This is an optimization exercise on Yosys and OpenROAD, whose aim is small area, not a production implementation. At most, simulation tests tie the RTL to the original design; equivalence was not proved. Not every run is shown, and edits may drop behaviour that the tests do not exercise. Only the layout flow was run in run 10; the RTL was not checked for function there. Power figures rest on the tool's default switching activity, not on a simulated workload. No driver is modelled on the clock port, so clocking that relies on it looks cheaper here than on a real chip.

### flow/config.mk
export PLATFORM = sky130hd
export DESIGN_NAME = SecA2B_n3k32_1
export DESIGN_NICKNAME = SecA2B_n3k32_1
export VERILOG_FILES = /design/flow/design.v
export SDC_FILE = /design/flow/constraint.sdc
export NUM_CORES = 8
export LEC_CHECK = 0
export CAP_MARGIN = 20
export CORE_MARGIN = 2
export CORE_UTILIZATION = 40
export PLACE_DENSITY = 0.6
export SETUP_SLACK_MARGIN = 0.3
export SLEW_MARGIN = 20
### flow/constraint.sdc
create_clock -name core_clock -period 5.0 [get_ports {clk_i}]
set_input_delay 1.0000 -clock core_clock [delete_from_list [all_inputs] [get_ports {clk_i}]]
set_output_delay 1.0000 -clock core_clock [all_outputs]
set_load 0.01 [all_outputs]
### flow/design.v
`default_nettype none
`timescale 1ns/1ps
module lix_and  #(
    parameter  W = 32
  )(
    input  wire [W-1:0] i_x,
    input  wire [W-1:0] i_y,
    output wire [W-1:0] o_z);
  genvar i;
  generate
  for (i = 0 ; i < W ; i = i + 1)begin: GAND
    assign o_z[i] = i_x[i] & i_y[i];
  end
  endgenerate
endmodule
`default_nettype none
`timescale 1ns/1ps
module lix_not #(
    parameter  W = 32
  )(
    input  wire  [W-1:0] i_x,
    output wire  [W-1:0] o_z);
  genvar i;
  generate
  for (i = 0 ; i < W ; i = i + 1)begin: GNOT
    assign o_z[i] = ~ i_x[i];
  end
  endgenerate
endmodule
`default_nettype none
`timescale 1ns/1ps
module lix_or  #(
    parameter  W = 32
  )(
    input  wire [W-1:0] i_x,
    input  wire [W-1:0] i_y,
    output wire [W-1:0] o_z);
  genvar i;
  generate
  for (i = 0 ; i < W ; i = i + 1)begin: GOR
    assign o_z[i] = i_x[i] | i_y[i];
  end
  endgenerate
endmodule
`default_nettype none
`timescale 1ns/1ps
module lix_reg #(
    parameter  W = 32
  )(
    input  wire          clk_i,
    input  wire          i_en,
    input  wire  [W-1:0] i_x,
    output reg   [W-1:0] o_z);
  always @(posedge clk_i) begin
    if (i_en) o_z <= i_x;
  end
endmodule
module lix_vreg (
    input  wire clk_i,
    input  wire rst_ni,
    input  wire i_en,
    input  wire i_x,
    output reg  o_z);
  always @(negedge rst_ni or posedge clk_i) begin
    if (~rst_ni)   o_z <= 1'b0;
    else if (i_en) o_z <= i_x;
  end
endmodule
`default_nettype none
`timescale 1ns/1ps
module lix_shr0 #(
    parameter  W = 32   ,
    parameter  N = 2
  )(
    input  wire          clk_i,
    input  wire          i_en,
    input  wire  [W-1:0] i_x,
    output wire  [W-1:0] o_z);
  wire [W-1:0] data [N:0];
  assign data[0] = i_x;
  genvar i;
  generate
    for (i = 0 ; i < N ; i = i + 1) begin: GDAT
      lix_reg #(.W(W)) u_reg_dat (
        .clk_i (clk_i),
        .i_en  (i_en),
        .i_x   (data[i]),
        .o_z   (data[i+1]));
    end
  endgenerate
  assign o_z = data[N];
endmodule
`default_nettype none
`timescale 1ns/1ps
module lix_shr1 #(
    parameter  N = 2
  )(
    input  wire          clk_i,
    input  wire          rst_ni,
    input  wire          i_en,
    input  wire          i_vld,
    output wire  [N:0]   o_vld);
  assign o_vld[0] = i_vld;
  genvar i;
  generate
    for (i = 0 ; i < N ; i = i + 1) begin: GVLD
      lix_vreg u_reg_vld (
        .clk_i  (clk_i),
        .rst_ni (rst_ni),
        .i_en   (i_en),
        .i_x    (o_vld[i]),
        .o_z    (o_vld[i+1]));
    end
  endgenerate
endmodule
`default_nettype none
`timescale 1ns/1ps
module lix_xor  #(
    parameter  W = 32
  )(
    input  wire [W-1:0] i_x,
    input  wire [W-1:0] i_y,
    output wire [W-1:0] o_z);
  genvar i;
  generate
  for (i = 0 ; i < W ; i = i + 1)begin: GXOR
    assign o_z[i] = i_x[i] ^ i_y[i];
  end
  endgenerate
endmodule
`default_nettype none
`timescale 1ns/1ps
module SecCSATree_n3k32(
    input  wire        clk_i,
    input  wire        i_en,
    input  wire [95:0] i_n,
    input  wire [95:0] i_x,
    output wire [95:0] o_s,
    output wire [95:0] o_c);
  wire [95:0] y1 = {32'd0, 32'd0, i_x[0+:32]};
  wire [95:0] y2 = {32'd0, i_x[32+:32], 32'd0};
  wire [95:0] y3 = {i_x[64+:32], 32'd0, 32'd0};
  SecCSA_n3k32 #(.YZ({32'd0, 32'hFFFF_FFFF, 32'd0})) u0_SecCSA_n3k32 (
    .clk_i  (clk_i),
    .i_en   (i_en),
    .i_n    (i_n[0+:96]),
    .i_x    (y1),
    .i_y    (y2),
    .i_c_in (y3),
    .o_s    (o_s),
    .o_c    (o_c));
endmodule
`default_nettype none
`timescale 1ns/1ps
module SecAnd_PINI1_n3k32_1 #(
    parameter [95:0] YZ = 96'd0
  )(
    input  wire        clk_i,
    input  wire        i_en,
    input  wire [95:0] i_n,
    input  wire [95:0] i_x,
    input  wire [95:0] i_y,
    output wire [95:0] o_c);
  localparam [17:0] LJ = {3'd2, 3'd2, 3'd1, 3'd1, 3'd0, 3'd0};
  localparam [17:0] LI = {3'd1, 3'd0, 3'd2, 3'd0, 3'd2, 3'd1};
  localparam [17:0] LQ = {3'd2, 3'd1, 3'd2, 3'd0, 3'd1, 3'd0};
  wire [95:0] xd;
  wire [95:0] yd;
  wire [95:0] r;
  lix_reg #(.W(96)) u_xd (.clk_i(clk_i), .i_en(i_en), .i_x(i_x), .o_z(xd));
  lix_reg #(.W(96)) u_yd (.clk_i(clk_i), .i_en(i_en), .i_x(i_y), .o_z(yd));
  lix_reg #(.W(96)) u_r  (.clk_i(clk_i), .i_en(i_en), .i_x(i_n), .o_z(r));
  wire [95:0] k;
  wire [95:0] rr;        
  wire [191:0] z;        
  lix_reg #(.W(96)) u_k  (.clk_i(clk_i), .i_en(i_en), .i_x(xd & yd), .o_z(k));
  lix_reg #(.W(96)) u_rr (.clk_i(clk_i), .i_en(i_en), .i_x(r), .o_z(rr));
  genvar m, b;
  generate
    for (m = 0; m < 6; m = m + 1) begin: GL
      localparam integer J = LJ[3*m +: 3];
      localparam integer I = LI[3*m +: 3];
      localparam integer Q = LQ[3*m +: 3];
      for (b = 0; b < 32; b = b + 1) begin: GB
        if (YZ[32*I + b]) begin: GDEG
          assign z[32*m + b] = rr[32*Q + b];
        end else begin: GFULL
          wire v, u, t;
          lix_reg #(.W(1)) u_v (.clk_i(clk_i), .i_en(i_en),
                                .i_x(i_y[32*I + b] ^ i_n[32*Q + b]), .o_z(v));
          lix_reg #(.W(1)) u_u (.clk_i(clk_i), .i_en(i_en),
                                .i_x(~xd[32*J + b] & r[32*Q + b]), .o_z(u));
          lix_reg #(.W(1)) u_t (.clk_i(clk_i), .i_en(i_en),
                                .i_x(xd[32*J + b] & v), .o_z(t));
          assign z[32*m + b] = u ^ t;
        end
      end
    end
  endgenerate
  assign o_c[ 0+:32] = k[ 0+:32] ^ z[ 0+:32] ^ z[ 32+:32];
  assign o_c[32+:32] = k[32+:32] ^ z[64+:32] ^ z[ 96+:32];
  assign o_c[64+:32] = k[64+:32] ^ z[128+:32] ^ z[160+:32];
endmodule
`default_nettype none
`timescale 1ns/1ps
module SecCSA_n3k32 #(
    parameter [95:0] YZ = 96'd0
  )(
    input  wire        clk_i,
    input  wire        i_en,
    input  wire [95:0] i_n,
    input  wire [95:0] i_x,
    input  wire [95:0] i_y,
    input  wire [95:0] i_c_in,
    output wire [95:0] o_c,
    output wire [95:0] o_s);
  wire [95:0] a   = i_x ^ i_y;
  wire [95:0] s   = a ^ i_c_in;
  wire [95:0] w   = i_x ^ i_c_in;
  wire [95:0] v;
  wire [95:0] sd;
  wire [95:0] xd;
  wire [95:0] xxv;
  SecAnd_PINI1_n3k32_1 #(.YZ(YZ)) u3_SecAnd_PINI1_n3k32_1 (
    .clk_i (clk_i),
    .i_en  (i_en),
    .i_n   (i_n),
    .i_x   (a),
    .i_y   (w),
    .o_c   (v));
  lix_shr0 #(.W(96), .N(2)) u4_lix_shr0 (
    .clk_i (clk_i), .i_en (i_en), .i_x (s), .o_z (sd));
  lix_shr0 #(.W(96), .N(2)) u5_lix_shr0 (
    .clk_i (clk_i), .i_en (i_en), .i_x (i_x), .o_z (xd));
  assign xxv = xd ^ v;
  assign o_c[ 0+:32] = xxv[ 0+:32] << 1;
  assign o_c[32+:32] = xxv[32+:32] << 1;
  assign o_c[64+:32] = xxv[64+:32] << 1;
  assign o_s = sd;
endmodule
`default_nettype none
`timescale 1ns/1ps
module SecKSA_1l_n3k32   #(
    parameter  SHIFT = 1,
    parameter  POW = 2**SHIFT
  )(
    input  wire         clk_i,
    input  wire         i_en,
    input  wire [191:0] i_n,
    input  wire  [95:0] i_p,
    input  wire  [95:0] i_g,
    output wire  [95:0] o_p,
    output wire  [95:0] o_g);
  localparam [31:0] LOW = (32'd1 << POW) - 32'd1;
  wire [95:0] tmp1;
  wire [95:0] tmp2;
  wire [95:0] a1;
  wire [95:0] gd;
  assign tmp1[ 0+:32] = i_g[ 0+:32] << POW;
  assign tmp1[32+:32] = i_g[32+:32] << POW;
  assign tmp1[64+:32] = i_g[64+:32] << POW;
  assign tmp2[ 0+:32] = i_p[ 0+:32] << POW;
  assign tmp2[32+:32] = i_p[32+:32] << POW;
  assign tmp2[64+:32] = i_p[64+:32] << POW;
  SecAnd_PINI1_n3k32_1 #(.YZ({3{LOW}})) u0_SecAnd_PINI1_n3k32_1 (
    .clk_i (clk_i),
    .i_en  (i_en),
    .i_n   (i_n[0+:96]),
    .i_x   (i_p),
    .i_y   (tmp1),
    .o_c   (a1));
  SecAnd_PINI1_n3k32_1 #(.YZ({3{LOW}})) u1_SecAnd_PINI1_n3k32_0 (
    .clk_i (clk_i),
    .i_en  (i_en),
    .i_n   (i_n[96+:96]),
    .i_x   (i_p),
    .i_y   (tmp2),
    .o_c   (o_p));
  lix_shr0 #(.W(96), .N(2)) u2_lix_shr0 (
    .clk_i (clk_i), .i_en (i_en), .i_x (i_g), .o_z (gd));
  assign o_g = gd ^ a1;
endmodule
`default_nettype none
`timescale 1ns/1ps
module SecKSA_n3k32_1(
    input  wire         clk_i,
    input  wire         i_en,
    input  wire [959:0] i_n,
    input  wire  [95:0] i_x,
    input  wire  [95:0] i_y,
    output wire  [95:0] o_z);
  wire [95:0] p = i_x ^ i_y;
  wire [95:0] pd;        
  wire [95:0] pz;        
  wire [95:0] g;
  wire [479:0] pl;
  wire [479:0] gl;
  wire [95:0] tmp;
  wire [95:0] a;
  wire [95:0] gd;
  wire [95:0] ga;
  wire [95:0] gals;
  lix_shr0 #(.W(96), .N(2))  u1_lix_shr0 (
    .clk_i (clk_i), .i_en (i_en), .i_x (p),  .o_z (pd));
  lix_shr0 #(.W(96), .N(10)) u10_lix_shr0 (
    .clk_i (clk_i), .i_en (i_en), .i_x (pd), .o_z (pz));
  SecAnd_PINI1_n3k32_1 #(.YZ({3{32'h1}})) u2_SecAnd_PINI1_n3k32_1 (
    .clk_i (clk_i),
    .i_en  (i_en),
    .i_n   (i_n[0+:96]),
    .i_x   (i_x),
    .i_y   (i_y),
    .o_c   (g));
  assign pl[0+:96] = pd;
  assign gl[0+:96] = g;
  genvar l;
  generate
    for (l = 0; l < 4; l = l + 1) begin: GLAYER
      SecKSA_1l_n3k32 #(.SHIFT(l)) u_SecKSA_1l_n3k32 (
        .clk_i (clk_i),
        .i_en  (i_en),
        .i_n   (i_n[96 + 192*l +: 192]),
        .i_p   (pl[96*l +: 96]),
        .i_g   (gl[96*l +: 96]),
        .o_p   (pl[96*(l+1) +: 96]),
        .o_g   (gl[96*(l+1) +: 96]));
    end
  endgenerate
  assign tmp[ 0+:32] = gl[384+:32] << 16;
  assign tmp[32+:32] = gl[416+:32] << 16;
  assign tmp[64+:32] = gl[448+:32] << 16;
  SecAnd_PINI1_n3k32_1 #(.YZ({3{32'hFFFF}})) u8_SecAnd_PINI1_n3k32_1 (
    .clk_i (clk_i),
    .i_en  (i_en),
    .i_n   (i_n[864+:96]),
    .i_x   (pl[384+:96]),
    .i_y   (tmp),
    .o_c   (a));
  lix_shr0 #(.W(96), .N(2)) u7_lix_shr0 (
    .clk_i (clk_i), .i_en (i_en), .i_x (gl[384+:96]), .o_z (gd));
  assign ga = gd ^ a;
  assign gals[ 0+:32] = ga[ 0+:32] << 1;
  assign gals[32+:32] = ga[32+:32] << 1;
  assign gals[64+:32] = ga[64+:32] << 1;
  assign o_z = pz ^ gals;
endmodule
`timescale 1ns/1ps
module SecA2B_n3k32_1(
    input  wire          clk_i,
    input  wire          rst_ni,
    input  wire          i_dvld,
    input  wire          i_rvld,
    input  wire [1055:0] i_n,
    input  wire   [95:0] i_a,
    output wire   [95:0] o_z,
    output wire          o_dvld);
wire     [95:0] s;
wire     [95:0] c;
wire     [14:0] vld;
lix_shr1 #(.N(14)) u_vld (
    .clk_i  (clk_i),
    .rst_ni (rst_ni),
    .i_en   (i_rvld),
    .i_vld  (i_dvld),
    .o_vld  (vld));
assign o_dvld = vld[14];
SecCSATree_n3k32
  u0_SecCSATree_n3k32
   (.clk_i  (clk_i),
    .i_en   (i_rvld),
    .i_n    (i_n[0+:96]),
    .i_x    (i_a),
    .o_s    (s),
    .o_c    (c));
SecKSA_n3k32_1
  u1_SecKSA_n3k32_1
   (.clk_i  (clk_i),
    .i_en   (i_rvld),
    .i_n    (i_n[96+:960]),
    .i_x    (s),
    .i_y    (c),
    .o_z    (o_z));
endmodule
### flow/run.sh
#!/bin/bash
# synth_recipe.tcl (not shown) runs the flow's synth.tcl, then flattens the netlist and writes it again
# the make line also repeats each setting of config.mk as NAME=value (left out here)
make -C /OpenROAD-flow-scripts/flow DESIGN_CONFIG=/design/flow/config.mk WORK_HOME=/design/flow/orfs CLKGATE_MAP_FILE= SYNTH_SCRIPT=/design/flow/synth_recipe.tcl finish
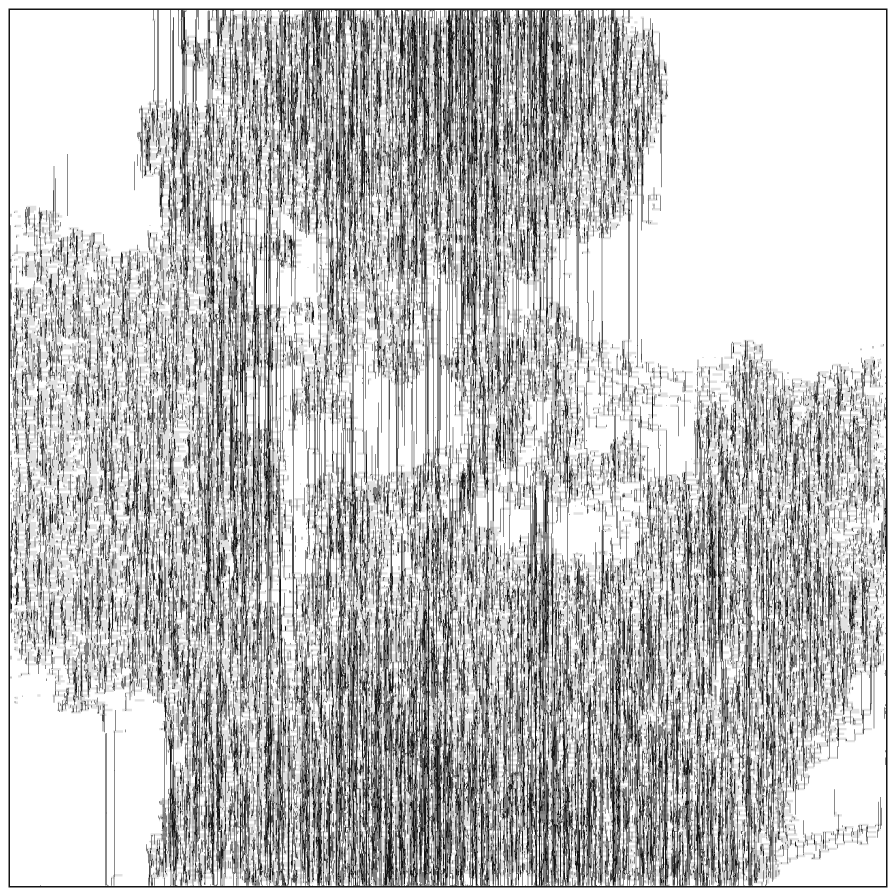
**Above:** run 1 (metal 2).
Cells faint in the background.
main direction: vertical
longest straight run: 421 µm
nets with wire on the layer: 19233

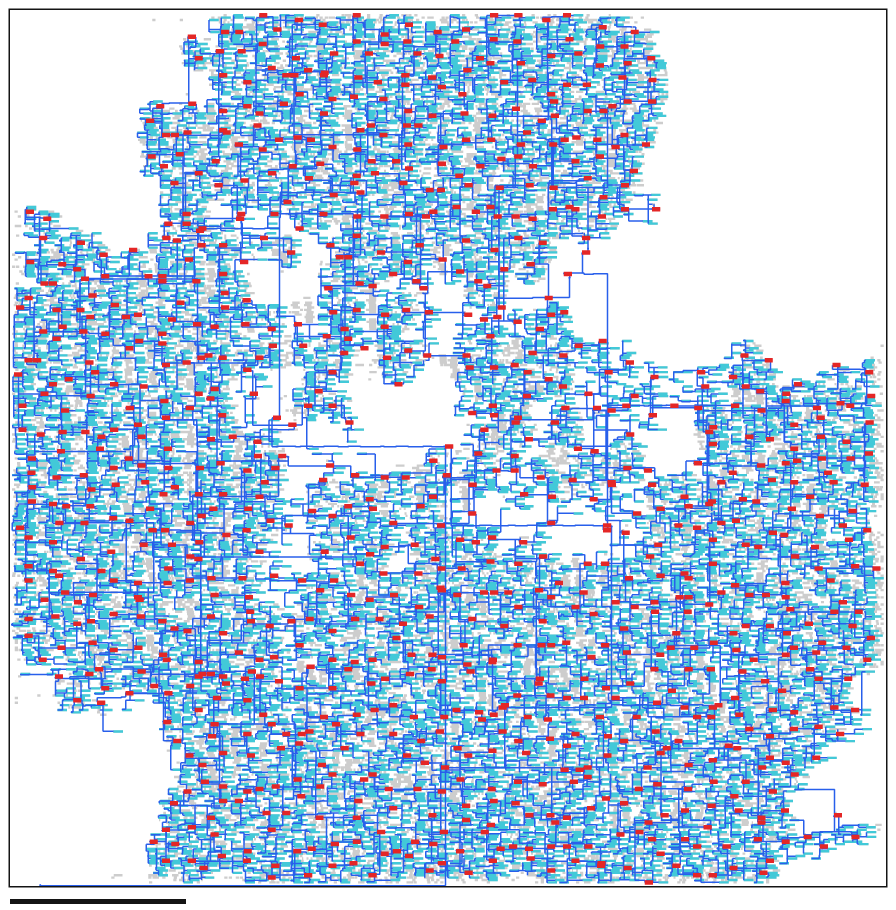
**Above:** run 1 (clock network drawn from the DEF).
Bar = 200 µm.
[clock drivers] red | count: 976
[clock wires] blue | length: 113 mm
[flip-flops] cyan | count: 9359
routed clock nets: 977

==> impl_results.md, run 1 <==
- Status: complete, no violations
- Post-Syn Area per Cell: around 21 µm²
- H-tree depth: 6
- Clock Pin Slew Worst Setup and Hold Paths: 60 ps
- Syn Nets: 19900
- Max frequency: 0.240 GHz
- Initial core utilization: 0.402
- Asr flop ratio synth: 0.00150
- Residual DRC count: 0
- Final setup viols: 0
- Detailed Place HPWL: 648 mm
- Predominant post-synthesis flop cell: edfxtp_1
- Synth Register Bits: a little over 9000
- GR Layer Usage met2: 0.282
- Gr usage total: 0.172
- Remaining Overflow, GRT: 0
- Most frequent cells in the layout: edfxtp_1, and2_1, xnor3_1
- Antenna-violating nets left: 0
- Skew-Pair Late Insertion Delay: 1170 ps
- 1st-pass router iterations: 5
- Placer Congestion: about 0.82
- Multi-input gate share of the layout cell area: 0.243
- Share of cells above drive strength 1: 0.101
- Clock root cell: clkbuf_16
- DP Cell Count: 32700
- Post-synthesis sequential area ratio: 0.716
- Clock Sink Count: 9359
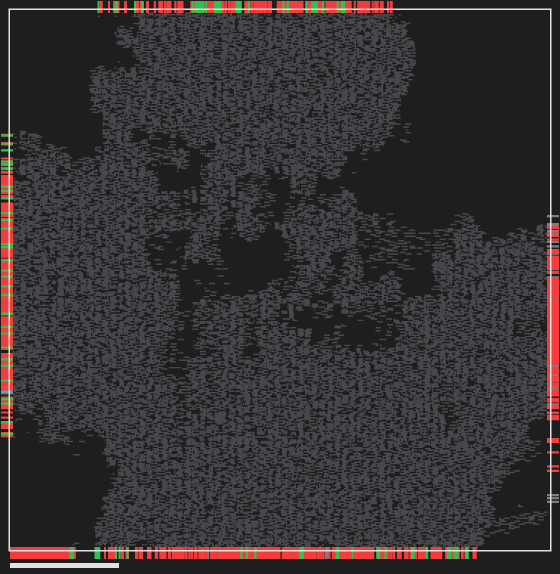
**Above:** run 1 (pin map).
Bar = 200 µm. Pins as bars across the die edge, other pins in gray.
[i_dvld] cyan | pins: 1 | direction: input | edge: left
[i_n] red | pins: 1056 | direction: input | edge: 448 bottom, 237 top, 214 left, 157 right
[i_a] green | pins: 96 | direction: input | edge: 36 top, 31 left, 29 bottom
port buffer count: 1129
die outline width: 995 µm
die height: 995 µm

-- run 1: worst reg2reg max path, cell delays in order, from the launching register on --
cell and delay [ps]:
edfxtp_1 390, xnor2_1 820, xnor3_1 610
-- run 1: cell families after synthesis --
logic type / after synthesis / synth area share
xor gates and xnor gates: 5099 / 0.218
buffers and inverters: 349 / 0.00337
DFF: 9359 / 0.716
muxes: 14 / 0.000402
and+or+nand+nor: 3906 / 0.0622
-- run 1: through the flow --
step	worst slack, ps	hold WS [ps]	utilization
floorplan	3040	400	-
finish	829	246	0.464
global placement	1830	400	0.431
CTS	627	155	0.463
detailed placement	1820	405	0.431
global route	637	183	0.464
-- run 1: report_power, final --
group	switching [mW]	leakage [nW]	internal [mW]
logic	17.9	63.0	27.8
clock network	30.5	15.4	41.3
registers	11.6	93.2	107
total	60.0	172	176
-- run 1: worst max path at each step --
| stage | endpoint | depth (start not counted) | slack (ps) |
|---|---|---|---|
| floorplan | o_z[17] | 2 | 3040 |
| global placement | register | 4 | 1830 |
| detailed placement | register | 4 | 1820 |
| CTS | o_z[45] | 3 | 630 |
| global route | o_z[62] | 3 | 640 |
| finish | o_z[30] | 3 | 830 |
## Run 2: what changed since run 1
--- a/flow/design.v
+++ b/flow/design.v
@@ -171,8 +171,10 @@
   lix_reg #(.W(96)) u_yd (.clk_i(clk_i), .i_en(i_en), .i_x(i_y), .o_z(yd));
   lix_reg #(.W(96)) u_r  (.clk_i(clk_i), .i_en(i_en), .i_x(i_n), .o_z(r));
-  wire [95:0] k;
+  wire [95:0] kn;       
   wire [95:0] rr;        
   wire [191:0] z;        
-  lix_reg #(.W(96)) u_k  (.clk_i(clk_i), .i_en(i_en), .i_x(xd & yd), .o_z(k));
+  wire [95:0] knr;
+  lix_reg #(.W(96)) u_k  (.clk_i(clk_i), .i_en(i_en), .i_x(~(xd & yd)), .o_z(knr));
+  assign kn = knr | YZ;    
   lix_reg #(.W(96)) u_rr (.clk_i(clk_i), .i_en(i_en), .i_x(r), .o_z(rr));
   genvar m, b;
@@ -186,19 +188,19 @@
           assign z[32*m + b] = rr[32*Q + b];
         end else begin: GFULL
-          wire v, u, t;
+          wire v, un, tn;
           lix_reg #(.W(1)) u_v (.clk_i(clk_i), .i_en(i_en),
                                 .i_x(i_y[32*I + b] ^ i_n[32*Q + b]), .o_z(v));
           lix_reg #(.W(1)) u_u (.clk_i(clk_i), .i_en(i_en),
-                                .i_x(~xd[32*J + b] & r[32*Q + b]), .o_z(u));
+                                .i_x(~(~xd[32*J + b] & r[32*Q + b])), .o_z(un));
           lix_reg #(.W(1)) u_t (.clk_i(clk_i), .i_en(i_en),
-                                .i_x(xd[32*J + b] & v), .o_z(t));
-          assign z[32*m + b] = u ^ t;
+                                .i_x(~(xd[32*J + b] & v)), .o_z(tn));
+          assign z[32*m + b] = ~(un & tn);
         end
       end
     end
   endgenerate
-  assign o_c[ 0+:32] = k[ 0+:32] ^ z[ 0+:32] ^ z[ 32+:32];
-  assign o_c[32+:32] = k[32+:32] ^ z[64+:32] ^ z[ 96+:32];
-  assign o_c[64+:32] = k[64+:32] ^ z[128+:32] ^ z[160+:32];
+  assign o_c[ 0+:32] = ~kn[ 0+:32] ^ z[ 0+:32] ^ z[ 32+:32];
+  assign o_c[32+:32] = ~kn[32+:32] ^ z[64+:32] ^ z[ 96+:32];
+  assign o_c[64+:32] = ~kn[64+:32] ^ z[128+:32] ^ z[160+:32];
 endmodule
 `default_nettype none
--- a/flow/config.mk
+++ b/flow/config.mk
@@ -8,6 +8,8 @@
 export CAP_MARGIN = 20
 export CORE_MARGIN = 2
-export CORE_UTILIZATION = 40
-export PLACE_DENSITY = 0.6
-export SETUP_SLACK_MARGIN = 0.3
+export CORE_UTILIZATION = 65
+export CTS_CLUSTER_DIAMETER = 80
+export CTS_CLUSTER_SIZE = 30
+export PLACE_DENSITY = 0.75
+export SETUP_SLACK_MARGIN = 0.05
 export SLEW_MARGIN = 20
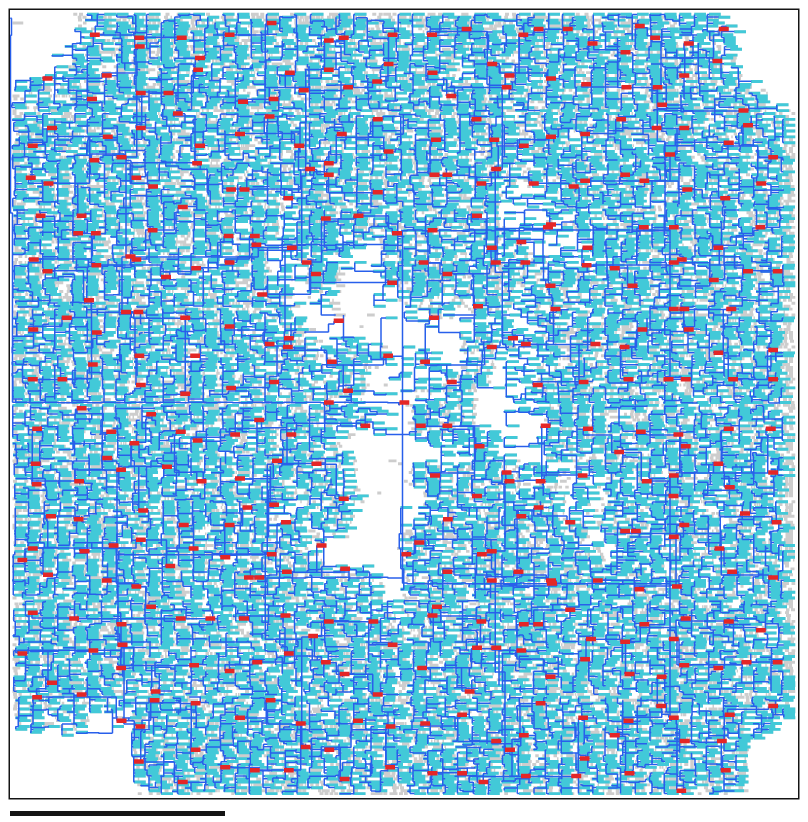
**Above:** run 2 (clock network drawn from the DEF).
Bar = 200 µm.
[clock drivers] red | count: 389
[clock wires] blue | length: 82.6 mm
[flip-flops] cyan | count: 9390
flops lie: spread over the die
routed clock nets: 390
clock network power: 38.6 mW
Skew-Pair Late Insertion Delay: 1040 ps
clock power share: 0.237
final worst clock skew: 51.6 ps

==> run 2 against run 1 <==
  * Still clean
  * Sequential power is 11% lower
  * Power is 31% lower
  * Final cell count is 20% lower
  * Core utilization is 25 points higher
  * Combinational power is 56% lower
  * First-iteration DRC count is 8.3% higher
  * Via count is 7.5% lower
  * Sequential share of layout area is 12 points higher
  * Non-clock buffer count is 7 lower
  * Critical endpoint is now o_z[88]
  * Highest routed layer unchanged
==> impl_results.md, run 2 <==
- Seq group: 105 mW (-11%)
- 1st-pass router iterations: 7 (+2)
- Share of cells above drive strength 1: 0.0395 (-0.0619)
- Syn Nets: 20100 (+0.86%)
- Residual DRC count: 0 (unchanged)
- Predominant post-synthesis flop cell: edfxtp_1
- Gr usage total: 0.241 (+0.0695)
- Final setup viols: 0 (unchanged)
- Final Worst Setup Slack: 791 ps (-37.7 ps)
- Power share of the sequential group: 0.640 (+0.138)
- Antenna-violating nets left: 0 (unchanged)
- Int Pwr: 124 mW (-30%)
- Post-synthesis adder-cell area fraction: 0 (unchanged)
- Max frequency: 0.238 GHz (-0.90%)
- Sw frac: 0.243 (-0.0117)
- Post-Syn Area per Cell: 18.3 µm² (-12%)
- Clock Pin Slew Worst Setup and Hold Paths: 110 ps (+50 ps)
- Hold WS: 348 ps (+102 ps)
- Clock Sink Count: 9390 (+0.33%)
- Combinational share of power: 0.123 (-0.071)
- H-tree depth: 5 (-1)
- Largest family of logic cells by synthesized area: XOR/XNOR gates
- GR Layer Usage met2: 0.395 (+0.114)
- Status: complete, no violations
- Net switching power: 39.6 mW (-34%)
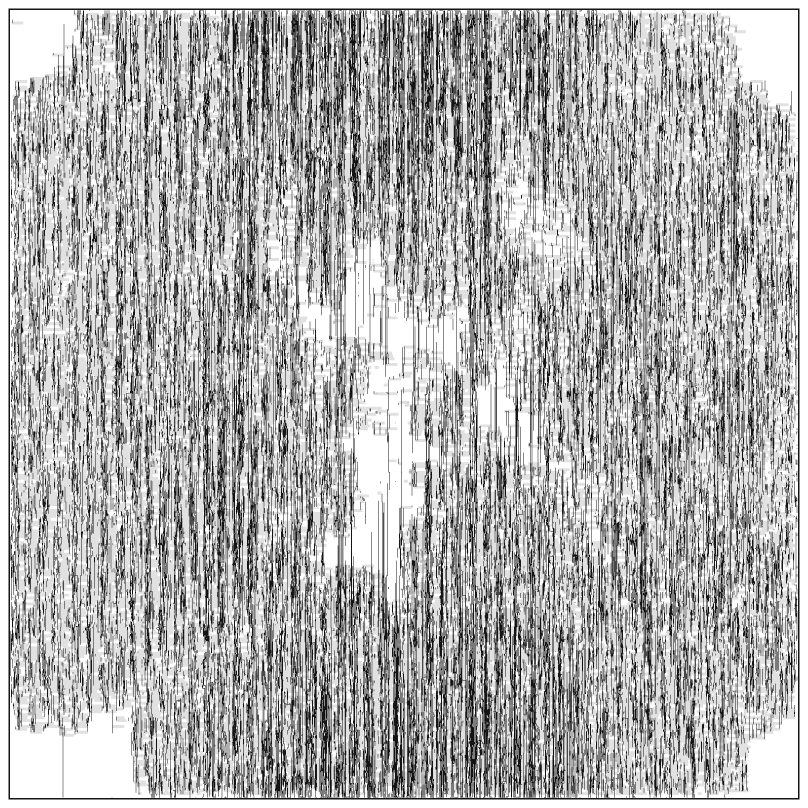
**Above:** run 2 (metal 2).
Cells faint in the background.
main direction: vertical
share of all routed wire: 49%

-- run 2: path summary, 6_finish.rpt --
check / endpoint / depth (start not counted) / slack (ps)
setup / recovery: o_z[88] / 4 / 790
max in group asynchronous: u_vld.GVLD[6].u_reg_vld.o_z$_DFFE_PN0P_ / 1 / 4280
setup reg to reg: register / 2 / 3000
hold reg to reg: register / 0 / 400
hold / removal: u_vld.GVLD[0].u_reg_vld.o_z$_DFFE_PN0P_ / 1 / 350
min in group core_clock: register / 1 / 370
-- run 2: layer usage --
metal | vias up | routed length [µm]
met3 | 1000 | 53600
met4 | 204 | 13900
met1 | 74800 | 267000
met2 | 3977 | 322000
li1 | 69700 | -
met5 | - | 1330
-- run 2: cell type report --
cell class / count / area, µm² / share of cell area
inverters: 140 / 526 / 0.00138
multi-input cells: 9082 / 63200 / 0.166
clock inverters: 175 / 2010 / 0.00528
diodes: 132 / 330 / 0.000869
flip-flops and latches: 9390 / 282000 / 0.742
repair buffers: 1297 / 13400 / 0.0352
well taps: 7020 / 8780 / 0.0231
clock buffers: 412 / 9980 / 0.0263
-- run 2: cell families after synthesis --
logic type | Yosys count
xor+xnor | 3581
buf+inv | 426
flops | 9390
mux | 14
simple gates | 5487
## Run 3: what changed since run 2
--- a/flow/config.mk
+++ b/flow/config.mk
@@ -8,8 +8,8 @@
 export CAP_MARGIN = 20
 export CORE_MARGIN = 2
-export CORE_UTILIZATION = 65
-export CTS_CLUSTER_DIAMETER = 80
-export CTS_CLUSTER_SIZE = 30
-export PLACE_DENSITY = 0.75
+export CORE_UTILIZATION = 55
+export CTS_CLUSTER_DIAMETER = 60
+export CTS_CLUSTER_SIZE = 24
+export PLACE_DENSITY = 0.65
 export SETUP_SLACK_MARGIN = 0.05
 export SLEW_MARGIN = 20
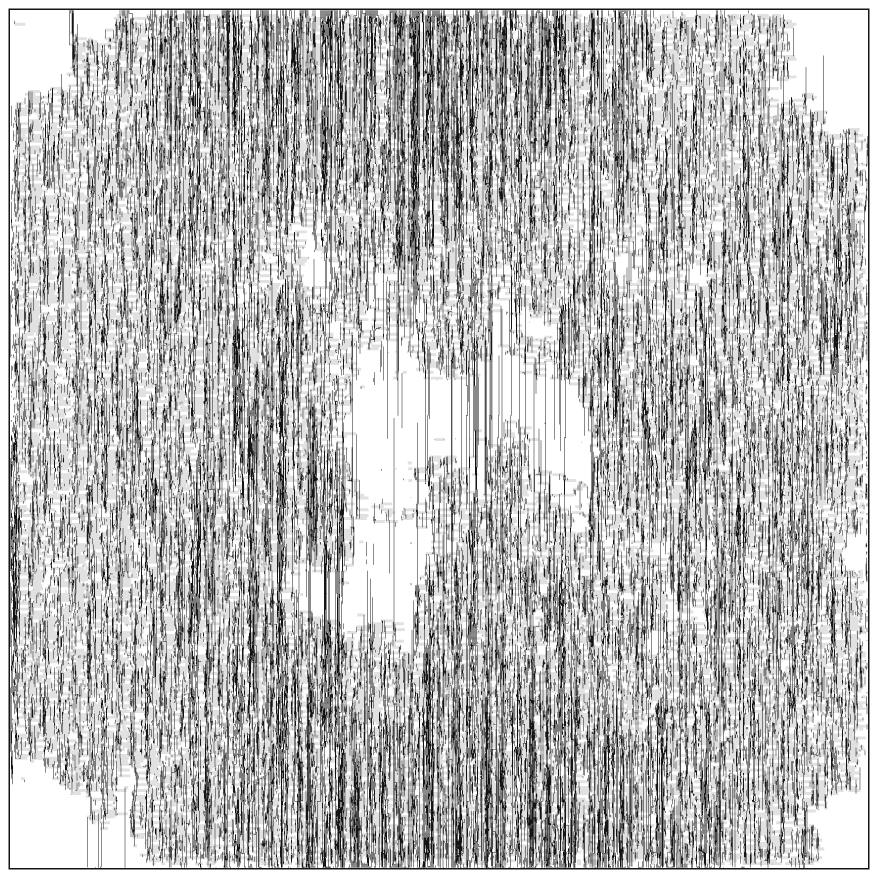
**Above:** run 3 (metal 2).
Cells faint in the background.
share of all routed wire: 48%
nets with wire on the layer: 17567
longest straight run: 291 µm
final WL: 685 mm
GR Layer Usage met2: 0.351

==> run 3 against run 2 <==
  * Sequential power is essentially flat
  * Clock power grew 33%
  * Sequential share of layout area shrank 1.9 points
  * First-iteration DRC count shrank 11%
  * Flip-flop and latch count is the same
  * Hold slack lost 47 ps
  * Worst setup slack lost 270 ps
  * Wire length grew 4.2%
  * Maximum frequency shrank 5.9%
  * Critical endpoint is now o_z[84]
==> impl_results.md, run 3 <==
- Multi-input logic area: 63200 µm² (about the same)
- Largest family of logic cells by synthesized area: XOR/XNOR gates
- Register area: 282000 µm² (unchanged)
- Clock Pin Slew Worst Setup and Hold Paths: 80 ps (-30 ps)
- CP Cell Sequence: xnor2_1 > xnor2_1 > xnor2_1 > clkdlybuf4s50_1
- Antenna-violating nets left: 0 (unchanged)
- Status: complete, no violations
- Predominant post-synthesis flop cell: edfxtp_1
- Multi-input gate share of the layout cell area: 0.162 (-0.00419)
- Data buffer area share: 0.0360 (+0.000806)
- Gr usage total: 0.212 (-0.0292)
- Multi-Input Combinational: 9082 (unchanged)
- Non-CTS buffers: 1349 (+4.0%)
- Tap Count: 8350 (+19%)
- Top cell category: sequential cells
- Vias per cell: 5.08
- First-pass GRT wire length: between 900 and 1000 mm
- 1st-pass router iterations: 5 (-2)
- Fraction of area in registers: 0.723 (-0.0188)
- Residual DRC count: 0 (unchanged)
- Drt wl/cell: 23.3 µm
- Synth Area in Compound Gates: 0
- Seq_cells: 9390 (unchanged)
- Final worst clock skew: 35.3 ps (-16.3 ps)
- Vias in the first global route: 145000
- Core footprint: 628000 µm²
- Max frequency: 0.224 GHz (-5.9%)
- Clock Sink Count: 9390 (unchanged)
- Final setup viols: 0 (unchanged)
- Asr flop ratio synth: 0.00149
- Wl on met1: 286 mm (+7.2%)
- Max-capacitance violation count: 0
- Post-synthesis adder-cell area fraction: 0 (unchanged)
- Antenna diodes: 95 (-28%)
- Layout clock area frac: 0.0503 (+0.0188)
- Final Worst Setup Slack: 526 ps (-266 ps)
- Hold WS: 301 ps (-47.2 ps)
- Clock buffers: 640 (+55%)
- Syn Nets: 20100 (unchanged)
- H-tree depth: 6 (+1)
- Post-synthesis cell type count: 14
- Top sig layer: met5
- Met3 WL: 50.7 mm (-5.4%)
- Share of cells above drive strength 1: 0.0603 (+0.0208)
- Logic inverters: 140 (unchanged)
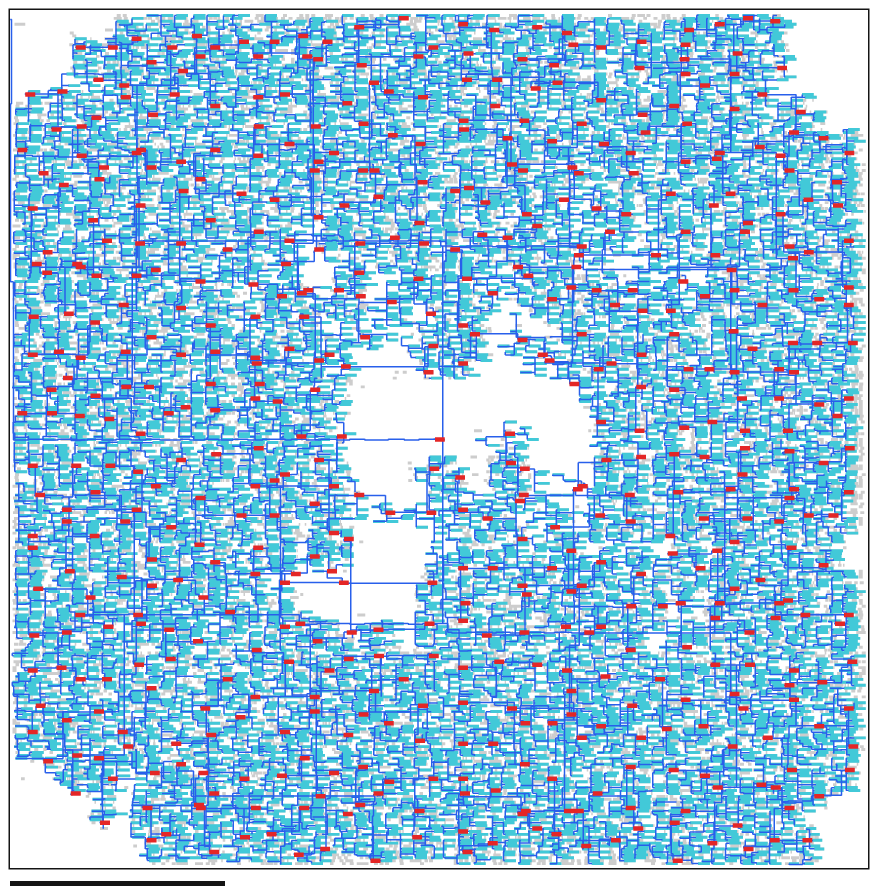
**Above:** run 3 (clock network drawn from the DEF).
Bar = 200 µm.
[clock drivers] red | count: 575
[flip-flops] cyan | count: 9390
[clock wires] blue | length: 92.6 mm
flops lie: spread over the die
Skew-Pair Late Insertion Delay: 1110 ps
clock network power: 51.5 mW

## run 3: cell count changes in the layout (fill, tap and decap cells not counted), moves of 8 or more
cell and change:
clkinv_2 +28, inv_12 +8, clkinv_8 +23, buf_4 +31, diode_2 -37, inv_8 +23, buf_12 +22, inv_6 +48
clkbuf_1 +26, bufinv_16 +27, clkbuf_16 +203, clkinv_4 +19, clkinv_1 +11, clkinvlp_4 +27
## run 3: path summary, 6_finish.rpt
path | to | slack (ps) | cells after the start
setup / recovery | o_z[84] | 530 | 4
hold / removal | u_vld.GVLD[0].u_reg_vld.o_z$_DFFE_PN0P_ | 300 | 1
setup reg to reg | register | 3050 | 2
hold reg to reg | register | 390 | 0
max in group asynchronous | u_vld.GVLD[8].u_reg_vld.o_z$_DFFE_PN0P_ | 4310 | 1
min in group core_clock | register | 390 | 0
## run 3: power breakdown
part	internal, mW	switching [mW]	total, mW
logic	8.77	11.5	20.2
clock network	24.8	26.7	51.5
registers	99.5	5.07	105
## run 3: worst max-delay path: cells and delay by family (launching register included)
family / cells / cell delay [ps]
xor gates and xnor gates: 3 / 1280
buffers and inverters: 1 / 710
DFF: 1 / 390
## Run 4: what changed since run 3
--- a/flow/design.v
+++ b/flow/design.v
@@ -141,5 +141,6 @@
   wire [95:0] y2 = {32'd0, i_x[32+:32], 32'd0};
   wire [95:0] y3 = {i_x[64+:32], 32'd0, 32'd0};
-  SecCSA_n3k32 #(.YZ({32'd0, 32'hFFFF_FFFF, 32'd0})) u0_SecCSA_n3k32 (
+  SecCSA_n3k32 #(.YZ({32'd0, 32'hFFFF_FFFF, 32'd0}),
+                 .KP({64'd0, 32'hFFFF_FFFF})) u0_SecCSA_n3k32 (
     .clk_i  (clk_i),
     .i_en   (i_en),
@@ -154,5 +155,6 @@
 `timescale 1ns/1ps
 module SecAnd_PINI1_n3k32_1 #(
-    parameter [95:0] YZ = 96'd0
+    parameter [95:0] YZ = 96'd0,
+    parameter [95:0] KP = 96'd0
   )(
     input  wire        clk_i,
@@ -175,6 +177,6 @@
   wire [191:0] z;        
   wire [95:0] knr;
-  lix_reg #(.W(96)) u_k  (.clk_i(clk_i), .i_en(i_en), .i_x(~(xd & yd)), .o_z(knr));
-  assign kn = knr | YZ;    
+  lix_reg #(.W(96)) u_k  (.clk_i(clk_i), .i_en(i_en), .i_x(~(xd & yd) ^ KP), .o_z(knr));
+  assign kn = (knr ^ KP) | YZ;    
   lix_reg #(.W(96)) u_rr (.clk_i(clk_i), .i_en(i_en), .i_x(r), .o_z(rr));
   genvar m, b;
@@ -207,5 +209,6 @@
 `timescale 1ns/1ps
 module SecCSA_n3k32 #(
-    parameter [95:0] YZ = 96'd0
+    parameter [95:0] YZ = 96'd0,
+    parameter [95:0] KP = 96'd0
   )(
     input  wire        clk_i,
@@ -224,5 +227,5 @@
   wire [95:0] xd;
   wire [95:0] xxv;
-  SecAnd_PINI1_n3k32_1 #(.YZ(YZ)) u3_SecAnd_PINI1_n3k32_1 (
+  SecAnd_PINI1_n3k32_1 #(.YZ(YZ), .KP(KP)) u3_SecAnd_PINI1_n3k32_1 (
     .clk_i (clk_i),
     .i_en  (i_en),
--- a/flow/config.mk
+++ b/flow/config.mk
@@ -8,8 +8,8 @@
 export CAP_MARGIN = 20
 export CORE_MARGIN = 2
-export CORE_UTILIZATION = 55
-export CTS_CLUSTER_DIAMETER = 60
-export CTS_CLUSTER_SIZE = 24
-export PLACE_DENSITY = 0.65
+export CORE_UTILIZATION = 65
+export CTS_CLUSTER_DIAMETER = 80
+export CTS_CLUSTER_SIZE = 30
+export PLACE_DENSITY = 0.75
 export SETUP_SLACK_MARGIN = 0.05
 export SLEW_MARGIN = 20
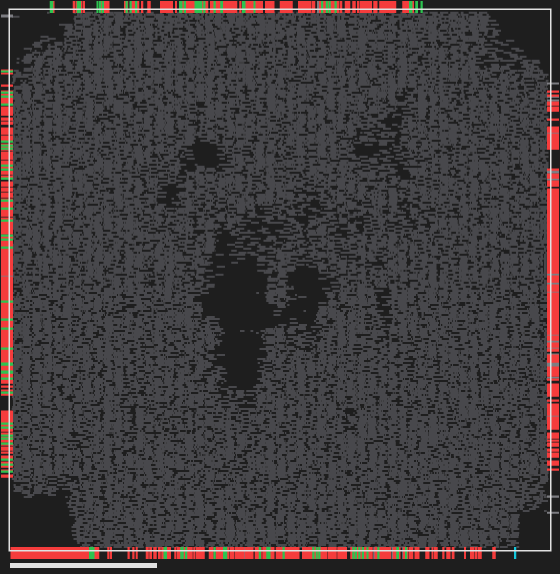
**Above:** run 4 (pin map).
Bar = 200 µm. Pins as bars across the die edge, other pins in gray.
[i_dvld] cyan | pins: 1 | direction: input | edge: bottom
[i_n] red | pins: 1056 | direction: input | edge: 364 bottom, 252 left, 224 right, 216 top
[i_a] green | pins: 96 | direction: input | edge: 35 top, 34 left, 27 bottom

==> run 4 against run 3 <==
  * Still clean on timing, DRC and antenna
  * Die area is 15% lower
  * Register-to-register slack barely moved
  * Wire length fell by 4.0%
  * Power decreased by 7.8%
  * First-iteration DRC count rose by 12%
  * Critical path type unchanged
  * Largest power group unchanged
==> impl_results.md, run 4 <==
- GR Layer Usage met2: 0.396 (+0.0450)
- R2R cell count: 2 (unchanged)
- Top cell category: sequential cells
- Crit path max-delay family: XOR/XNOR gates
- Status: complete, no violations
- Asr flop ratio synth: 0.00150 (+0.00000494)
- Reg2reg setup slack: 3050 ps (about the same)
- Gr usage total: 0.241 (+0.0293)
- Clock buffers: 415 (-35%)
- Layout clock area frac: 0.0324 (-0.0179)
- Syn Nets: 20100 (+0.070%)
- Max-capacitance violation count: 0 (unchanged)
- Tap Count: 7020 (-16%)
- Max frequency: 0.229 GHz (+2.4%)
- Multi-input gate share of the layout cell area: 0.168 (+0.00625)
- Met3 WL: 55.2 mm (+8.8%)
- Drt wl/cell: 23.8 µm (+2.1%)
- Core footprint: 532000 µm² (-15%)
- Multi-input logic area: 64000 µm² (+1.3%)
- Data buffer area share: 0.0356 (-0.000455)
- Share of cells above drive strength 1: 0.0519 (-0.00841)
- Seq_cells: 9359 (-0.33%)
- Vias per cell: 5.40 (+6.3%)
- Top sig layer: met5
- Min-delay worst type: in -> async
- Predominant post-synthesis flop cell: edfxtp_1
- Hold WS: 348 ps (+47.2 ps)
- Antenna-violating nets left: 0 (unchanged)
- Final WL: 658 mm (-4.0%)
- Clock Sink Count: 9359 (-0.33%)
- Buf/Inv on CP: 1 (unchanged)
- Final Worst Setup Slack: 631 ps (+105 ps)
- Fill count: 31800
- Crit path launch type: register
- Vias in the first global route: 143000 (-1.2%)
- Register area: 281000 µm² (-0.33%)
- 1st-pass router iterations: 6 (+1)
- Wl on met1: 267 mm (-6.7%)
- CP Cell Sequence: xnor2_1 > xnor2_1 > xnor2_1 > clkdlybuf4s50_1
- Multi-Input Combinational: 9158 (+0.84%)
- Final setup viols: 0 (unchanged)
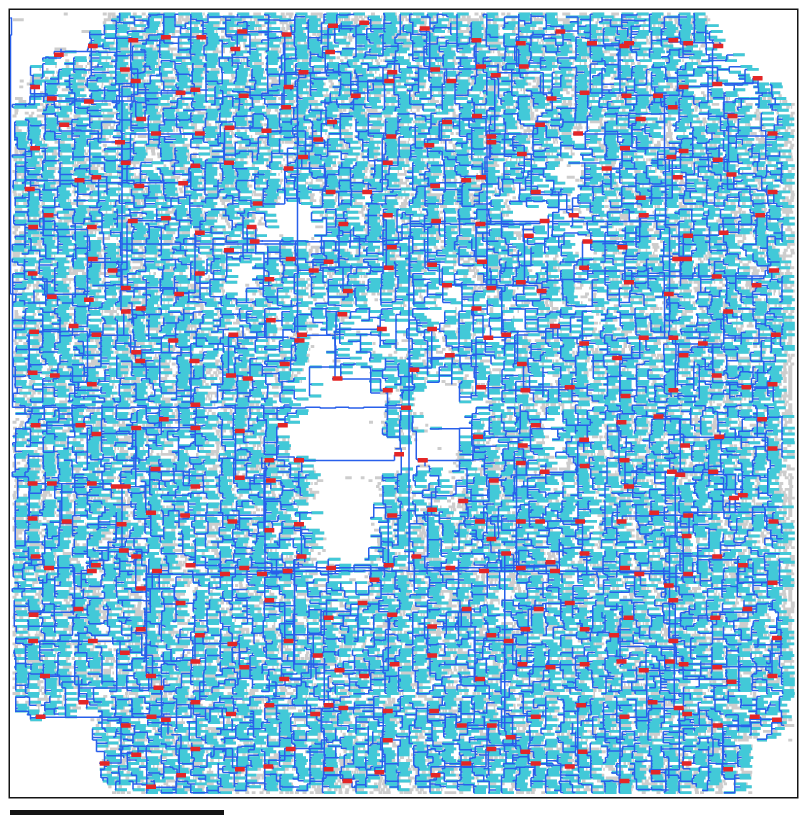
**Above:** run 4 (clock network drawn from the DEF).
Bar = 200 µm.
[flip-flops] cyan | count: 9359
[clock wires] blue | length: 82.1 mm
[clock drivers] red | count: 391
routed clock nets: 392
flops lie: spread over the die
clock network power: 39.2 mW
clock power share: 0.241
Skew-Pair Late Insertion Delay: 1060 ps
final worst clock skew: 64.1 ps

-- run 4: cell types whose count changed in the layout (fill, tap and decap cells not counted), sizes merged, moves of 31 or more --
| cell | change |
|---|---|
| xnor3 | -66 |
| inv | -109 |
| xnor2 | +179 |
| clkinv | -92 |
| nand2 | -31 |
| nand2b | +31 |
| buf | -31 |
| clkbuf | -225 |
| xor2 | -37 |
| edfxtp | -31 |
-- run 4: cell families after synthesis --
family                 after synthesis  share of synthesized area
XOR/XNOR                          3657                      0.113
AND/OR/NAND/NOR                   5487                     0.0709
multiplexers                        14                   0.000455
flip-flops                        9359                      0.811
buffers and inverters              395                    0.00432
-- run 4: worst max-delay path by stage --
stage / startpoint / endpoint / slack (ps) / cells past startpoint
global placement: register / o_z[92] / 1720 / 4
global route: register / o_z[92] / 550 / 4
finish: register / o_z[92] / 630 / 4
floorplan: register / o_z[17] / 3100 / 3
CTS: register / o_z[92] / 570 / 4
detailed placement: register / o_z[92] / 1740 / 4
-- run 4: report_power, final --
part           leakage (nW)  internal [mW]  switching, mW  total [mW]
Sequential             88.2           98.8           4.97         104
Clock                  5.96           16.0           23.2        39.2
Combinational          38.8           8.70           11.0        19.7
Total                   133            123           39.2         163
## Run 5: what changed since run 4
==> flow/flow/run.sh (new file) <==
#!/bin/bash
# Own layout flow: the standard layout (standard.sh), with two changes.
#  1. After the standard synthesis, the combinational logic between the
#     registers is mapped again by ABC for area (remap.tcl).  The registers
#     stay as the standard synthesis made them: same instances, names and
#     cell types.
#  2. Placement buffers the ports with sky130_fd_sc_hd__buf_1 cells.
# Each tool's output goes to a log file of its own in this folder.
set -euo pipefail
R=orfs/results/${FLOW_PLATFORM}/SecA2B_n3k32_1/base
LIB=${FLOW_HOME}/platforms/${FLOW_PLATFORM}/lib/sky130_fd_sc_hd__tt_025C_1v80.lib

bash standard.sh synth > 1_synth_standard.log 2>&1
cp ${R}/1_2_yosys.v ${R}/1_2_yosys_standard.v

REMAP_IN=${R}/1_2_yosys_standard.v REMAP_OUT=${R}/1_2_yosys.v REMAP_LIB=${LIB} \
  REMAP_ABC=flow/area.abc REMAP_TOP=${FLOW_TOP} \
  yosys -c flow/remap.tcl > 1_remap_yosys.log 2>&1
rm -f ${R}/1_synth.odb

BUFFER_PORTS_ARGS="-buffer_cell sky130_fd_sc_hd__buf_1" \
  bash standard.sh finish > 2_layout_standard.log 2>&1
==> flow/flow/area.abc (new file) <==
strash
dch
map -a
topo
==> flow/flow/remap.tcl (new file) <==
# Map the combinational logic of the standard synthesis netlist again, for
# area.  Sequential cells and tie cells are kept as black boxes, so every
# register keeps its instance name, cell type and connections.
yosys -import
read_liberty -overwrite -ignore_miss_func -setattr liberty_cell $::env(REMAP_LIB)
read_verilog -overwrite $::env(REMAP_IN)
hierarchy -top $::env(REMAP_TOP)
setattr -mod -set blackbox 1 sky130_fd_sc_hd__df* sky130_fd_sc_hd__edf* sky130_fd_sc_hd__sdf* sky130_fd_sc_hd__sedf* sky130_fd_sc_hd__dl* sky130_fd_sc_hd__conb*
tee -o remap_before.txt stat
flatten
opt_clean -purge
techmap
opt -fast -purge
abc -liberty $::env(REMAP_LIB) -script $::env(REMAP_ABC) \
  -dont_use sky130_fd_sc_hd__probe_p_8 -dont_use sky130_fd_sc_hd__probec_p_8 \
  -dont_use *lpflow* -dont_use *clkdlybuf* -dont_use *dlygate* -dont_use *dlymetal*
opt_clean -purge
hilomap -singleton -hicell sky130_fd_sc_hd__conb_1 HI -locell sky130_fd_sc_hd__conb_1 LO
splitnets
opt_clean -purge
insbuf -buf sky130_fd_sc_hd__buf_4 A X
yosys rename -enumerate -pattern remap_%_ w:$* c:$*
tee -o remap_after.txt stat
check
write_verilog -noattr -nohex -nodec $::env(REMAP_OUT)
==> flow/standard.sh (new file) <==
#!/bin/bash
# synth_recipe.tcl (not shown) runs the flow's synth.tcl, then flattens the netlist and writes it again
# the make line also repeats each setting of config.mk as NAME=value (left out here)
make -C /OpenROAD-flow-scripts/flow DESIGN_CONFIG=/design/flow/config.mk WORK_HOME=/design/flow/orfs CLKGATE_MAP_FILE= SYNTH_SCRIPT=/design/flow/synth_recipe.tcl "${@:-finish}"
removed: flow/run.sh
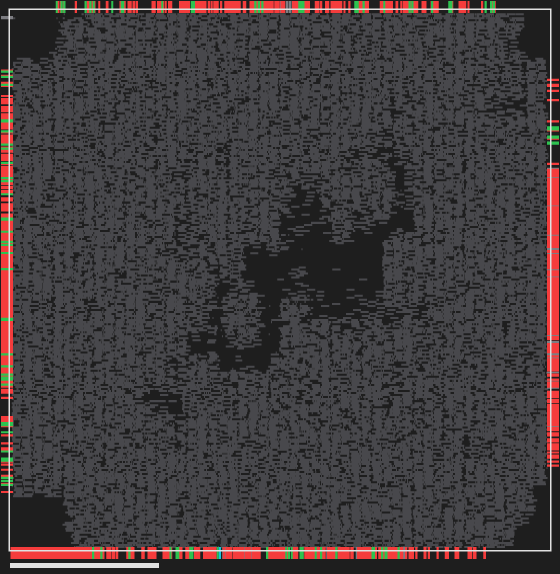
**Above:** run 5 (pin map).
Bar = 200 µm. Pins as bars across the die edge, other pins in gray.
[i_n] red | pins: 1056 | direction: input | edge: 380 bottom, 242 left, 234 top, 200 right
[i_a] green | pins: 96 | direction: input | edge: 36 left, 30 top, 24 bottom, 6 right
[i_dvld] cyan | pins: 1 | direction: input | edge: bottom
all pins by edge: 430 bottom, 289 left, 268 top, 266 right

==> run 5 against run 4 <==
  * The layout now fails its checks (antenna rules)
  * Critical path depth is the same
  * Highest routed layer unchanged
  * Sequential power is essentially flat
  * Flip-flop and latch count is the same
  * Design area down 3.7%
  * Non-clock buffer count is 48 higher
  * Critical endpoint is now o_z[61]
==> impl_results.md, run 5 <==
- Setup TNS: 0 ps
- Syn Nets: 20500 (+2.0%)
- GR Layer Usage met2: 0.403 (+0.00717)
- Vias in the first global route: 146000 (+1.8%)
- Fill count: 31900 (+0.49%)
- Layout Check Failures: antenna rules
- Worst Hold Depth: 1
- Data buffer area share: 0.0190 (-0.0165)
- Cts hold-fix bufs: 1
- Rows: 264
- Clock root cell: clkbuf_16
- Period utilization: 0.796
- DRT iter0 DRCs: 16600
- Cell Area, Synth: roughly 340000 µm²
- Gr usage total: 0.242 (+0.000685)
- Wl on met1: 253 mm (-5.3%)
- Fraction of area in registers: 0.767
- Top sig layer: met5
- Hold Violations, Final: 0
- Leak pwr: ~130 nW
- Remaining Overflow, GRT: 0
- Reg2reg setup slack: 2810 ps (-240 ps)
- Most frequent cells in the layout: edfxtp_1, nand2_1, xor2_1
- Final worst clock skew: 61.3 ps (-2.79 ps)
- Crit path launch type: register
- Status: finished with violations
- Multi-Input Combinational: 9422 (+2.9%)
- Min-delay worst type: in -> reg
- Final setup viols: 0 (unchanged)
- CTS Buffer Depth: 4
- Clock buffers: 412 (-0.72%)
- Layout clock area frac: 0.0325 (+0.000106)
- Drt wl/cell: 22.6 µm (-4.8%)
- RSZ-0062 raised after global routing: no
- Core footprint: 518000 µm² (-2.7%)
- Max-capacitance violation count: 0 (unchanged)
- 1st-pass router iterations: 6 (unchanged)
- Top cell category: sequential cells
- R2R cell count: 4 (+2)
- Met3 WL: 54.4 mm (-1.4%)
- Antenna-violating nets left: 1 (+1)
- Port buffer count: 1129
- Clock Sink Count: 9359 (unchanged)
- Tap Count: 6916 (-1.5%)
- Vias per cell: 5.33 (-1.2%)
- Multi-input gate share of the layout cell area: 0.151 (-0.0175)
- Synthesis-to-finish area growth: 8.31%
- M3 GR Usage: 0.0529
- First-pass GRT wire length: 923 mm
- Max frequency: 0.251 GHz (+9.8%)
- Register area: 281000 µm² (unchanged)
- Largest net degree at the start of global routing: 175
- Seq_cells: 9359 (unchanged)
- Antenna diodes: 170
- Post-cts sizing count: 0
- Share of cells above drive strength 1: 0.0388 (-0.0132)
- Nets: approximately 22000
- Final WL: 641 mm (-2.5%)
- Multi-input logic area: 55200 µm² (-14%)
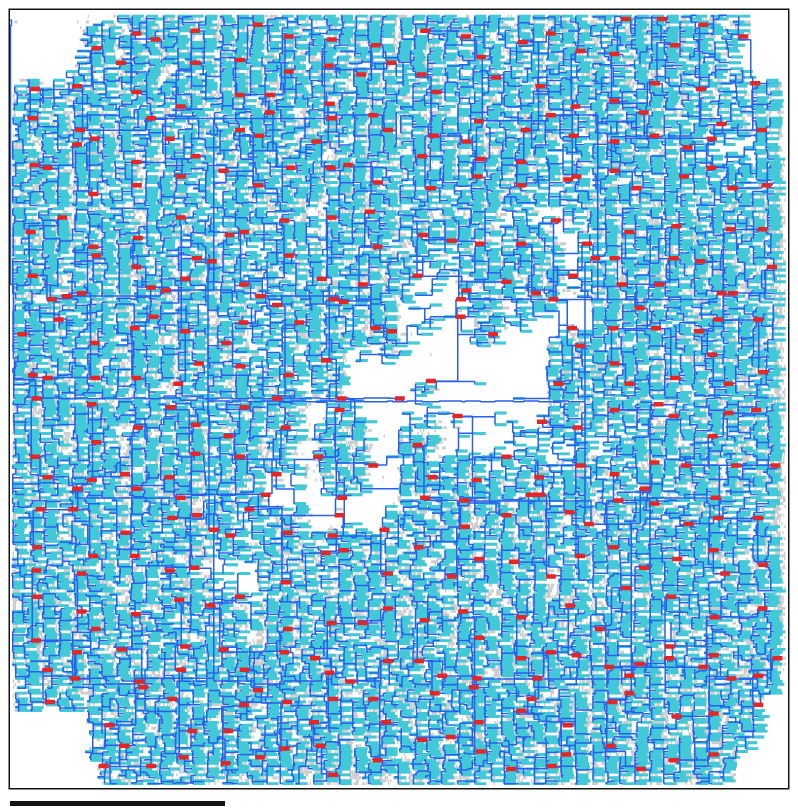
**Above:** run 5 (clock network drawn from the DEF).
Bar = 200 µm.
[flip-flops] cyan | count: 9359
[clock drivers] red | count: 385
[clock wires] blue | length: 81.6 mm
flops lie: spread over the die
routed clock nets: 386
Skew-Pair Late Insertion Delay: 1040 ps
clock power share: 0.243

[run 5: worst max-delay path by stage]
stage / from / to / slack [ps] / cells past startpoint
2_1_floorplan: register / o_z[17] / 3040 / 3
3_3_place_gp: i_rvld / register / 1680 / 4
3_5_place_dp: i_rvld / register / 1680 / 4
4_1_cts: register / o_z[61] / 990 / 4
5_1_grt: register / o_z[24] / 970 / 4
6_report: register / o_z[61] / 1020 / 4
[run 5: where the power goes]
group / total [mW] / switching (mW) / internal (mW)
Clock: 38.7 / 22.9 / 15.8
Sequential: 104 / 4.76 / 98.8
Combinational: 16.9 / 11.4 / 5.56
[run 5: metrics by stage]
step                area (µm²)  cells   util  worst slack [ps]  hold slack (ps)
floorplan               338000  19300      -              3040              400
global placement        354000  27600  0.683              1680              400
detailed placement      354000  27600  0.683              1680              405
CTS                     366000  28200  0.706               988             15.4
global route            366000  28200  0.707               973             66.1
finish                  366000  28300  0.707              1020              125
[run 5: worst max-delay path, cell delays in order (launching register included)]
cell and delay, ps:
edfxtp_1 410, xnor2_1 290, xor2_1 210, xor2_1 840, buf_1 220
## Run 6: what changed since run 5
--- a/flow/flow/run.sh
+++ b/flow/flow/run.sh
@@ -1,4 +1,4 @@
 #!/bin/bash
-# Own layout flow: the standard layout (standard.sh), with two changes.
+# Own layout flow: the standard layout (standard.sh), with these changes.
 #  1. After the standard synthesis, the combinational logic between the
 #     registers is mapped again by ABC for area (remap.tcl).  The registers
@@ -6,7 +6,10 @@
 #     cell types.
 #  2. Placement buffers the ports with sky130_fd_sc_hd__buf_1 cells.
+#  3. If the routed layout still has an antenna violation, placement and
+#     routing are run again with the placement density moved by 0.01.
 # Each tool's output goes to a log file of its own in this folder.
 set -euo pipefail
 R=orfs/results/${FLOW_PLATFORM}/SecA2B_n3k32_1/base
+REP=orfs/reports/${FLOW_PLATFORM}/SecA2B_n3k32_1/base
 LIB=${FLOW_HOME}/platforms/${FLOW_PLATFORM}/lib/sky130_fd_sc_hd__tt_025C_1v80.lib
 
@@ -19,4 +22,17 @@
 rm -f ${R}/1_synth.odb
 
-BUFFER_PORTS_ARGS="-buffer_cell sky130_fd_sc_hd__buf_1" \
-  bash standard.sh finish > 2_layout_standard.log 2>&1
+export BUFFER_PORTS_ARGS="-buffer_cell sky130_fd_sc_hd__buf_1"
+PD=$(sed -n 's/^export PLACE_DENSITY = //p' config.mk)
+PD=${PD:-0.6}
+n=0
+for d in 0 -0.01 0.01 -0.02 0.02; do
+  n=$((n + 1))
+  dens=$(python3 -c "print(round(${PD} + (${d}), 3))")
+  bash standard.sh PLACE_DENSITY=${dens} route > 2_layout_try${n}.log 2>&1
+  if ! grep -q VIOLATED ${REP}/drt_antennas.log; then
+    break
+  fi
+  # placement onwards again, at the next density
+  rm -f ${R}/3_3_* ${R}/3_4_* ${R}/3_5_* ${R}/3_place.* ${R}/4_* ${R}/5_*
+done
+bash standard.sh PLACE_DENSITY=${dens} finish > 3_finish_standard.log 2>&1
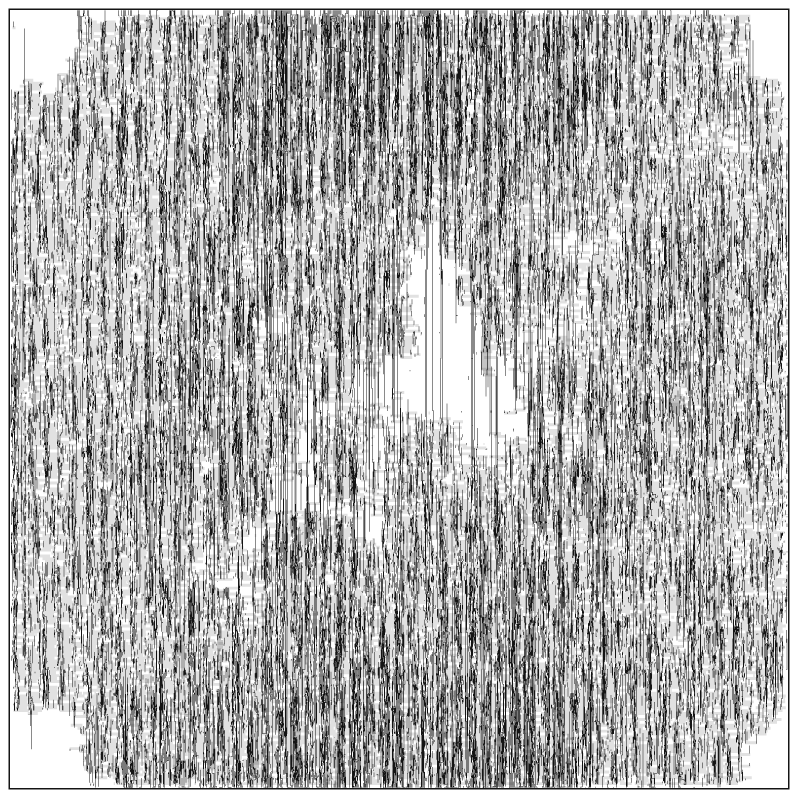
**Above:** run 6 (metal 2).
Cells faint in the background.
share of all routed wire: 49%
main direction: vertical
vias: 151000
final WL: 644 mm

==> run 6 against run 5 <==
  * Power barely moved
  * Wire length rose by 0.38%
  * Design area rose by 0.13%
  * Worst setup slack improved by 39 ps
  * Largest power group unchanged
  * Now clean on timing, DRC and antenna
  * Hold slack got worse by 18 ps
==> impl_results.md, run 6 <==
- Status: complete, no violations
- First-pass GRT wire length: 930 mm (+0.83%)
- R2R cell count: 4 (unchanged)
- DP Cell Count: 27600 (+0.15%)
- Worst Hold Depth: 1 (unchanged)
- Met3 WL: 52.2 mm (-4.0%)
- Clock Sink Count: 9359 (unchanged)
- Fill count: 31900 (-0.14%)
- Final Worst Setup Slack: 1060 ps (+38.6 ps)
- Final non-filler cell area: 367000 µm² (+0.13%)
- Hold Violations, Final: 0 (unchanged)
- Drt wl/cell: 22.7 µm (+0.29%)
- Post-cts sizing count: 0 (unchanged)
- Cell Area, Synth: 338000 µm² (unchanged)
- Vias in the first global route: 146000 (+0.26%)
- Remaining Overflow, GRT: 0 (unchanged)
- Post-DP Area: 354000 µm² (+0.13%)
- Nets: 22300 (+0.21%)
- Core footprint: 518000 µm² (unchanged)
- Final setup viols: 0 (unchanged)
- GR Layer Usage met2: 0.404 (+0.000702)
- Post-Place Worst Slack: 1710 ps (+29.9 ps)
- Share of cells above drive strength 1: 0.0411 (+0.00233)
- Skew-Pair Late Insertion Delay: 1030 ps (about the same)
- 1st-pass router iterations: 6 (unchanged)
- DRT iter0 DRCs: 15800 (-4.9%)
- Clock root cell: clkbuf_16
- CTS Buffer Depth: 4 (unchanged)
- M3 GR Usage: 0.0518 (-0.00111)
- Port buffer count: 1129 (unchanged)
- Most frequent cells in the layout: edfxtp_1, nand2_1, xor2_1
- Rows: 264 (unchanged)
- Top sig layer: met5
- Gr usage total: 0.244 (+0.00153)
- Max frequency: 0.254 GHz (+0.98%)
- RSZ-0062 raised after global routing: no
- Period utilization: 0.788 (-0.00772)
- Leak pwr: 126 nW (+0.23%)
- Min-delay worst type: in -> reg
- Max-capacitance violation count: 0 (unchanged)
- Final worst clock skew: 51.1 ps (-10.2 ps)
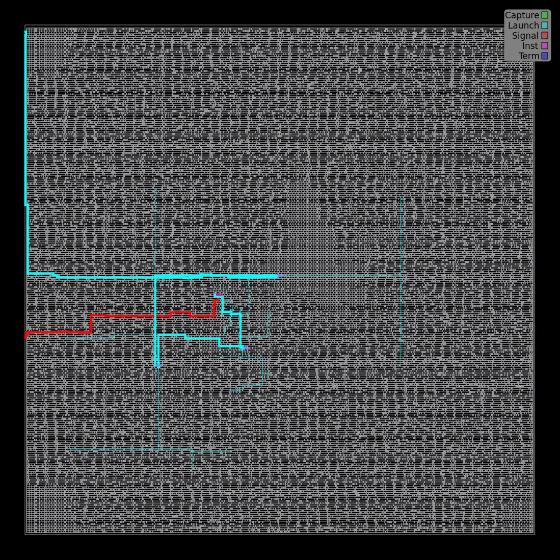
**Above:** run 6 (path with the least slack).
crit path time final: 3940 ps
final core utilization: 0.708
final non-filler cell total: 28300

## run 6: cell type report
type	count	area (µm²)	area share
Inverter	530	1990	0.00543
Clock buffer	432	10100	0.0275
Timing Repair Buffer	1408	7410	0.0202
Clock inverter	148	1940	0.00530
Antenna cell	134	335	0.000915
Sequential cell	9359	281000	0.766
Tap cell	6916	8650	0.0236
Multi-Input combinational cell	9422	55200	0.151
## run 6: worst max-delay path by stage
| stage | from | to |
|---|---|---|
| 2_1_floorplan | register | o_z[17] |
| 3_3_place_gp | i_rvld | register |
| 3_5_place_dp | i_rvld | register |
| 4_1_cts | register | o_z[24] |
| 5_1_grt | register | o_z[24] |
| 6_report | register | o_z[24] |
## run 6: repair_timing
item / 4_1_cts / 5_1_grt
hold buffers: 1 / 0
endpoints found under the hold margin: 14 / 0
endpoints found under the setup margin: 0 / 0
## run 6: report_power, final
part	switching, mW	internal, mW
sequential	4.78	98.8
clock	23.1	15.7
combinational	11.4	5.59
## run 6: worst max-delay path: stages, from the launching register on
cell and delay (ps):
edfxtp_1 410, xnor2_1 210, xor2_1 200, xor2_1 870, buf_1 220
## Run 7: what changed since run 6
--- a/flow/config.mk
+++ b/flow/config.mk
@@ -8,8 +8,8 @@
 export CAP_MARGIN = 20
 export CORE_MARGIN = 2
-export CORE_UTILIZATION = 65
-export CTS_CLUSTER_DIAMETER = 80
+export CORE_UTILIZATION = 70
+export CTS_CLUSTER_DIAMETER = 100
 export CTS_CLUSTER_SIZE = 30
-export PLACE_DENSITY = 0.75
+export PLACE_DENSITY = 0.78
 export SETUP_SLACK_MARGIN = 0.05
 export SLEW_MARGIN = 20
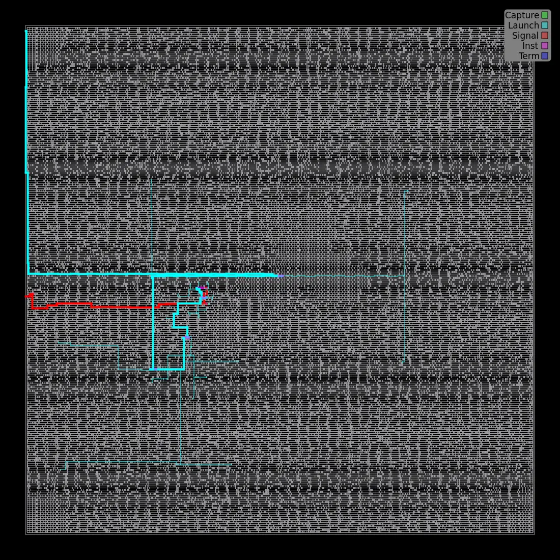
**Above:** run 7 (path with the least slack).
final non-filler cell total: 27700
setup TNS: 0 ps

==> run 7 against run 6 <==
  * Combinational power barely moved
  * Critical endpoint is now o_z[88]
  * Critical path depth did not move
  * Design area fell by 1.0%
  * Sequential power barely moved
  * Area after synthesis did not move
  * Power fell by 2.5%
  * Non-clock buffer count fell by 69
  * Maximum frequency rose by 1.4%
  * Wire length fell by 1.2%
  * Largest cell class unchanged
==> impl_results.md, run 7 <==
- Status: complete, no violations
- Min-delay worst type: in -> reg
- Share of cells above drive strength 1: 0.0306 (-0.0105)
- Sw frac: 0.242 (-0.00485)
- Top cell category: sequential cells
- Antenna diodes: 171 (+28%)
- CP max stage delay: 840 ps (-30 ps)
- Crit path max-delay family: XOR/XNOR gates
- Vias in the first global route: 146000 (-0.40%)
- Core footprint: 482000 µm² (-6.9%)
- Post-Place Worst Slack: 1630 ps (-87.6 ps)
- Gr usage total: 0.259 (+0.0158)
- Final setup viols: 0 (unchanged)
- Critical Path Slowest Stage Cell: xor2_1
- Clock buffers: 387 (-10%)
- Layout clock area frac: 0.0262 (-0.00660)
- GR Layer Usage met2: 0.429 (+0.0250)
- Logic inverters: 530 (unchanged)
- Fraction of area in registers: 0.774 (+0.00801)
- Clock network power: 34.8 mW (-10%)
- Number of cells on the critical path: 4 (unchanged)
- Net switching power: 37.5 mW (-4.5%)
- Remaining Overflow, GRT: 0 (unchanged)
- Top sig layer: met5
- CP Cell Sequence: xnor2_1 > xor2_1 > xor2_1 > buf_1
- Max-capacitance violation count: 0 (unchanged)
- Drt wl/cell: 23.0 µm (+1.3%)
- Tap Count: 6425 (-7.1%)
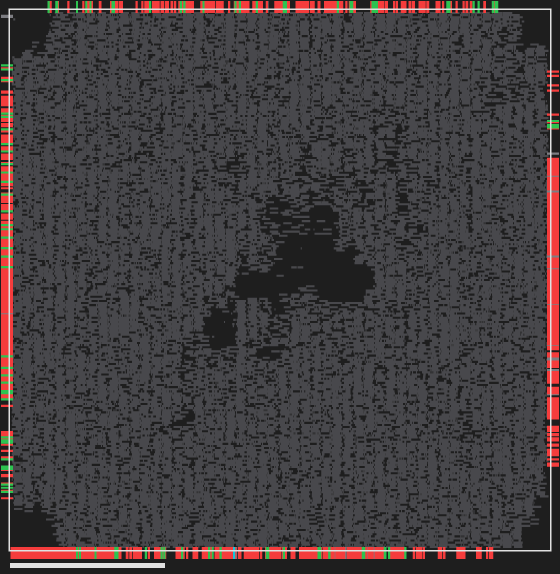
**Above:** run 7 (pin map).
Bar = 200 µm. Pins as bars across the die edge, other pins in gray.
[i_n] red | pins: 1056 | direction: input | edge: 385 bottom, 241 left, 232 top, 198 right
[i_a] green | pins: 96 | direction: input | edge: 36 left, 32 top, 24 bottom, 4 right
[i_dvld] cyan | pins: 1 | direction: input | edge: bottom

==> run 7: cell types whose count changed in the layout (fill, tap and decap cells not counted), sizes merged <==
| cell | delta |
|---|---|
| bufinv | -9 |
| clkbuf | -45 |
| diode | +37 |
| clkinvlp | -9 |
| clkinv | -51 |
| inv | -62 |
| buf | -69 |
==> run 7: per-stage QoR <==
| stage | total power [mW] | area [µm²] | hold WS, ps | instances | utilization |
|---|---|---|---|---|---|
| CTS | 156 | 362000 | 30.9 | 27500 | 0.752 |
| finish | 155 | 363000 | 138 | 27700 | 0.753 |
| floorplan | 113 | 338000 | 400 | 19300 | - |
| detailed placement | 122 | 353000 | 405 | 27100 | 0.732 |
| global placement | 121 | 353000 | 401 | 27100 | 0.732 |
| global route | 161 | 362000 | 73.7 | 27500 | 0.752 |
==> run 7: worst reg2reg max path: cells and delay by family, from the launching register on <==
family           cells  cell delay, ps
flip-flops           1             350
XOR/XNOR             3            1370
AND/OR/NAND/NOR      1              70
==> run 7: timing repair <==
action / in CTS / in global routing
hold buffers: 1 / 0
buffers inserted: 0 / 0
gates resized for setup: 0 / 0
hold endpoints to repair: 14 / 0
## Run 8: what changed since run 7
--- a/flow/design.v
+++ b/flow/design.v
@@ -297,5 +297,6 @@
   wire [95:0] p = i_x ^ i_y;
   wire [95:0] pd;        
-  wire [95:0] pz;        
+  wire [95:0] xd;        
+  wire [95:0] yd;        
   wire [95:0] g;
   wire [479:0] pl;
@@ -308,6 +309,8 @@
   lix_shr0 #(.W(96), .N(2))  u1_lix_shr0 (
     .clk_i (clk_i), .i_en (i_en), .i_x (p),  .o_z (pd));
-  lix_shr0 #(.W(96), .N(10)) u10_lix_shr0 (
-    .clk_i (clk_i), .i_en (i_en), .i_x (pd), .o_z (pz));
+  lix_shr0 #(.W(96), .N(12)) u10_lix_shr0 (
+    .clk_i (clk_i), .i_en (i_en), .i_x (i_x), .o_z (xd));
+  lix_shr0 #(.W(96), .N(12)) u11_lix_shr0 (
+    .clk_i (clk_i), .i_en (i_en), .i_x (i_y), .o_z (yd));
   SecAnd_PINI1_n3k32_1 #(.YZ({3{32'h1}})) u2_SecAnd_PINI1_n3k32_1 (
     .clk_i (clk_i),
@@ -348,5 +351,5 @@
   assign gals[32+:32] = ga[32+:32] << 1;
   assign gals[64+:32] = ga[64+:32] << 1;
-  assign o_z = pz ^ gals;
+  assign o_z = xd ^ yd ^ gals;
 endmodule
 `timescale 1ns/1ps
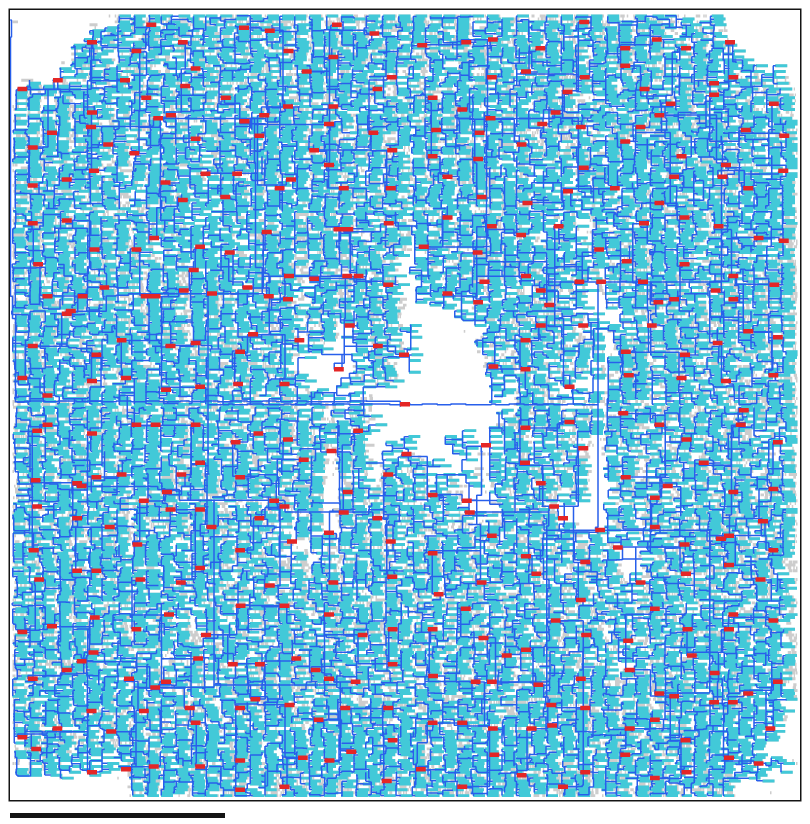
**Above:** run 8 (clock network drawn from the DEF).
Bar = 200 µm.
[clock drivers] red | count: 391
[clock wires] blue | length: 88.1 mm
[flip-flops] cyan | count: 10565
flops lie: spread over the die
routed clock nets: 392

==> run 8 against run 7 <==
  * Maximum frequency fell by 7.9%
  * Die area rose by 11%
  * Hold slack worse by 2.3 ps
  * Still clean on timing, DRC and antenna
  * Synthesized cell count is 6.7% higher
  * Critical endpoint is now o_z[26]
  * Sequential power increased by 12%
  * Area after synthesis up 11%
==> impl_results.md, run 8 <==
- Detailed Place HPWL: between 500 and 600 mm
- Power share of the sequential group: 0.672
- Total power: 172 mW (+11%)
- Post-CTS Setup Bufs: 0 (unchanged)
- CTS Buf Count: 391
- Gr usage total: 0.265 (+0.00577)
- Max frequency: 0.237 GHz
- Final non-filler cell total: 29800 (+7.6%)
- Skew-Pair Late Insertion Delay: 1030 ps
- Final non-filler cell area: 403000 µm² (+11%)
- Post-Place Worst Slack: 1740 ps (+113 ps)
- Status: complete, no violations
- Max-capacitance violation count: 0 (unchanged)
- CP Cell Sequence: xnor2_2 > xnor2_1 > xor2_1 > buf_1
- Final WL: between 700 and 800 mm
- Hold WS: 136 ps (-2.26 ps)
- Cts hold-fix bufs: 1 (unchanged)
- Setup TNS: 0 ps (unchanged)
- Sw frac: 0.241 (-0.000884)
- Core footprint: 533000 µm² (+11%)
- Share of cells above drive strength 1: 0.0372 (+0.00658)
- Clock network power: 38.5 mW (+11%)
- Drt wl/cell: 24.3 µm (+5.8%)
- Worst EP required: 4000 ps
- CP Class: reg -> out
- Remaining Overflow, GRT: 0 (unchanged)
- Post-Synthesis Cells: 20600
- Net switching power: 41.5 mW (+11%)
- CP max stage delay: 640 ps (-200 ps)
- Post-DP Area: 392000 µm² (+11%)
- Min-delay worst type: in -> reg
- Post-cts sizing count: 0 (unchanged)
- DP Cell Count: 29100 (+7.5%)
- Critical Path Slowest Stage Cell: xnor2_2
- Final core utilization: 0.757 (+0.00357)
- Final setup viols: 0 (unchanged)
- Vias in the first global route: 161000 (+10%)
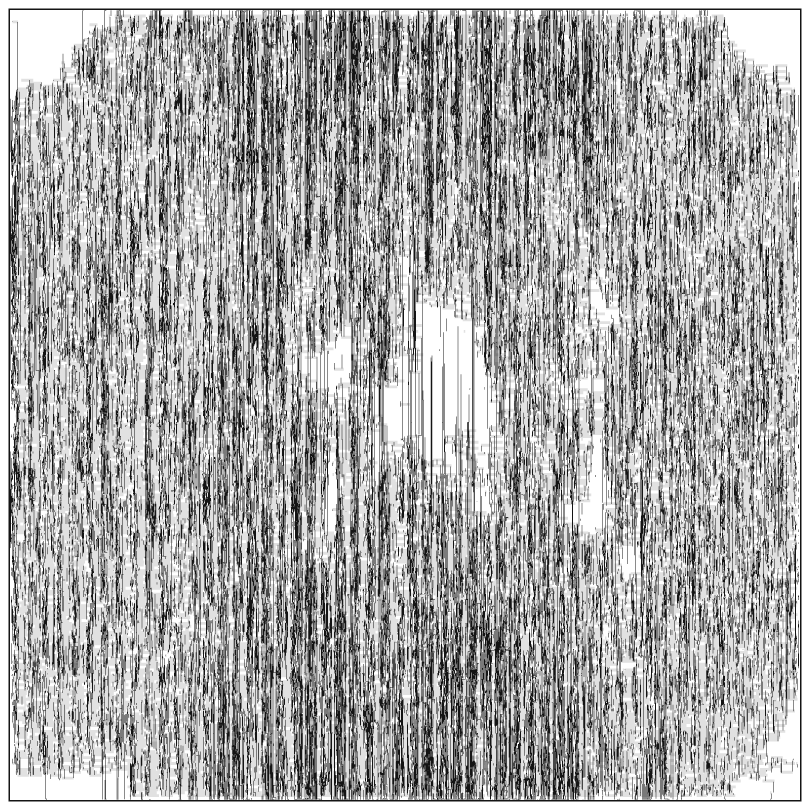
**Above:** run 8 (metal 2).
Cells faint in the background.
main direction: vertical
wire length on this layer: 357 mm
longest straight run: 257 µm
share of all routed wire: 49%
nets with wire on the layer: 19984

==> run 8: layout make-up <==
type	instances	area [µm²]
Timing Repair Buffer	1474	8390
Antenna cell	224	561
Clock inverter	22	332
Inverter	530	1990
Clock buffer	418	10000
Sequential cell	10600	317000
Fill cell	29100	130000
Tap cell	7020	8780
Multi-Input combinational cell	9512	56100
==> run 8: how the worst max path moves through the flow <==
stage | startpoint | to | slack [ps] | cells after the start
final | register | o_z[26] | 780 | 4
after global routing | register | o_z[26] | 720 | 4
after CTS | register | o_z[26] | 550 | 4
after detailed placement | register | o_z[26] | 1740 | 4
after global placement | i_rvld | register | 1600 | 4
after floorplan | register | o_z[69] | 2990 | 3
==> run 8: layer usage <==
layer | wire length (µm) | vias up | share of wire | global-route usage
li1 | - | 76400 | - | -
met1 | 277000 | 82800 | 0.38 | 0.366
met2 | 357000 | 5421 | 0.49 | 0.436
met3 | 62800 | 1225 | 0.087 | 0.0507
met4 | 26500 | 168 | 0.037 | 0.0884
met5 | 1090 | - | 0.0015 | 0
==> run 8: critical path: cells and delay by family, from the launching register on <==
kind	cells	cell delay (ps)
buffers and inverters	1	220
xor gates and xnor gates	3	1530
DFF	1	430
## Run 9: what changed since run 8
--- a/flow/design.v
+++ b/flow/design.v
@@ -141,6 +141,5 @@
   wire [95:0] y2 = {32'd0, i_x[32+:32], 32'd0};
   wire [95:0] y3 = {i_x[64+:32], 32'd0, 32'd0};
-  SecCSA_n3k32 #(.YZ({32'd0, 32'hFFFF_FFFF, 32'd0}),
-                 .KP({64'd0, 32'hFFFF_FFFF})) u0_SecCSA_n3k32 (
+  SecCSA_n3k32 #(.KP({64'd0, 32'hFFFF_FFFF})) u0_SecCSA_n3k32 (
     .clk_i  (clk_i),
     .i_en   (i_en),
@@ -155,5 +154,4 @@
 `timescale 1ns/1ps
 module SecAnd_PINI1_n3k32_1 #(
-    parameter [95:0] YZ = 96'd0,
     parameter [95:0] KP = 96'd0
   )(
@@ -174,10 +172,8 @@
   lix_reg #(.W(96)) u_r  (.clk_i(clk_i), .i_en(i_en), .i_x(i_n), .o_z(r));
   wire [95:0] kn;       
-  wire [95:0] rr;        
   wire [191:0] z;        
   wire [95:0] knr;
   lix_reg #(.W(96)) u_k  (.clk_i(clk_i), .i_en(i_en), .i_x(~(xd & yd) ^ KP), .o_z(knr));
-  assign kn = (knr ^ KP) | YZ;    
-  lix_reg #(.W(96)) u_rr (.clk_i(clk_i), .i_en(i_en), .i_x(r), .o_z(rr));
+  assign kn = knr ^ KP;
   genvar m, b;
   generate
@@ -187,16 +183,12 @@
       localparam integer Q = LQ[3*m +: 3];
       for (b = 0; b < 32; b = b + 1) begin: GB
-        if (YZ[32*I + b]) begin: GDEG
-          assign z[32*m + b] = rr[32*Q + b];
-        end else begin: GFULL
-          wire v, un, tn;
-          lix_reg #(.W(1)) u_v (.clk_i(clk_i), .i_en(i_en),
-                                .i_x(i_y[32*I + b] ^ i_n[32*Q + b]), .o_z(v));
-          lix_reg #(.W(1)) u_u (.clk_i(clk_i), .i_en(i_en),
-                                .i_x(~(~xd[32*J + b] & r[32*Q + b])), .o_z(un));
-          lix_reg #(.W(1)) u_t (.clk_i(clk_i), .i_en(i_en),
-                                .i_x(~(xd[32*J + b] & v)), .o_z(tn));
-          assign z[32*m + b] = ~(un & tn);
-        end
+        wire v, un, tn;
+        lix_reg #(.W(1)) u_v (.clk_i(clk_i), .i_en(i_en),
+                              .i_x(i_y[32*I + b] ^ i_n[32*Q + b]), .o_z(v));
+        lix_reg #(.W(1)) u_u (.clk_i(clk_i), .i_en(i_en),
+                              .i_x(~(~xd[32*J + b] & r[32*Q + b])), .o_z(un));
+        lix_reg #(.W(1)) u_t (.clk_i(clk_i), .i_en(i_en),
+                              .i_x(~(xd[32*J + b] & v)), .o_z(tn));
+        assign z[32*m + b] = ~(un & tn);
       end
     end
@@ -209,5 +201,4 @@
 `timescale 1ns/1ps
 module SecCSA_n3k32 #(
-    parameter [95:0] YZ = 96'd0,
     parameter [95:0] KP = 96'd0
   )(
@@ -227,5 +218,5 @@
   wire [95:0] xd;
   wire [95:0] xxv;
-  SecAnd_PINI1_n3k32_1 #(.YZ(YZ), .KP(KP)) u3_SecAnd_PINI1_n3k32_1 (
+  SecAnd_PINI1_n3k32_1 #(.KP(KP)) u3_SecAnd_PINI1_n3k32_1 (
     .clk_i (clk_i),
     .i_en  (i_en),
@@ -257,5 +248,4 @@
     output wire  [95:0] o_p,
     output wire  [95:0] o_g);
-  localparam [31:0] LOW = (32'd1 << POW) - 32'd1;
   wire [95:0] tmp1;
   wire [95:0] tmp2;
@@ -268,5 +258,5 @@
   assign tmp2[32+:32] = i_p[32+:32] << POW;
   assign tmp2[64+:32] = i_p[64+:32] << POW;
-  SecAnd_PINI1_n3k32_1 #(.YZ({3{LOW}})) u0_SecAnd_PINI1_n3k32_1 (
+  SecAnd_PINI1_n3k32_1 u0_SecAnd_PINI1_n3k32_1 (
     .clk_i (clk_i),
     .i_en  (i_en),
@@ -275,5 +265,5 @@
     .i_y   (tmp1),
     .o_c   (a1));
-  SecAnd_PINI1_n3k32_1 #(.YZ({3{LOW}})) u1_SecAnd_PINI1_n3k32_0 (
+  SecAnd_PINI1_n3k32_1 u1_SecAnd_PINI1_n3k32_0 (
     .clk_i (clk_i),
     .i_en  (i_en),
@@ -313,5 +303,5 @@
   lix_shr0 #(.W(96), .N(12)) u11_lix_shr0 (
     .clk_i (clk_i), .i_en (i_en), .i_x (i_y), .o_z (yd));
-  SecAnd_PINI1_n3k32_1 #(.YZ({3{32'h1}})) u2_SecAnd_PINI1_n3k32_1 (
+  SecAnd_PINI1_n3k32_1 u2_SecAnd_PINI1_n3k32_1 (
     .clk_i (clk_i),
     .i_en  (i_en),
@@ -338,5 +328,5 @@
   assign tmp[32+:32] = gl[416+:32] << 16;
   assign tmp[64+:32] = gl[448+:32] << 16;
-  SecAnd_PINI1_n3k32_1 #(.YZ({3{32'hFFFF}})) u8_SecAnd_PINI1_n3k32_1 (
+  SecAnd_PINI1_n3k32_1 u8_SecAnd_PINI1_n3k32_1 (
     .clk_i (clk_i),
     .i_en  (i_en),
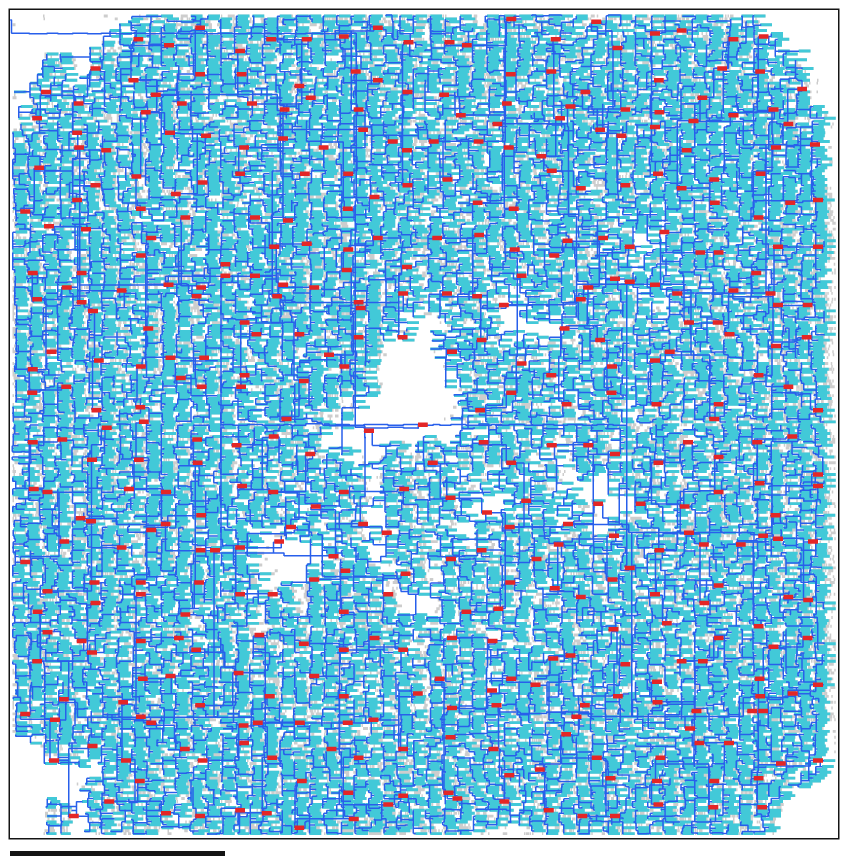
**Above:** run 9 (clock network drawn from the DEF).
Bar = 200 µm.
[clock wires] blue | length: 96.3 mm
[clock drivers] red | count: 424
[flip-flops] cyan | count: 11559
routed clock nets: 425
clock power share: 0.222
Skew-Pair Late Insertion Delay: 1120 ps
clock network power: 41.9 mW
final worst clock skew: 78.4 ps

==> run 9 against run 8 <==
  * Core utilization is 0.29 points lower
  * Combinational power grew 12%
  * Area after synthesis increased by 9.9%
  * Via count increased by 11%
  * Synthesized cell count grew 13%
  * Final cell count is 12% higher
  * Non-clock buffer count is 14 higher
  * Global-route usage up 0.71 points
  * Design area up 9.5%
  * Die area up 9.8%
==> impl_results.md, run 9 <==
- Detailed Place HPWL: 611 mm (+13%)
- Setup TNS: 0 ps (unchanged)
- Critical Path Slowest Stage Cell: xnor2_2
- Gr usage total: 0.272 (+0.00712)
- Final WL: 815 mm (+13%)
- Remaining Overflow, GRT: 0 (unchanged)
- M3 GR Usage: 0.0563 (+0.00563)
- Wl on met1: 315 mm (+14%)
- Cts hold-fix bufs: 33 (+32)
- Crit path max-delay family: XOR/XNOR gates
- Fill count: 32400 (+12%)
- DRT iter0 DRCs: approximately 21000
- CP max stage delay: 890 ps (+250 ps)
- Top sig layer: met5
- Buf/Inv on CP: 1 (unchanged)
- Post-Synthesis Cells: 23200 (+13%)
- Worst EP required: 4000 ps (about the same)
- Post-DP Area: 430000 µm² (+9.5%)
- Sw frac: 0.244 (+0.00288)
- Min-delay worst type: in -> reg
- Final non-filler cell area: 442000 µm² (+9.5%)
- Post-cts sizing count: 0 (unchanged)
- GR Layer Usage met2: 0.434 (-0.00224)
- Met2 wire len: 391 mm (+9.5%)
- CP Class: reg -> out
- Core footprint: 586000 µm² (+9.9%)
- TritonCTS clock tree: done
- Gr busiest metal: met2
- Final setup viols: 0 (unchanged)
- Share of cells above drive strength 1: 0.0293 (-0.00786)
- Post-CTS Setup Bufs: 0 (unchanged)
- Net switching power: 46.1 mW (+11%)
- Max frequency: 0.224 GHz (-5.4%)
- Power share of the sequential group: 0.671 (about the same)
- CP Cell Sequence: xnor2_2 > xor2_1 > xor2_1 > buf_1
- Status: complete, no violations
- Pwr Density: 428 nW/µm²
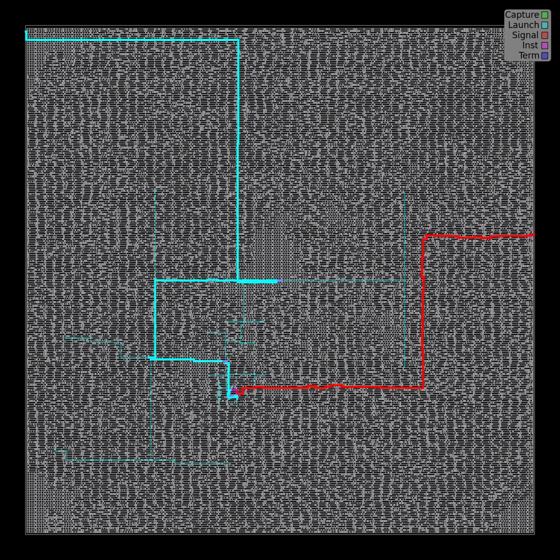
**Above:** run 9 (path with the least slack).
final core utilization: 0.754
Final Worst Setup Slack: 537 ps
final non-filler cell total: 33200
crit path time final: 4460 ps

[run 9: cell type report]
type,count,area (µm²),share of cell area
tap,7782,9740,0.0220
clock inverter,21,369,0.000836
timing repair buffer,1488,7780,0.0176
sequential,11600,347000,0.786
clock buffer,432,10800,0.0245
multi-input combinational,11000,62800,0.142
inverter,689,2590,0.00585
antenna,259,648,0.00147
[run 9: worst max path at each step]
stage	start	to	slack (ps)	cells past startpoint
3_3_place_gp	register	o_z[72]	1600	4
3_5_place_dp	i_rvld	register	1580	3
5_1_grt	register	o_z[72]	330	4
2_1_floorplan	register	o_z[10]	3040	3
6_report	register	o_z[38]	540	4
4_1_cts	register	o_z[72]	380	4
[run 9: per-stage QoR]
step | instances | power (mW) | utilization | setup slack [ps]
floorplan | 23200 | 137 | - | 3040
global placement | 32500 | 148 | 0.733 | 1600
detailed placement | 32500 | 149 | 0.733 | 1580
CTS | 33000 | 190 | 0.753 | 381
global route | 33100 | 195 | 0.753 | 333
finish | 33200 | 189 | 0.754 | 537
==> run 10: too many edits to list; what changed since run 9 <==
flow/design.v: 381 -> 1788 lines; modules unchanged: 4
  lix_reg: edited, 11 -> 24 lines
  lix_shr0: edited, 22 -> 41 lines
  lix_shr1: edited, 21 -> 43 lines
  SecCSATree_n3k32: edited, 20 -> 38 lines
  SecAnd_PINI1_n3k32_1: edited, 45 -> 611 lines
  SecCSA_n3k32: edited, 35 -> 81 lines
  SecAnd_PINI1_n3k32_0: new, 599 lines
  SecKSA_1l_n3k32: edited, 39 -> 64 lines
  SecKSA_n3k32_1: edited, 65 -> 180 lines
  SecA2B_n3k32_1: edited, 36 -> 35 lines
  removed: lix_vreg
==> module SecCSATree_n3k32 as of run 10 <==
module SecCSATree_n3k32(
    input  wire        clk_i,
    input  wire        rst_ni,
    input  wire        i_dvld,
    input  wire        i_rvld,
    input  wire [95:0] i_n,
    input  wire [95:0] i_x,
    output wire [95:0] o_s,
    output wire [95:0] o_c,
    output wire        o_dvld);
wire     [95:0] y1;
wire     [95:0] y2;
wire     [95:0] y3;
wire            vc;
assign y1[0+:32] = i_x[0+:32];
assign y1[32+:32] = 32'd0;
assign y1[64+:32] = 32'd0;
assign y2[0+:32] = 32'd0;
assign y2[32+:32] = i_x[32+:32];
assign y2[64+:32] = 32'd0;
assign y3[0+:32] = 32'd0;
assign y3[32+:32] = 32'd0;
assign y3[64+:32] = i_x[64+:32];
assign vc = i_dvld;
SecCSA_n3k32
  u0_SecCSA_n3k32
   (.clk_i  (clk_i),
    .rst_ni (rst_ni),
    .i_dvld (vc),
    .i_rvld (i_rvld),
    .i_n    (i_n[0+:96]),
    .i_x    (y1),
    .i_y    (y2),
    .i_c_in (y3),
    .o_s    (o_s),
    .o_c    (o_c),
    .o_dvld (o_dvld));
endmodule
==> module SecA2B_n3k32_1 as of run 10 <==
module SecA2B_n3k32_1(
    input  wire          clk_i,
    input  wire          rst_ni,
    input  wire          i_dvld,
    input  wire          i_rvld,
    input  wire [1055:0] i_n,
    input  wire   [95:0] i_a,
    output wire   [95:0] o_z,
    output wire          o_dvld);
wire     [95:0] s;
wire     [95:0] c;
wire            vk;
SecCSATree_n3k32
  u0_SecCSATree_n3k32
   (.clk_i  (clk_i),
    .rst_ni (rst_ni),
    .i_dvld (i_dvld),
    .i_rvld (i_rvld),
    .i_n    (i_n[0+:96]),
    .i_x    (i_a),
    .o_s    (s),
    .o_c    (c),
    .o_dvld (vk));
SecKSA_n3k32_1
  u1_SecKSA_n3k32_1
   (.clk_i  (clk_i),
    .rst_ni (rst_ni),
    .i_dvld (vk),
    .i_rvld (i_rvld),
    .i_n    (i_n[96+:960]),
    .i_x    (s),
    .i_y    (c),
    .o_z    (o_z),
    .o_dvld (o_dvld));
endmodule
==> module SecCSA_n3k32 as of run 10 <==
module SecCSA_n3k32(
    input  wire        clk_i,
    input  wire        rst_ni,
    input  wire        i_dvld,
    input  wire        i_rvld,
    input  wire [95:0] i_n,
    input  wire [95:0] i_x,
    input  wire [95:0] i_y,
    input  wire [95:0] i_c_in,
    output wire [95:0] o_c,
    output wire [95:0] o_s,
    output wire        o_dvld);
wire     [95:0] a;
wire     [95:0] s;
wire     [95:0] w;
wire     [95:0] v;
wire     [95:0] vls;
wire     [95:0] sd;
wire     [95:0] xd;
wire     [95:0] xxv;
lix_xor
  #(.W (96))
  u0_lix_xor
   (.i_x (i_x),
    .i_y (i_y),
    .o_z (a));
lix_xor
  #(.W (96))
  u1_lix_xor
   (.i_x (a),
    .i_y (i_c_in),
    .o_z (s));
lix_xor
  #(.W (96))
  u2_lix_xor
   (.i_x (i_x),
    .i_y (i_c_in),
    .o_z (w));
SecAnd_PINI1_n3k32_1
  u3_SecAnd_PINI1_n3k32_1
   (.clk_i  (clk_i),
    .rst_ni (rst_ni),
    .i_dvld (i_dvld),
    .i_rvld (i_rvld),
    .i_n    (i_n),
    .i_x    (a),
    .i_y    (w),
    .o_c    (v),
    .o_dvld (o_dvld));
lix_shr0
  #(.W (96),
    .N (2))
  u4_lix_shr0
   (.clk_i  (clk_i),
    .rst_ni (rst_ni),
    .i_vld  (i_dvld),
    .i_en   (i_rvld),
    .i_x    (s),
    .o_z    (sd));
lix_shr0
  #(.W (96),
    .N (2))
  u5_lix_shr0
   (.clk_i  (clk_i),
    .rst_ni (rst_ni),
    .i_vld  (i_dvld),
    .i_en   (i_rvld),
    .i_x    (i_x),
    .o_z    (xd));
lix_xor
  #(.W (96))
  u6_lix_xor
   (.i_x (xd),
    .i_y (v),
    .o_z (xxv));
assign vls[ 0+:32] = xxv[ 0+:32]  <<  1;
assign vls[32+:32] = xxv[32+:32]  <<  1;
assign vls[64+:32] = xxv[64+:32]  <<  1;
assign o_c[ 0+:96] = vls[ 0+:96];
assign o_s[ 0+:96] = sd[ 0+:96];
endmodule
==> module lix_shr0 as of run 10 <==
module lix_shr0 #(
    parameter  W = 32   ,
    parameter  N = 2    
  )(
    input  wire          clk_i,
    input  wire          rst_ni,
    input  wire          i_vld,
    input  wire          i_en,
    input  wire  [W-1:0] i_x,
    output wire  [W-1:0] o_z);
  genvar i;
  wire [N-1:0] valid;
  wire [W-1:0] data [N:0];
  assign valid[0] = i_vld;
  generate
    for (i = 0 ; i < N -1; i = i +1)begin: GVLD
      lix_reg #(.W(1))
      u_reg_vld(
        .clk_i   (clk_i),
        .rst_ni  (rst_ni),
        .i_vld   (i_en),
        .i_en    (i_en),
        .i_x     (valid[i]),
        .o_z     (valid[i+1]));
    end
  endgenerate
  assign data[0] = i_x;
  generate
    for (i = 0 ; i < N ; i = i +1) begin: GDAT
      lix_reg #(.W(W))
      u_reg_dat(
        .clk_i   (clk_i),
        .rst_ni  (rst_ni),
        .i_vld   (valid[i]),
        .i_en    (i_en),
        .i_x     (data[i]),
        .o_z     (data[i+1]));
    end
  endgenerate
  assign o_z = data[N];
endmodule
==> module lix_shr1 as of run 10 <==
module lix_shr1 #(
    parameter  W = 32   ,
    parameter  N = 2    
  )(
    input  wire          clk_i,
    input  wire          rst_ni,
    input  wire          i_vld,
    input  wire          i_en,
    input  wire  [W-1:0] i_x,
    output wire          o_vld,
    output wire  [W-1:0] o_z);
  genvar i;
  wire [N:0] valid;
  wire [W-1:0] data [N:0];
  assign valid[0] = i_vld;
  generate
    for (i = 0 ; i < N ; i = i +1)begin: GVLD
      lix_reg #(.W(1))
      u_reg_vld(
        .clk_i   (clk_i),
        .rst_ni  (rst_ni),
        .i_vld   (i_en),
        .i_en    (i_en),
        .i_x     (valid[i]),
        .o_z     (valid[i+1]));
    end
  endgenerate
  assign o_vld = valid[N];
  assign data[0] = i_x;
  generate
    for (i = 0 ; i < N ; i = i +1) begin: GDAT
      lix_reg #(.W(W))
      u_reg_dat(
        .clk_i   (clk_i),
        .rst_ni  (rst_ni),
        .i_vld   (valid[i]),
        .i_en    (i_en),
        .i_x     (data[i]),
        .o_z     (data[i+1]));
    end
  endgenerate
  assign o_z = data[N];
endmodule
==> module SecKSA_1l_n3k32 as of run 10 <==
module SecKSA_1l_n3k32   #(
    parameter  SHIFT = 1,
    parameter  POW = 2**SHIFT
  )(
    input  wire         clk_i,
    input  wire         rst_ni,
    input  wire         i_dvld,
    input  wire         i_rvld,
    input  wire [191:0] i_n,
    input  wire  [95:0] i_p,
    input  wire  [95:0] i_g,
    output wire  [95:0] o_p,
    output wire  [95:0] o_g,
    output wire         o_dvld);
wire     [95:0] tmp1;
wire     [95:0] a1;
wire     [95:0] gd;
wire     [95:0] tmp2;
wire     [95:0] a2;
assign tmp1[ 0+:32] = i_g[ 0+:32]  <<  POW;
assign tmp1[32+:32] = i_g[32+:32]  <<  POW;
assign tmp1[64+:32] = i_g[64+:32]  <<  POW;
assign tmp2[ 0+:32] = i_p[ 0+:32]  <<  POW;
assign tmp2[32+:32] = i_p[32+:32]  <<  POW;
assign tmp2[64+:32] = i_p[64+:32]  <<  POW;
SecAnd_PINI1_n3k32_1
  u0_SecAnd_PINI1_n3k32_1
   (.clk_i  (clk_i),
    .rst_ni (rst_ni),
    .i_dvld (i_dvld),
    .i_rvld (i_rvld),
    .i_n    (i_n[0+:96]),
    .i_x    (i_p),
    .i_y    (tmp1),
    .o_c    (a1),
    .o_dvld (o_dvld));
SecAnd_PINI1_n3k32_0
  u1_SecAnd_PINI1_n3k32_0
   (.clk_i  (clk_i),
    .rst_ni (rst_ni),
    .i_dvld (i_dvld),
    .i_rvld (i_rvld),
    .i_n    (i_n[96+:96]),
    .i_x    (i_p),
    .i_y    (tmp2),
    .o_c    (a2));
lix_shr0
  #(.W (96),
    .N (2))
  u2_lix_shr0
   (.clk_i  (clk_i),
    .rst_ni (rst_ni),
    .i_vld  (i_dvld),
    .i_en   (i_rvld),
    .i_x    (i_g),
    .o_z    (gd));
lix_xor
  #(.W (96))
  u3_lix_xor
   (.i_x (gd),
    .i_y (a1),
    .o_z (o_g));
assign o_p[ 0+:96] = a2[ 0+:96];
endmodule
==> module lix_reg as of run 10 <==
module lix_reg #(
    parameter  W = 32
  )(
    input  wire          clk_i,
    input  wire          rst_ni,
    input  wire          i_vld,
    input  wire          i_en,
    input  wire  [W-1:0] i_x,
    output wire  [W-1:0] o_z);
  reg [W-1:0] data;
  genvar i;
  generate
  for (i = 0 ; i < W ; i = i + 1)begin: GREG
    always@(negedge rst_ni or posedge clk_i) begin
      if (~rst_ni)begin
        data[i] <= 1'b0;
      end else if (i_vld && i_en) begin
        data[i] <= i_x[i];
      end
    end
    assign o_z[i] = data[i];
  end
  endgenerate
endmodule
==> flow/run.sh (new file) <==
#!/bin/bash
# synth_recipe.tcl (not shown) runs the flow's synth.tcl, then flattens the netlist and writes it again
# the make line also repeats each setting of config.mk as NAME=value (left out here)
make -C /OpenROAD-flow-scripts/flow DESIGN_CONFIG=/design/flow/config.mk WORK_HOME=/design/flow/orfs CLKGATE_MAP_FILE= SYNTH_SCRIPT=/design/flow/synth_recipe.tcl finish
--- a/flow/config.mk
+++ b/flow/config.mk
@@ -8,8 +8,6 @@
 export CAP_MARGIN = 20
 export CORE_MARGIN = 2
-export CORE_UTILIZATION = 70
-export CTS_CLUSTER_DIAMETER = 100
-export CTS_CLUSTER_SIZE = 30
-export PLACE_DENSITY = 0.78
-export SETUP_SLACK_MARGIN = 0.05
+export CORE_UTILIZATION = 40
+export PLACE_DENSITY = 0.6
+export SETUP_SLACK_MARGIN = 0.3
 export SLEW_MARGIN = 20
removed: flow/flow/run.sh
removed: flow/flow/area.abc
removed: flow/flow/remap.tcl
removed: flow/standard.sh
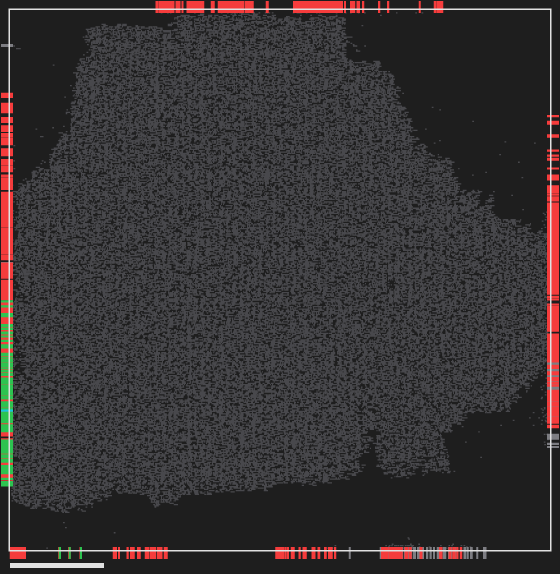
**Above:** run 10 (pin map).
Bar = 200 µm. Pins as bars across the die edge, other pins in gray.
[i_n] red | pins: 1056 | direction: input | edge: 386 left, 271 right, 253 top, 146 bottom
[i_dvld] cyan | pins: 1 | direction: input | edge: left
[i_a] green | pins: 96 | direction: input | edge: 93 left, 3 bottom
all pins by edge: 483 left, 327 right, 253 top, 190 bottom
die height: 1.15 mm
die outline width: 1.15 mm
port buffer count: 1219

==> run 10 against run 9 <==
  * Worst setup slack lost 300 ps
  * Clock skew grew 71 ps
  * Combinational power grew to 9.2 times the previous value
  * Largest cell class unchanged
  * Hold slack gained 150 ps
  * Wire length grew 130%
==> impl_results.md, run 10 <==
- Post-synth top cells: nand2_1, dfrtp_1, o21ai_0, xnor2_1, mux2_2
- Setup TNS: 0 ps (unchanged)
- Largest family of logic cells by synthesized area: XOR/XNOR gates
- Placer Congestion: 0.932
- Combinational share of power: 0.409
- RSZ-0062 raised after global routing: no
- Total power: 451 mW (+140%)
- Post-Place Worst Slack: 1020 ps (-564 ps)
- GR Layer Usage met2: 0.397 (-0.0369)
- DRT iter0 DRCs: 36200 (+70%)
- Net switching power: 178 mW (+290%)
- Vias per cell: 5.12
- Pwr Density: 752 nW/µm² (+76%)
- Core footprint: 1310000 µm² (+120%)
- Most frequent cells in the layout: nand2_1, dfrtp_1, o21ai_0
- Max-capacitance violation count: 0
- Cell Area, Synth: 525000 µm²
- Post-Synthesis Cells: 47800 (+110%)
- Clock power share: 0.214 (-0.008)
- Post-synthesis mux area share: 0.0478
- Min-delay worst type: in -> reg
- Remaining Overflow, GRT: 0 (unchanged)
- Post-synthesis adder-cell area fraction: 0
- Critical Path Slowest Stage Cell: xnor2_1
- Share of cells above drive strength 1: 0.102 (+0.0730)
- Clock Pin Slew Worst Setup and Hold Paths: 60 ps
- CP Class: reg -> out
- Met2 wire len: 793 mm (+100%)
- Final setup viols: 0 (unchanged)
- Final non-filler cell area: 600000 µm² (+36%)
- Largest net degree at the start of global routing: 259
- Crit path max-delay family: XOR/XNOR gates
- Buf/Inv on CP: 2 (+1)
- CP max stage delay: 760 ps (-130 ps)
- Max frequency: 0.210 GHz (-6.3%)
- Power share of the sequential group: 0.377 (-0.294)
- Status: complete, no violations
- Wl on met1: 818 mm (+160%)
- Skew-Pair Late Insertion Delay: 1340 ps (+220 ps)
- Worst-path fanout max: 2
- Post-CTS Setup Bufs: 0 (unchanged)
- Top sig layer: met5
- Final WL: 1890 mm (+130%)
- Final core utilization: 0.459 (-0.295)
- CP Cell Sequence: xor2_1 > buf_4 > xnor2_1 > xnor2_1 > clkdlybuf4s50_1
- Detailed Place HPWL: 1470 mm (+140%)
- DP Cell Count: 64400 (+98%)
- Final worst clock skew: 150 ps (+71.2 ps)
- Vias in the first global route: 321000
- Worst EP required: 4000 ps (about the same)
- Period utilization: 0.953
- M3 GR Usage: 0.0769 (+0.0205)
- Gr usage total: 0.282 (+0.00941)
- TritonCTS clock tree: done
- Top cell type's share of synthesized area: 0.551
- Sw frac: 0.393 (+0.150)
- Actual slew at the worst max-slew pin: 1290 ps
- Post-DP Area: 556000 µm² (+29%)
- Hold WS: 235 ps
- Gr busiest metal: met1
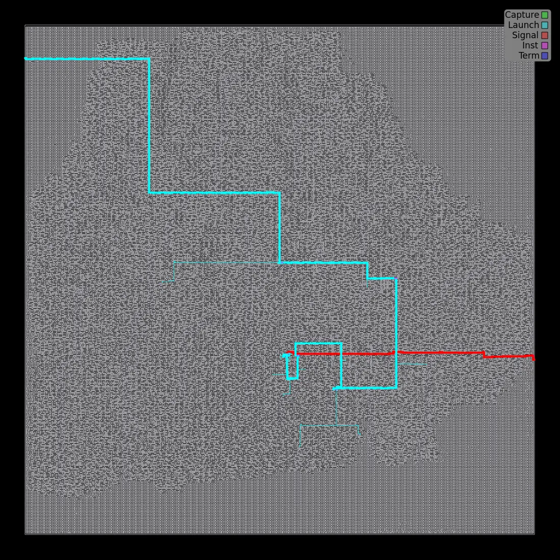
**Above:** run 10 (path with the least slack).
Final Worst Setup Slack: 237 ps
final non-filler cell total: 67300
crit path time final: 4760 ps

run 10: final timing paths:
path,startpoint,to,cells after the start
min in group asynchronous,rst_ni,asynchronous set/reset pin,2
max,register,o_z[89],5
max reg2reg,register,register,4
min,i_n[805],register,3
min reg2reg,register,register,2
max in group asynchronous,rst_ni,asynchronous set/reset pin,5
run 10: repair_timing:
item | in CTS | in global routing
cloned | 0 | 0
resized for setup | 48 | 3
endpoints found under the setup margin | 39 | 3
endpoints found under the hold margin | 143 | 0
hold buffers | 1 | 0
run 10: final cells by class:
class                            count  area [µm²]
Timing Repair Buffer              1916       20100
Clock inverter                     347        3930
Multi-Input combinational cell   33600      225000
Sequential cell                  11600      289000
Clock buffer                      1905       38500
Fill cell                       122000      708000
Antenna cell                       655        1640
Inverter                            14        52.6
Tap cell                         17300       21600
run 10: power groups by stage:
| stage | combinational (mW) | clock (mW) | sequential [mW] |
|---|---|---|---|
| after floorplan | 118 | 0 | 147 |
| after global placement | 180 | 0 | 170 |
| after detailed placement | 181 | 0 | 171 |
| after CTS | 184 | 97.7 | 169 |
| after global routing | 194 | 102 | 173 |
| final | 185 | 96.7 | 170 |

## re-timing with driven ports
How much do the figures lean on ideal ports? The routed layouts below were timed once more, with nothing changed but the port constraints.
Step 1: set_driving_cell puts a clkbuf_16 on clk_i and a buf_2 on each other input, an assumption about the parent block.
Step 2 moves the port delays by t, midway between the first and last clock arrival at a register: inputs arrive t later, outputs are due t later. That takes back most of the time a late clock gives input paths.
Three values: ideal ports, drivers, drivers and shift; two values: the first two.
run	t, ns	slack for setup (ns)	hold slack, ns	worst setup path at the end	cell pins on the clock port's net
run 1	1.247	0.829 / 0.668 / 1.773	0.246 / 0.147 / 0.254	input to register	1
run 2	1.148	0.791 / 0.656 / 1.804	0.348 / 0.237 / 0.405	register to output	1
run 3	1.226	0.526 / 0.386 / 1.613	0.301 / 0.188 / 0.393	register to output	1
run 4	1.151	0.631 / 0.505 / 1.656	0.348 / 0.247 / 0.406	register to output	1
run 5	1.134	1.020 / 0.891 / 1.675	0.125 / 0.020 / 0.396	input to register	1
run 6	1.145	1.058 / 0.928 / 1.728	0.106 / 0.002 / 0.407	input to register	1
run 7	1.118	1.113 / 0.983 / 1.664	0.138 / 0.029 / 0.417	input to register	1
run 8	1.145	0.778 / 0.643 / 1.788	0.136 / 0.024 / 0.410	register to output	1
run 9	1.220	0.537 / 0.392 / 1.508	0.087 / -0.030 / 0.400	input to register	1
run 10	1.456	0.237 / 0.052 / 0.919	0.235 / 0.075 / 0.404	input to register	1
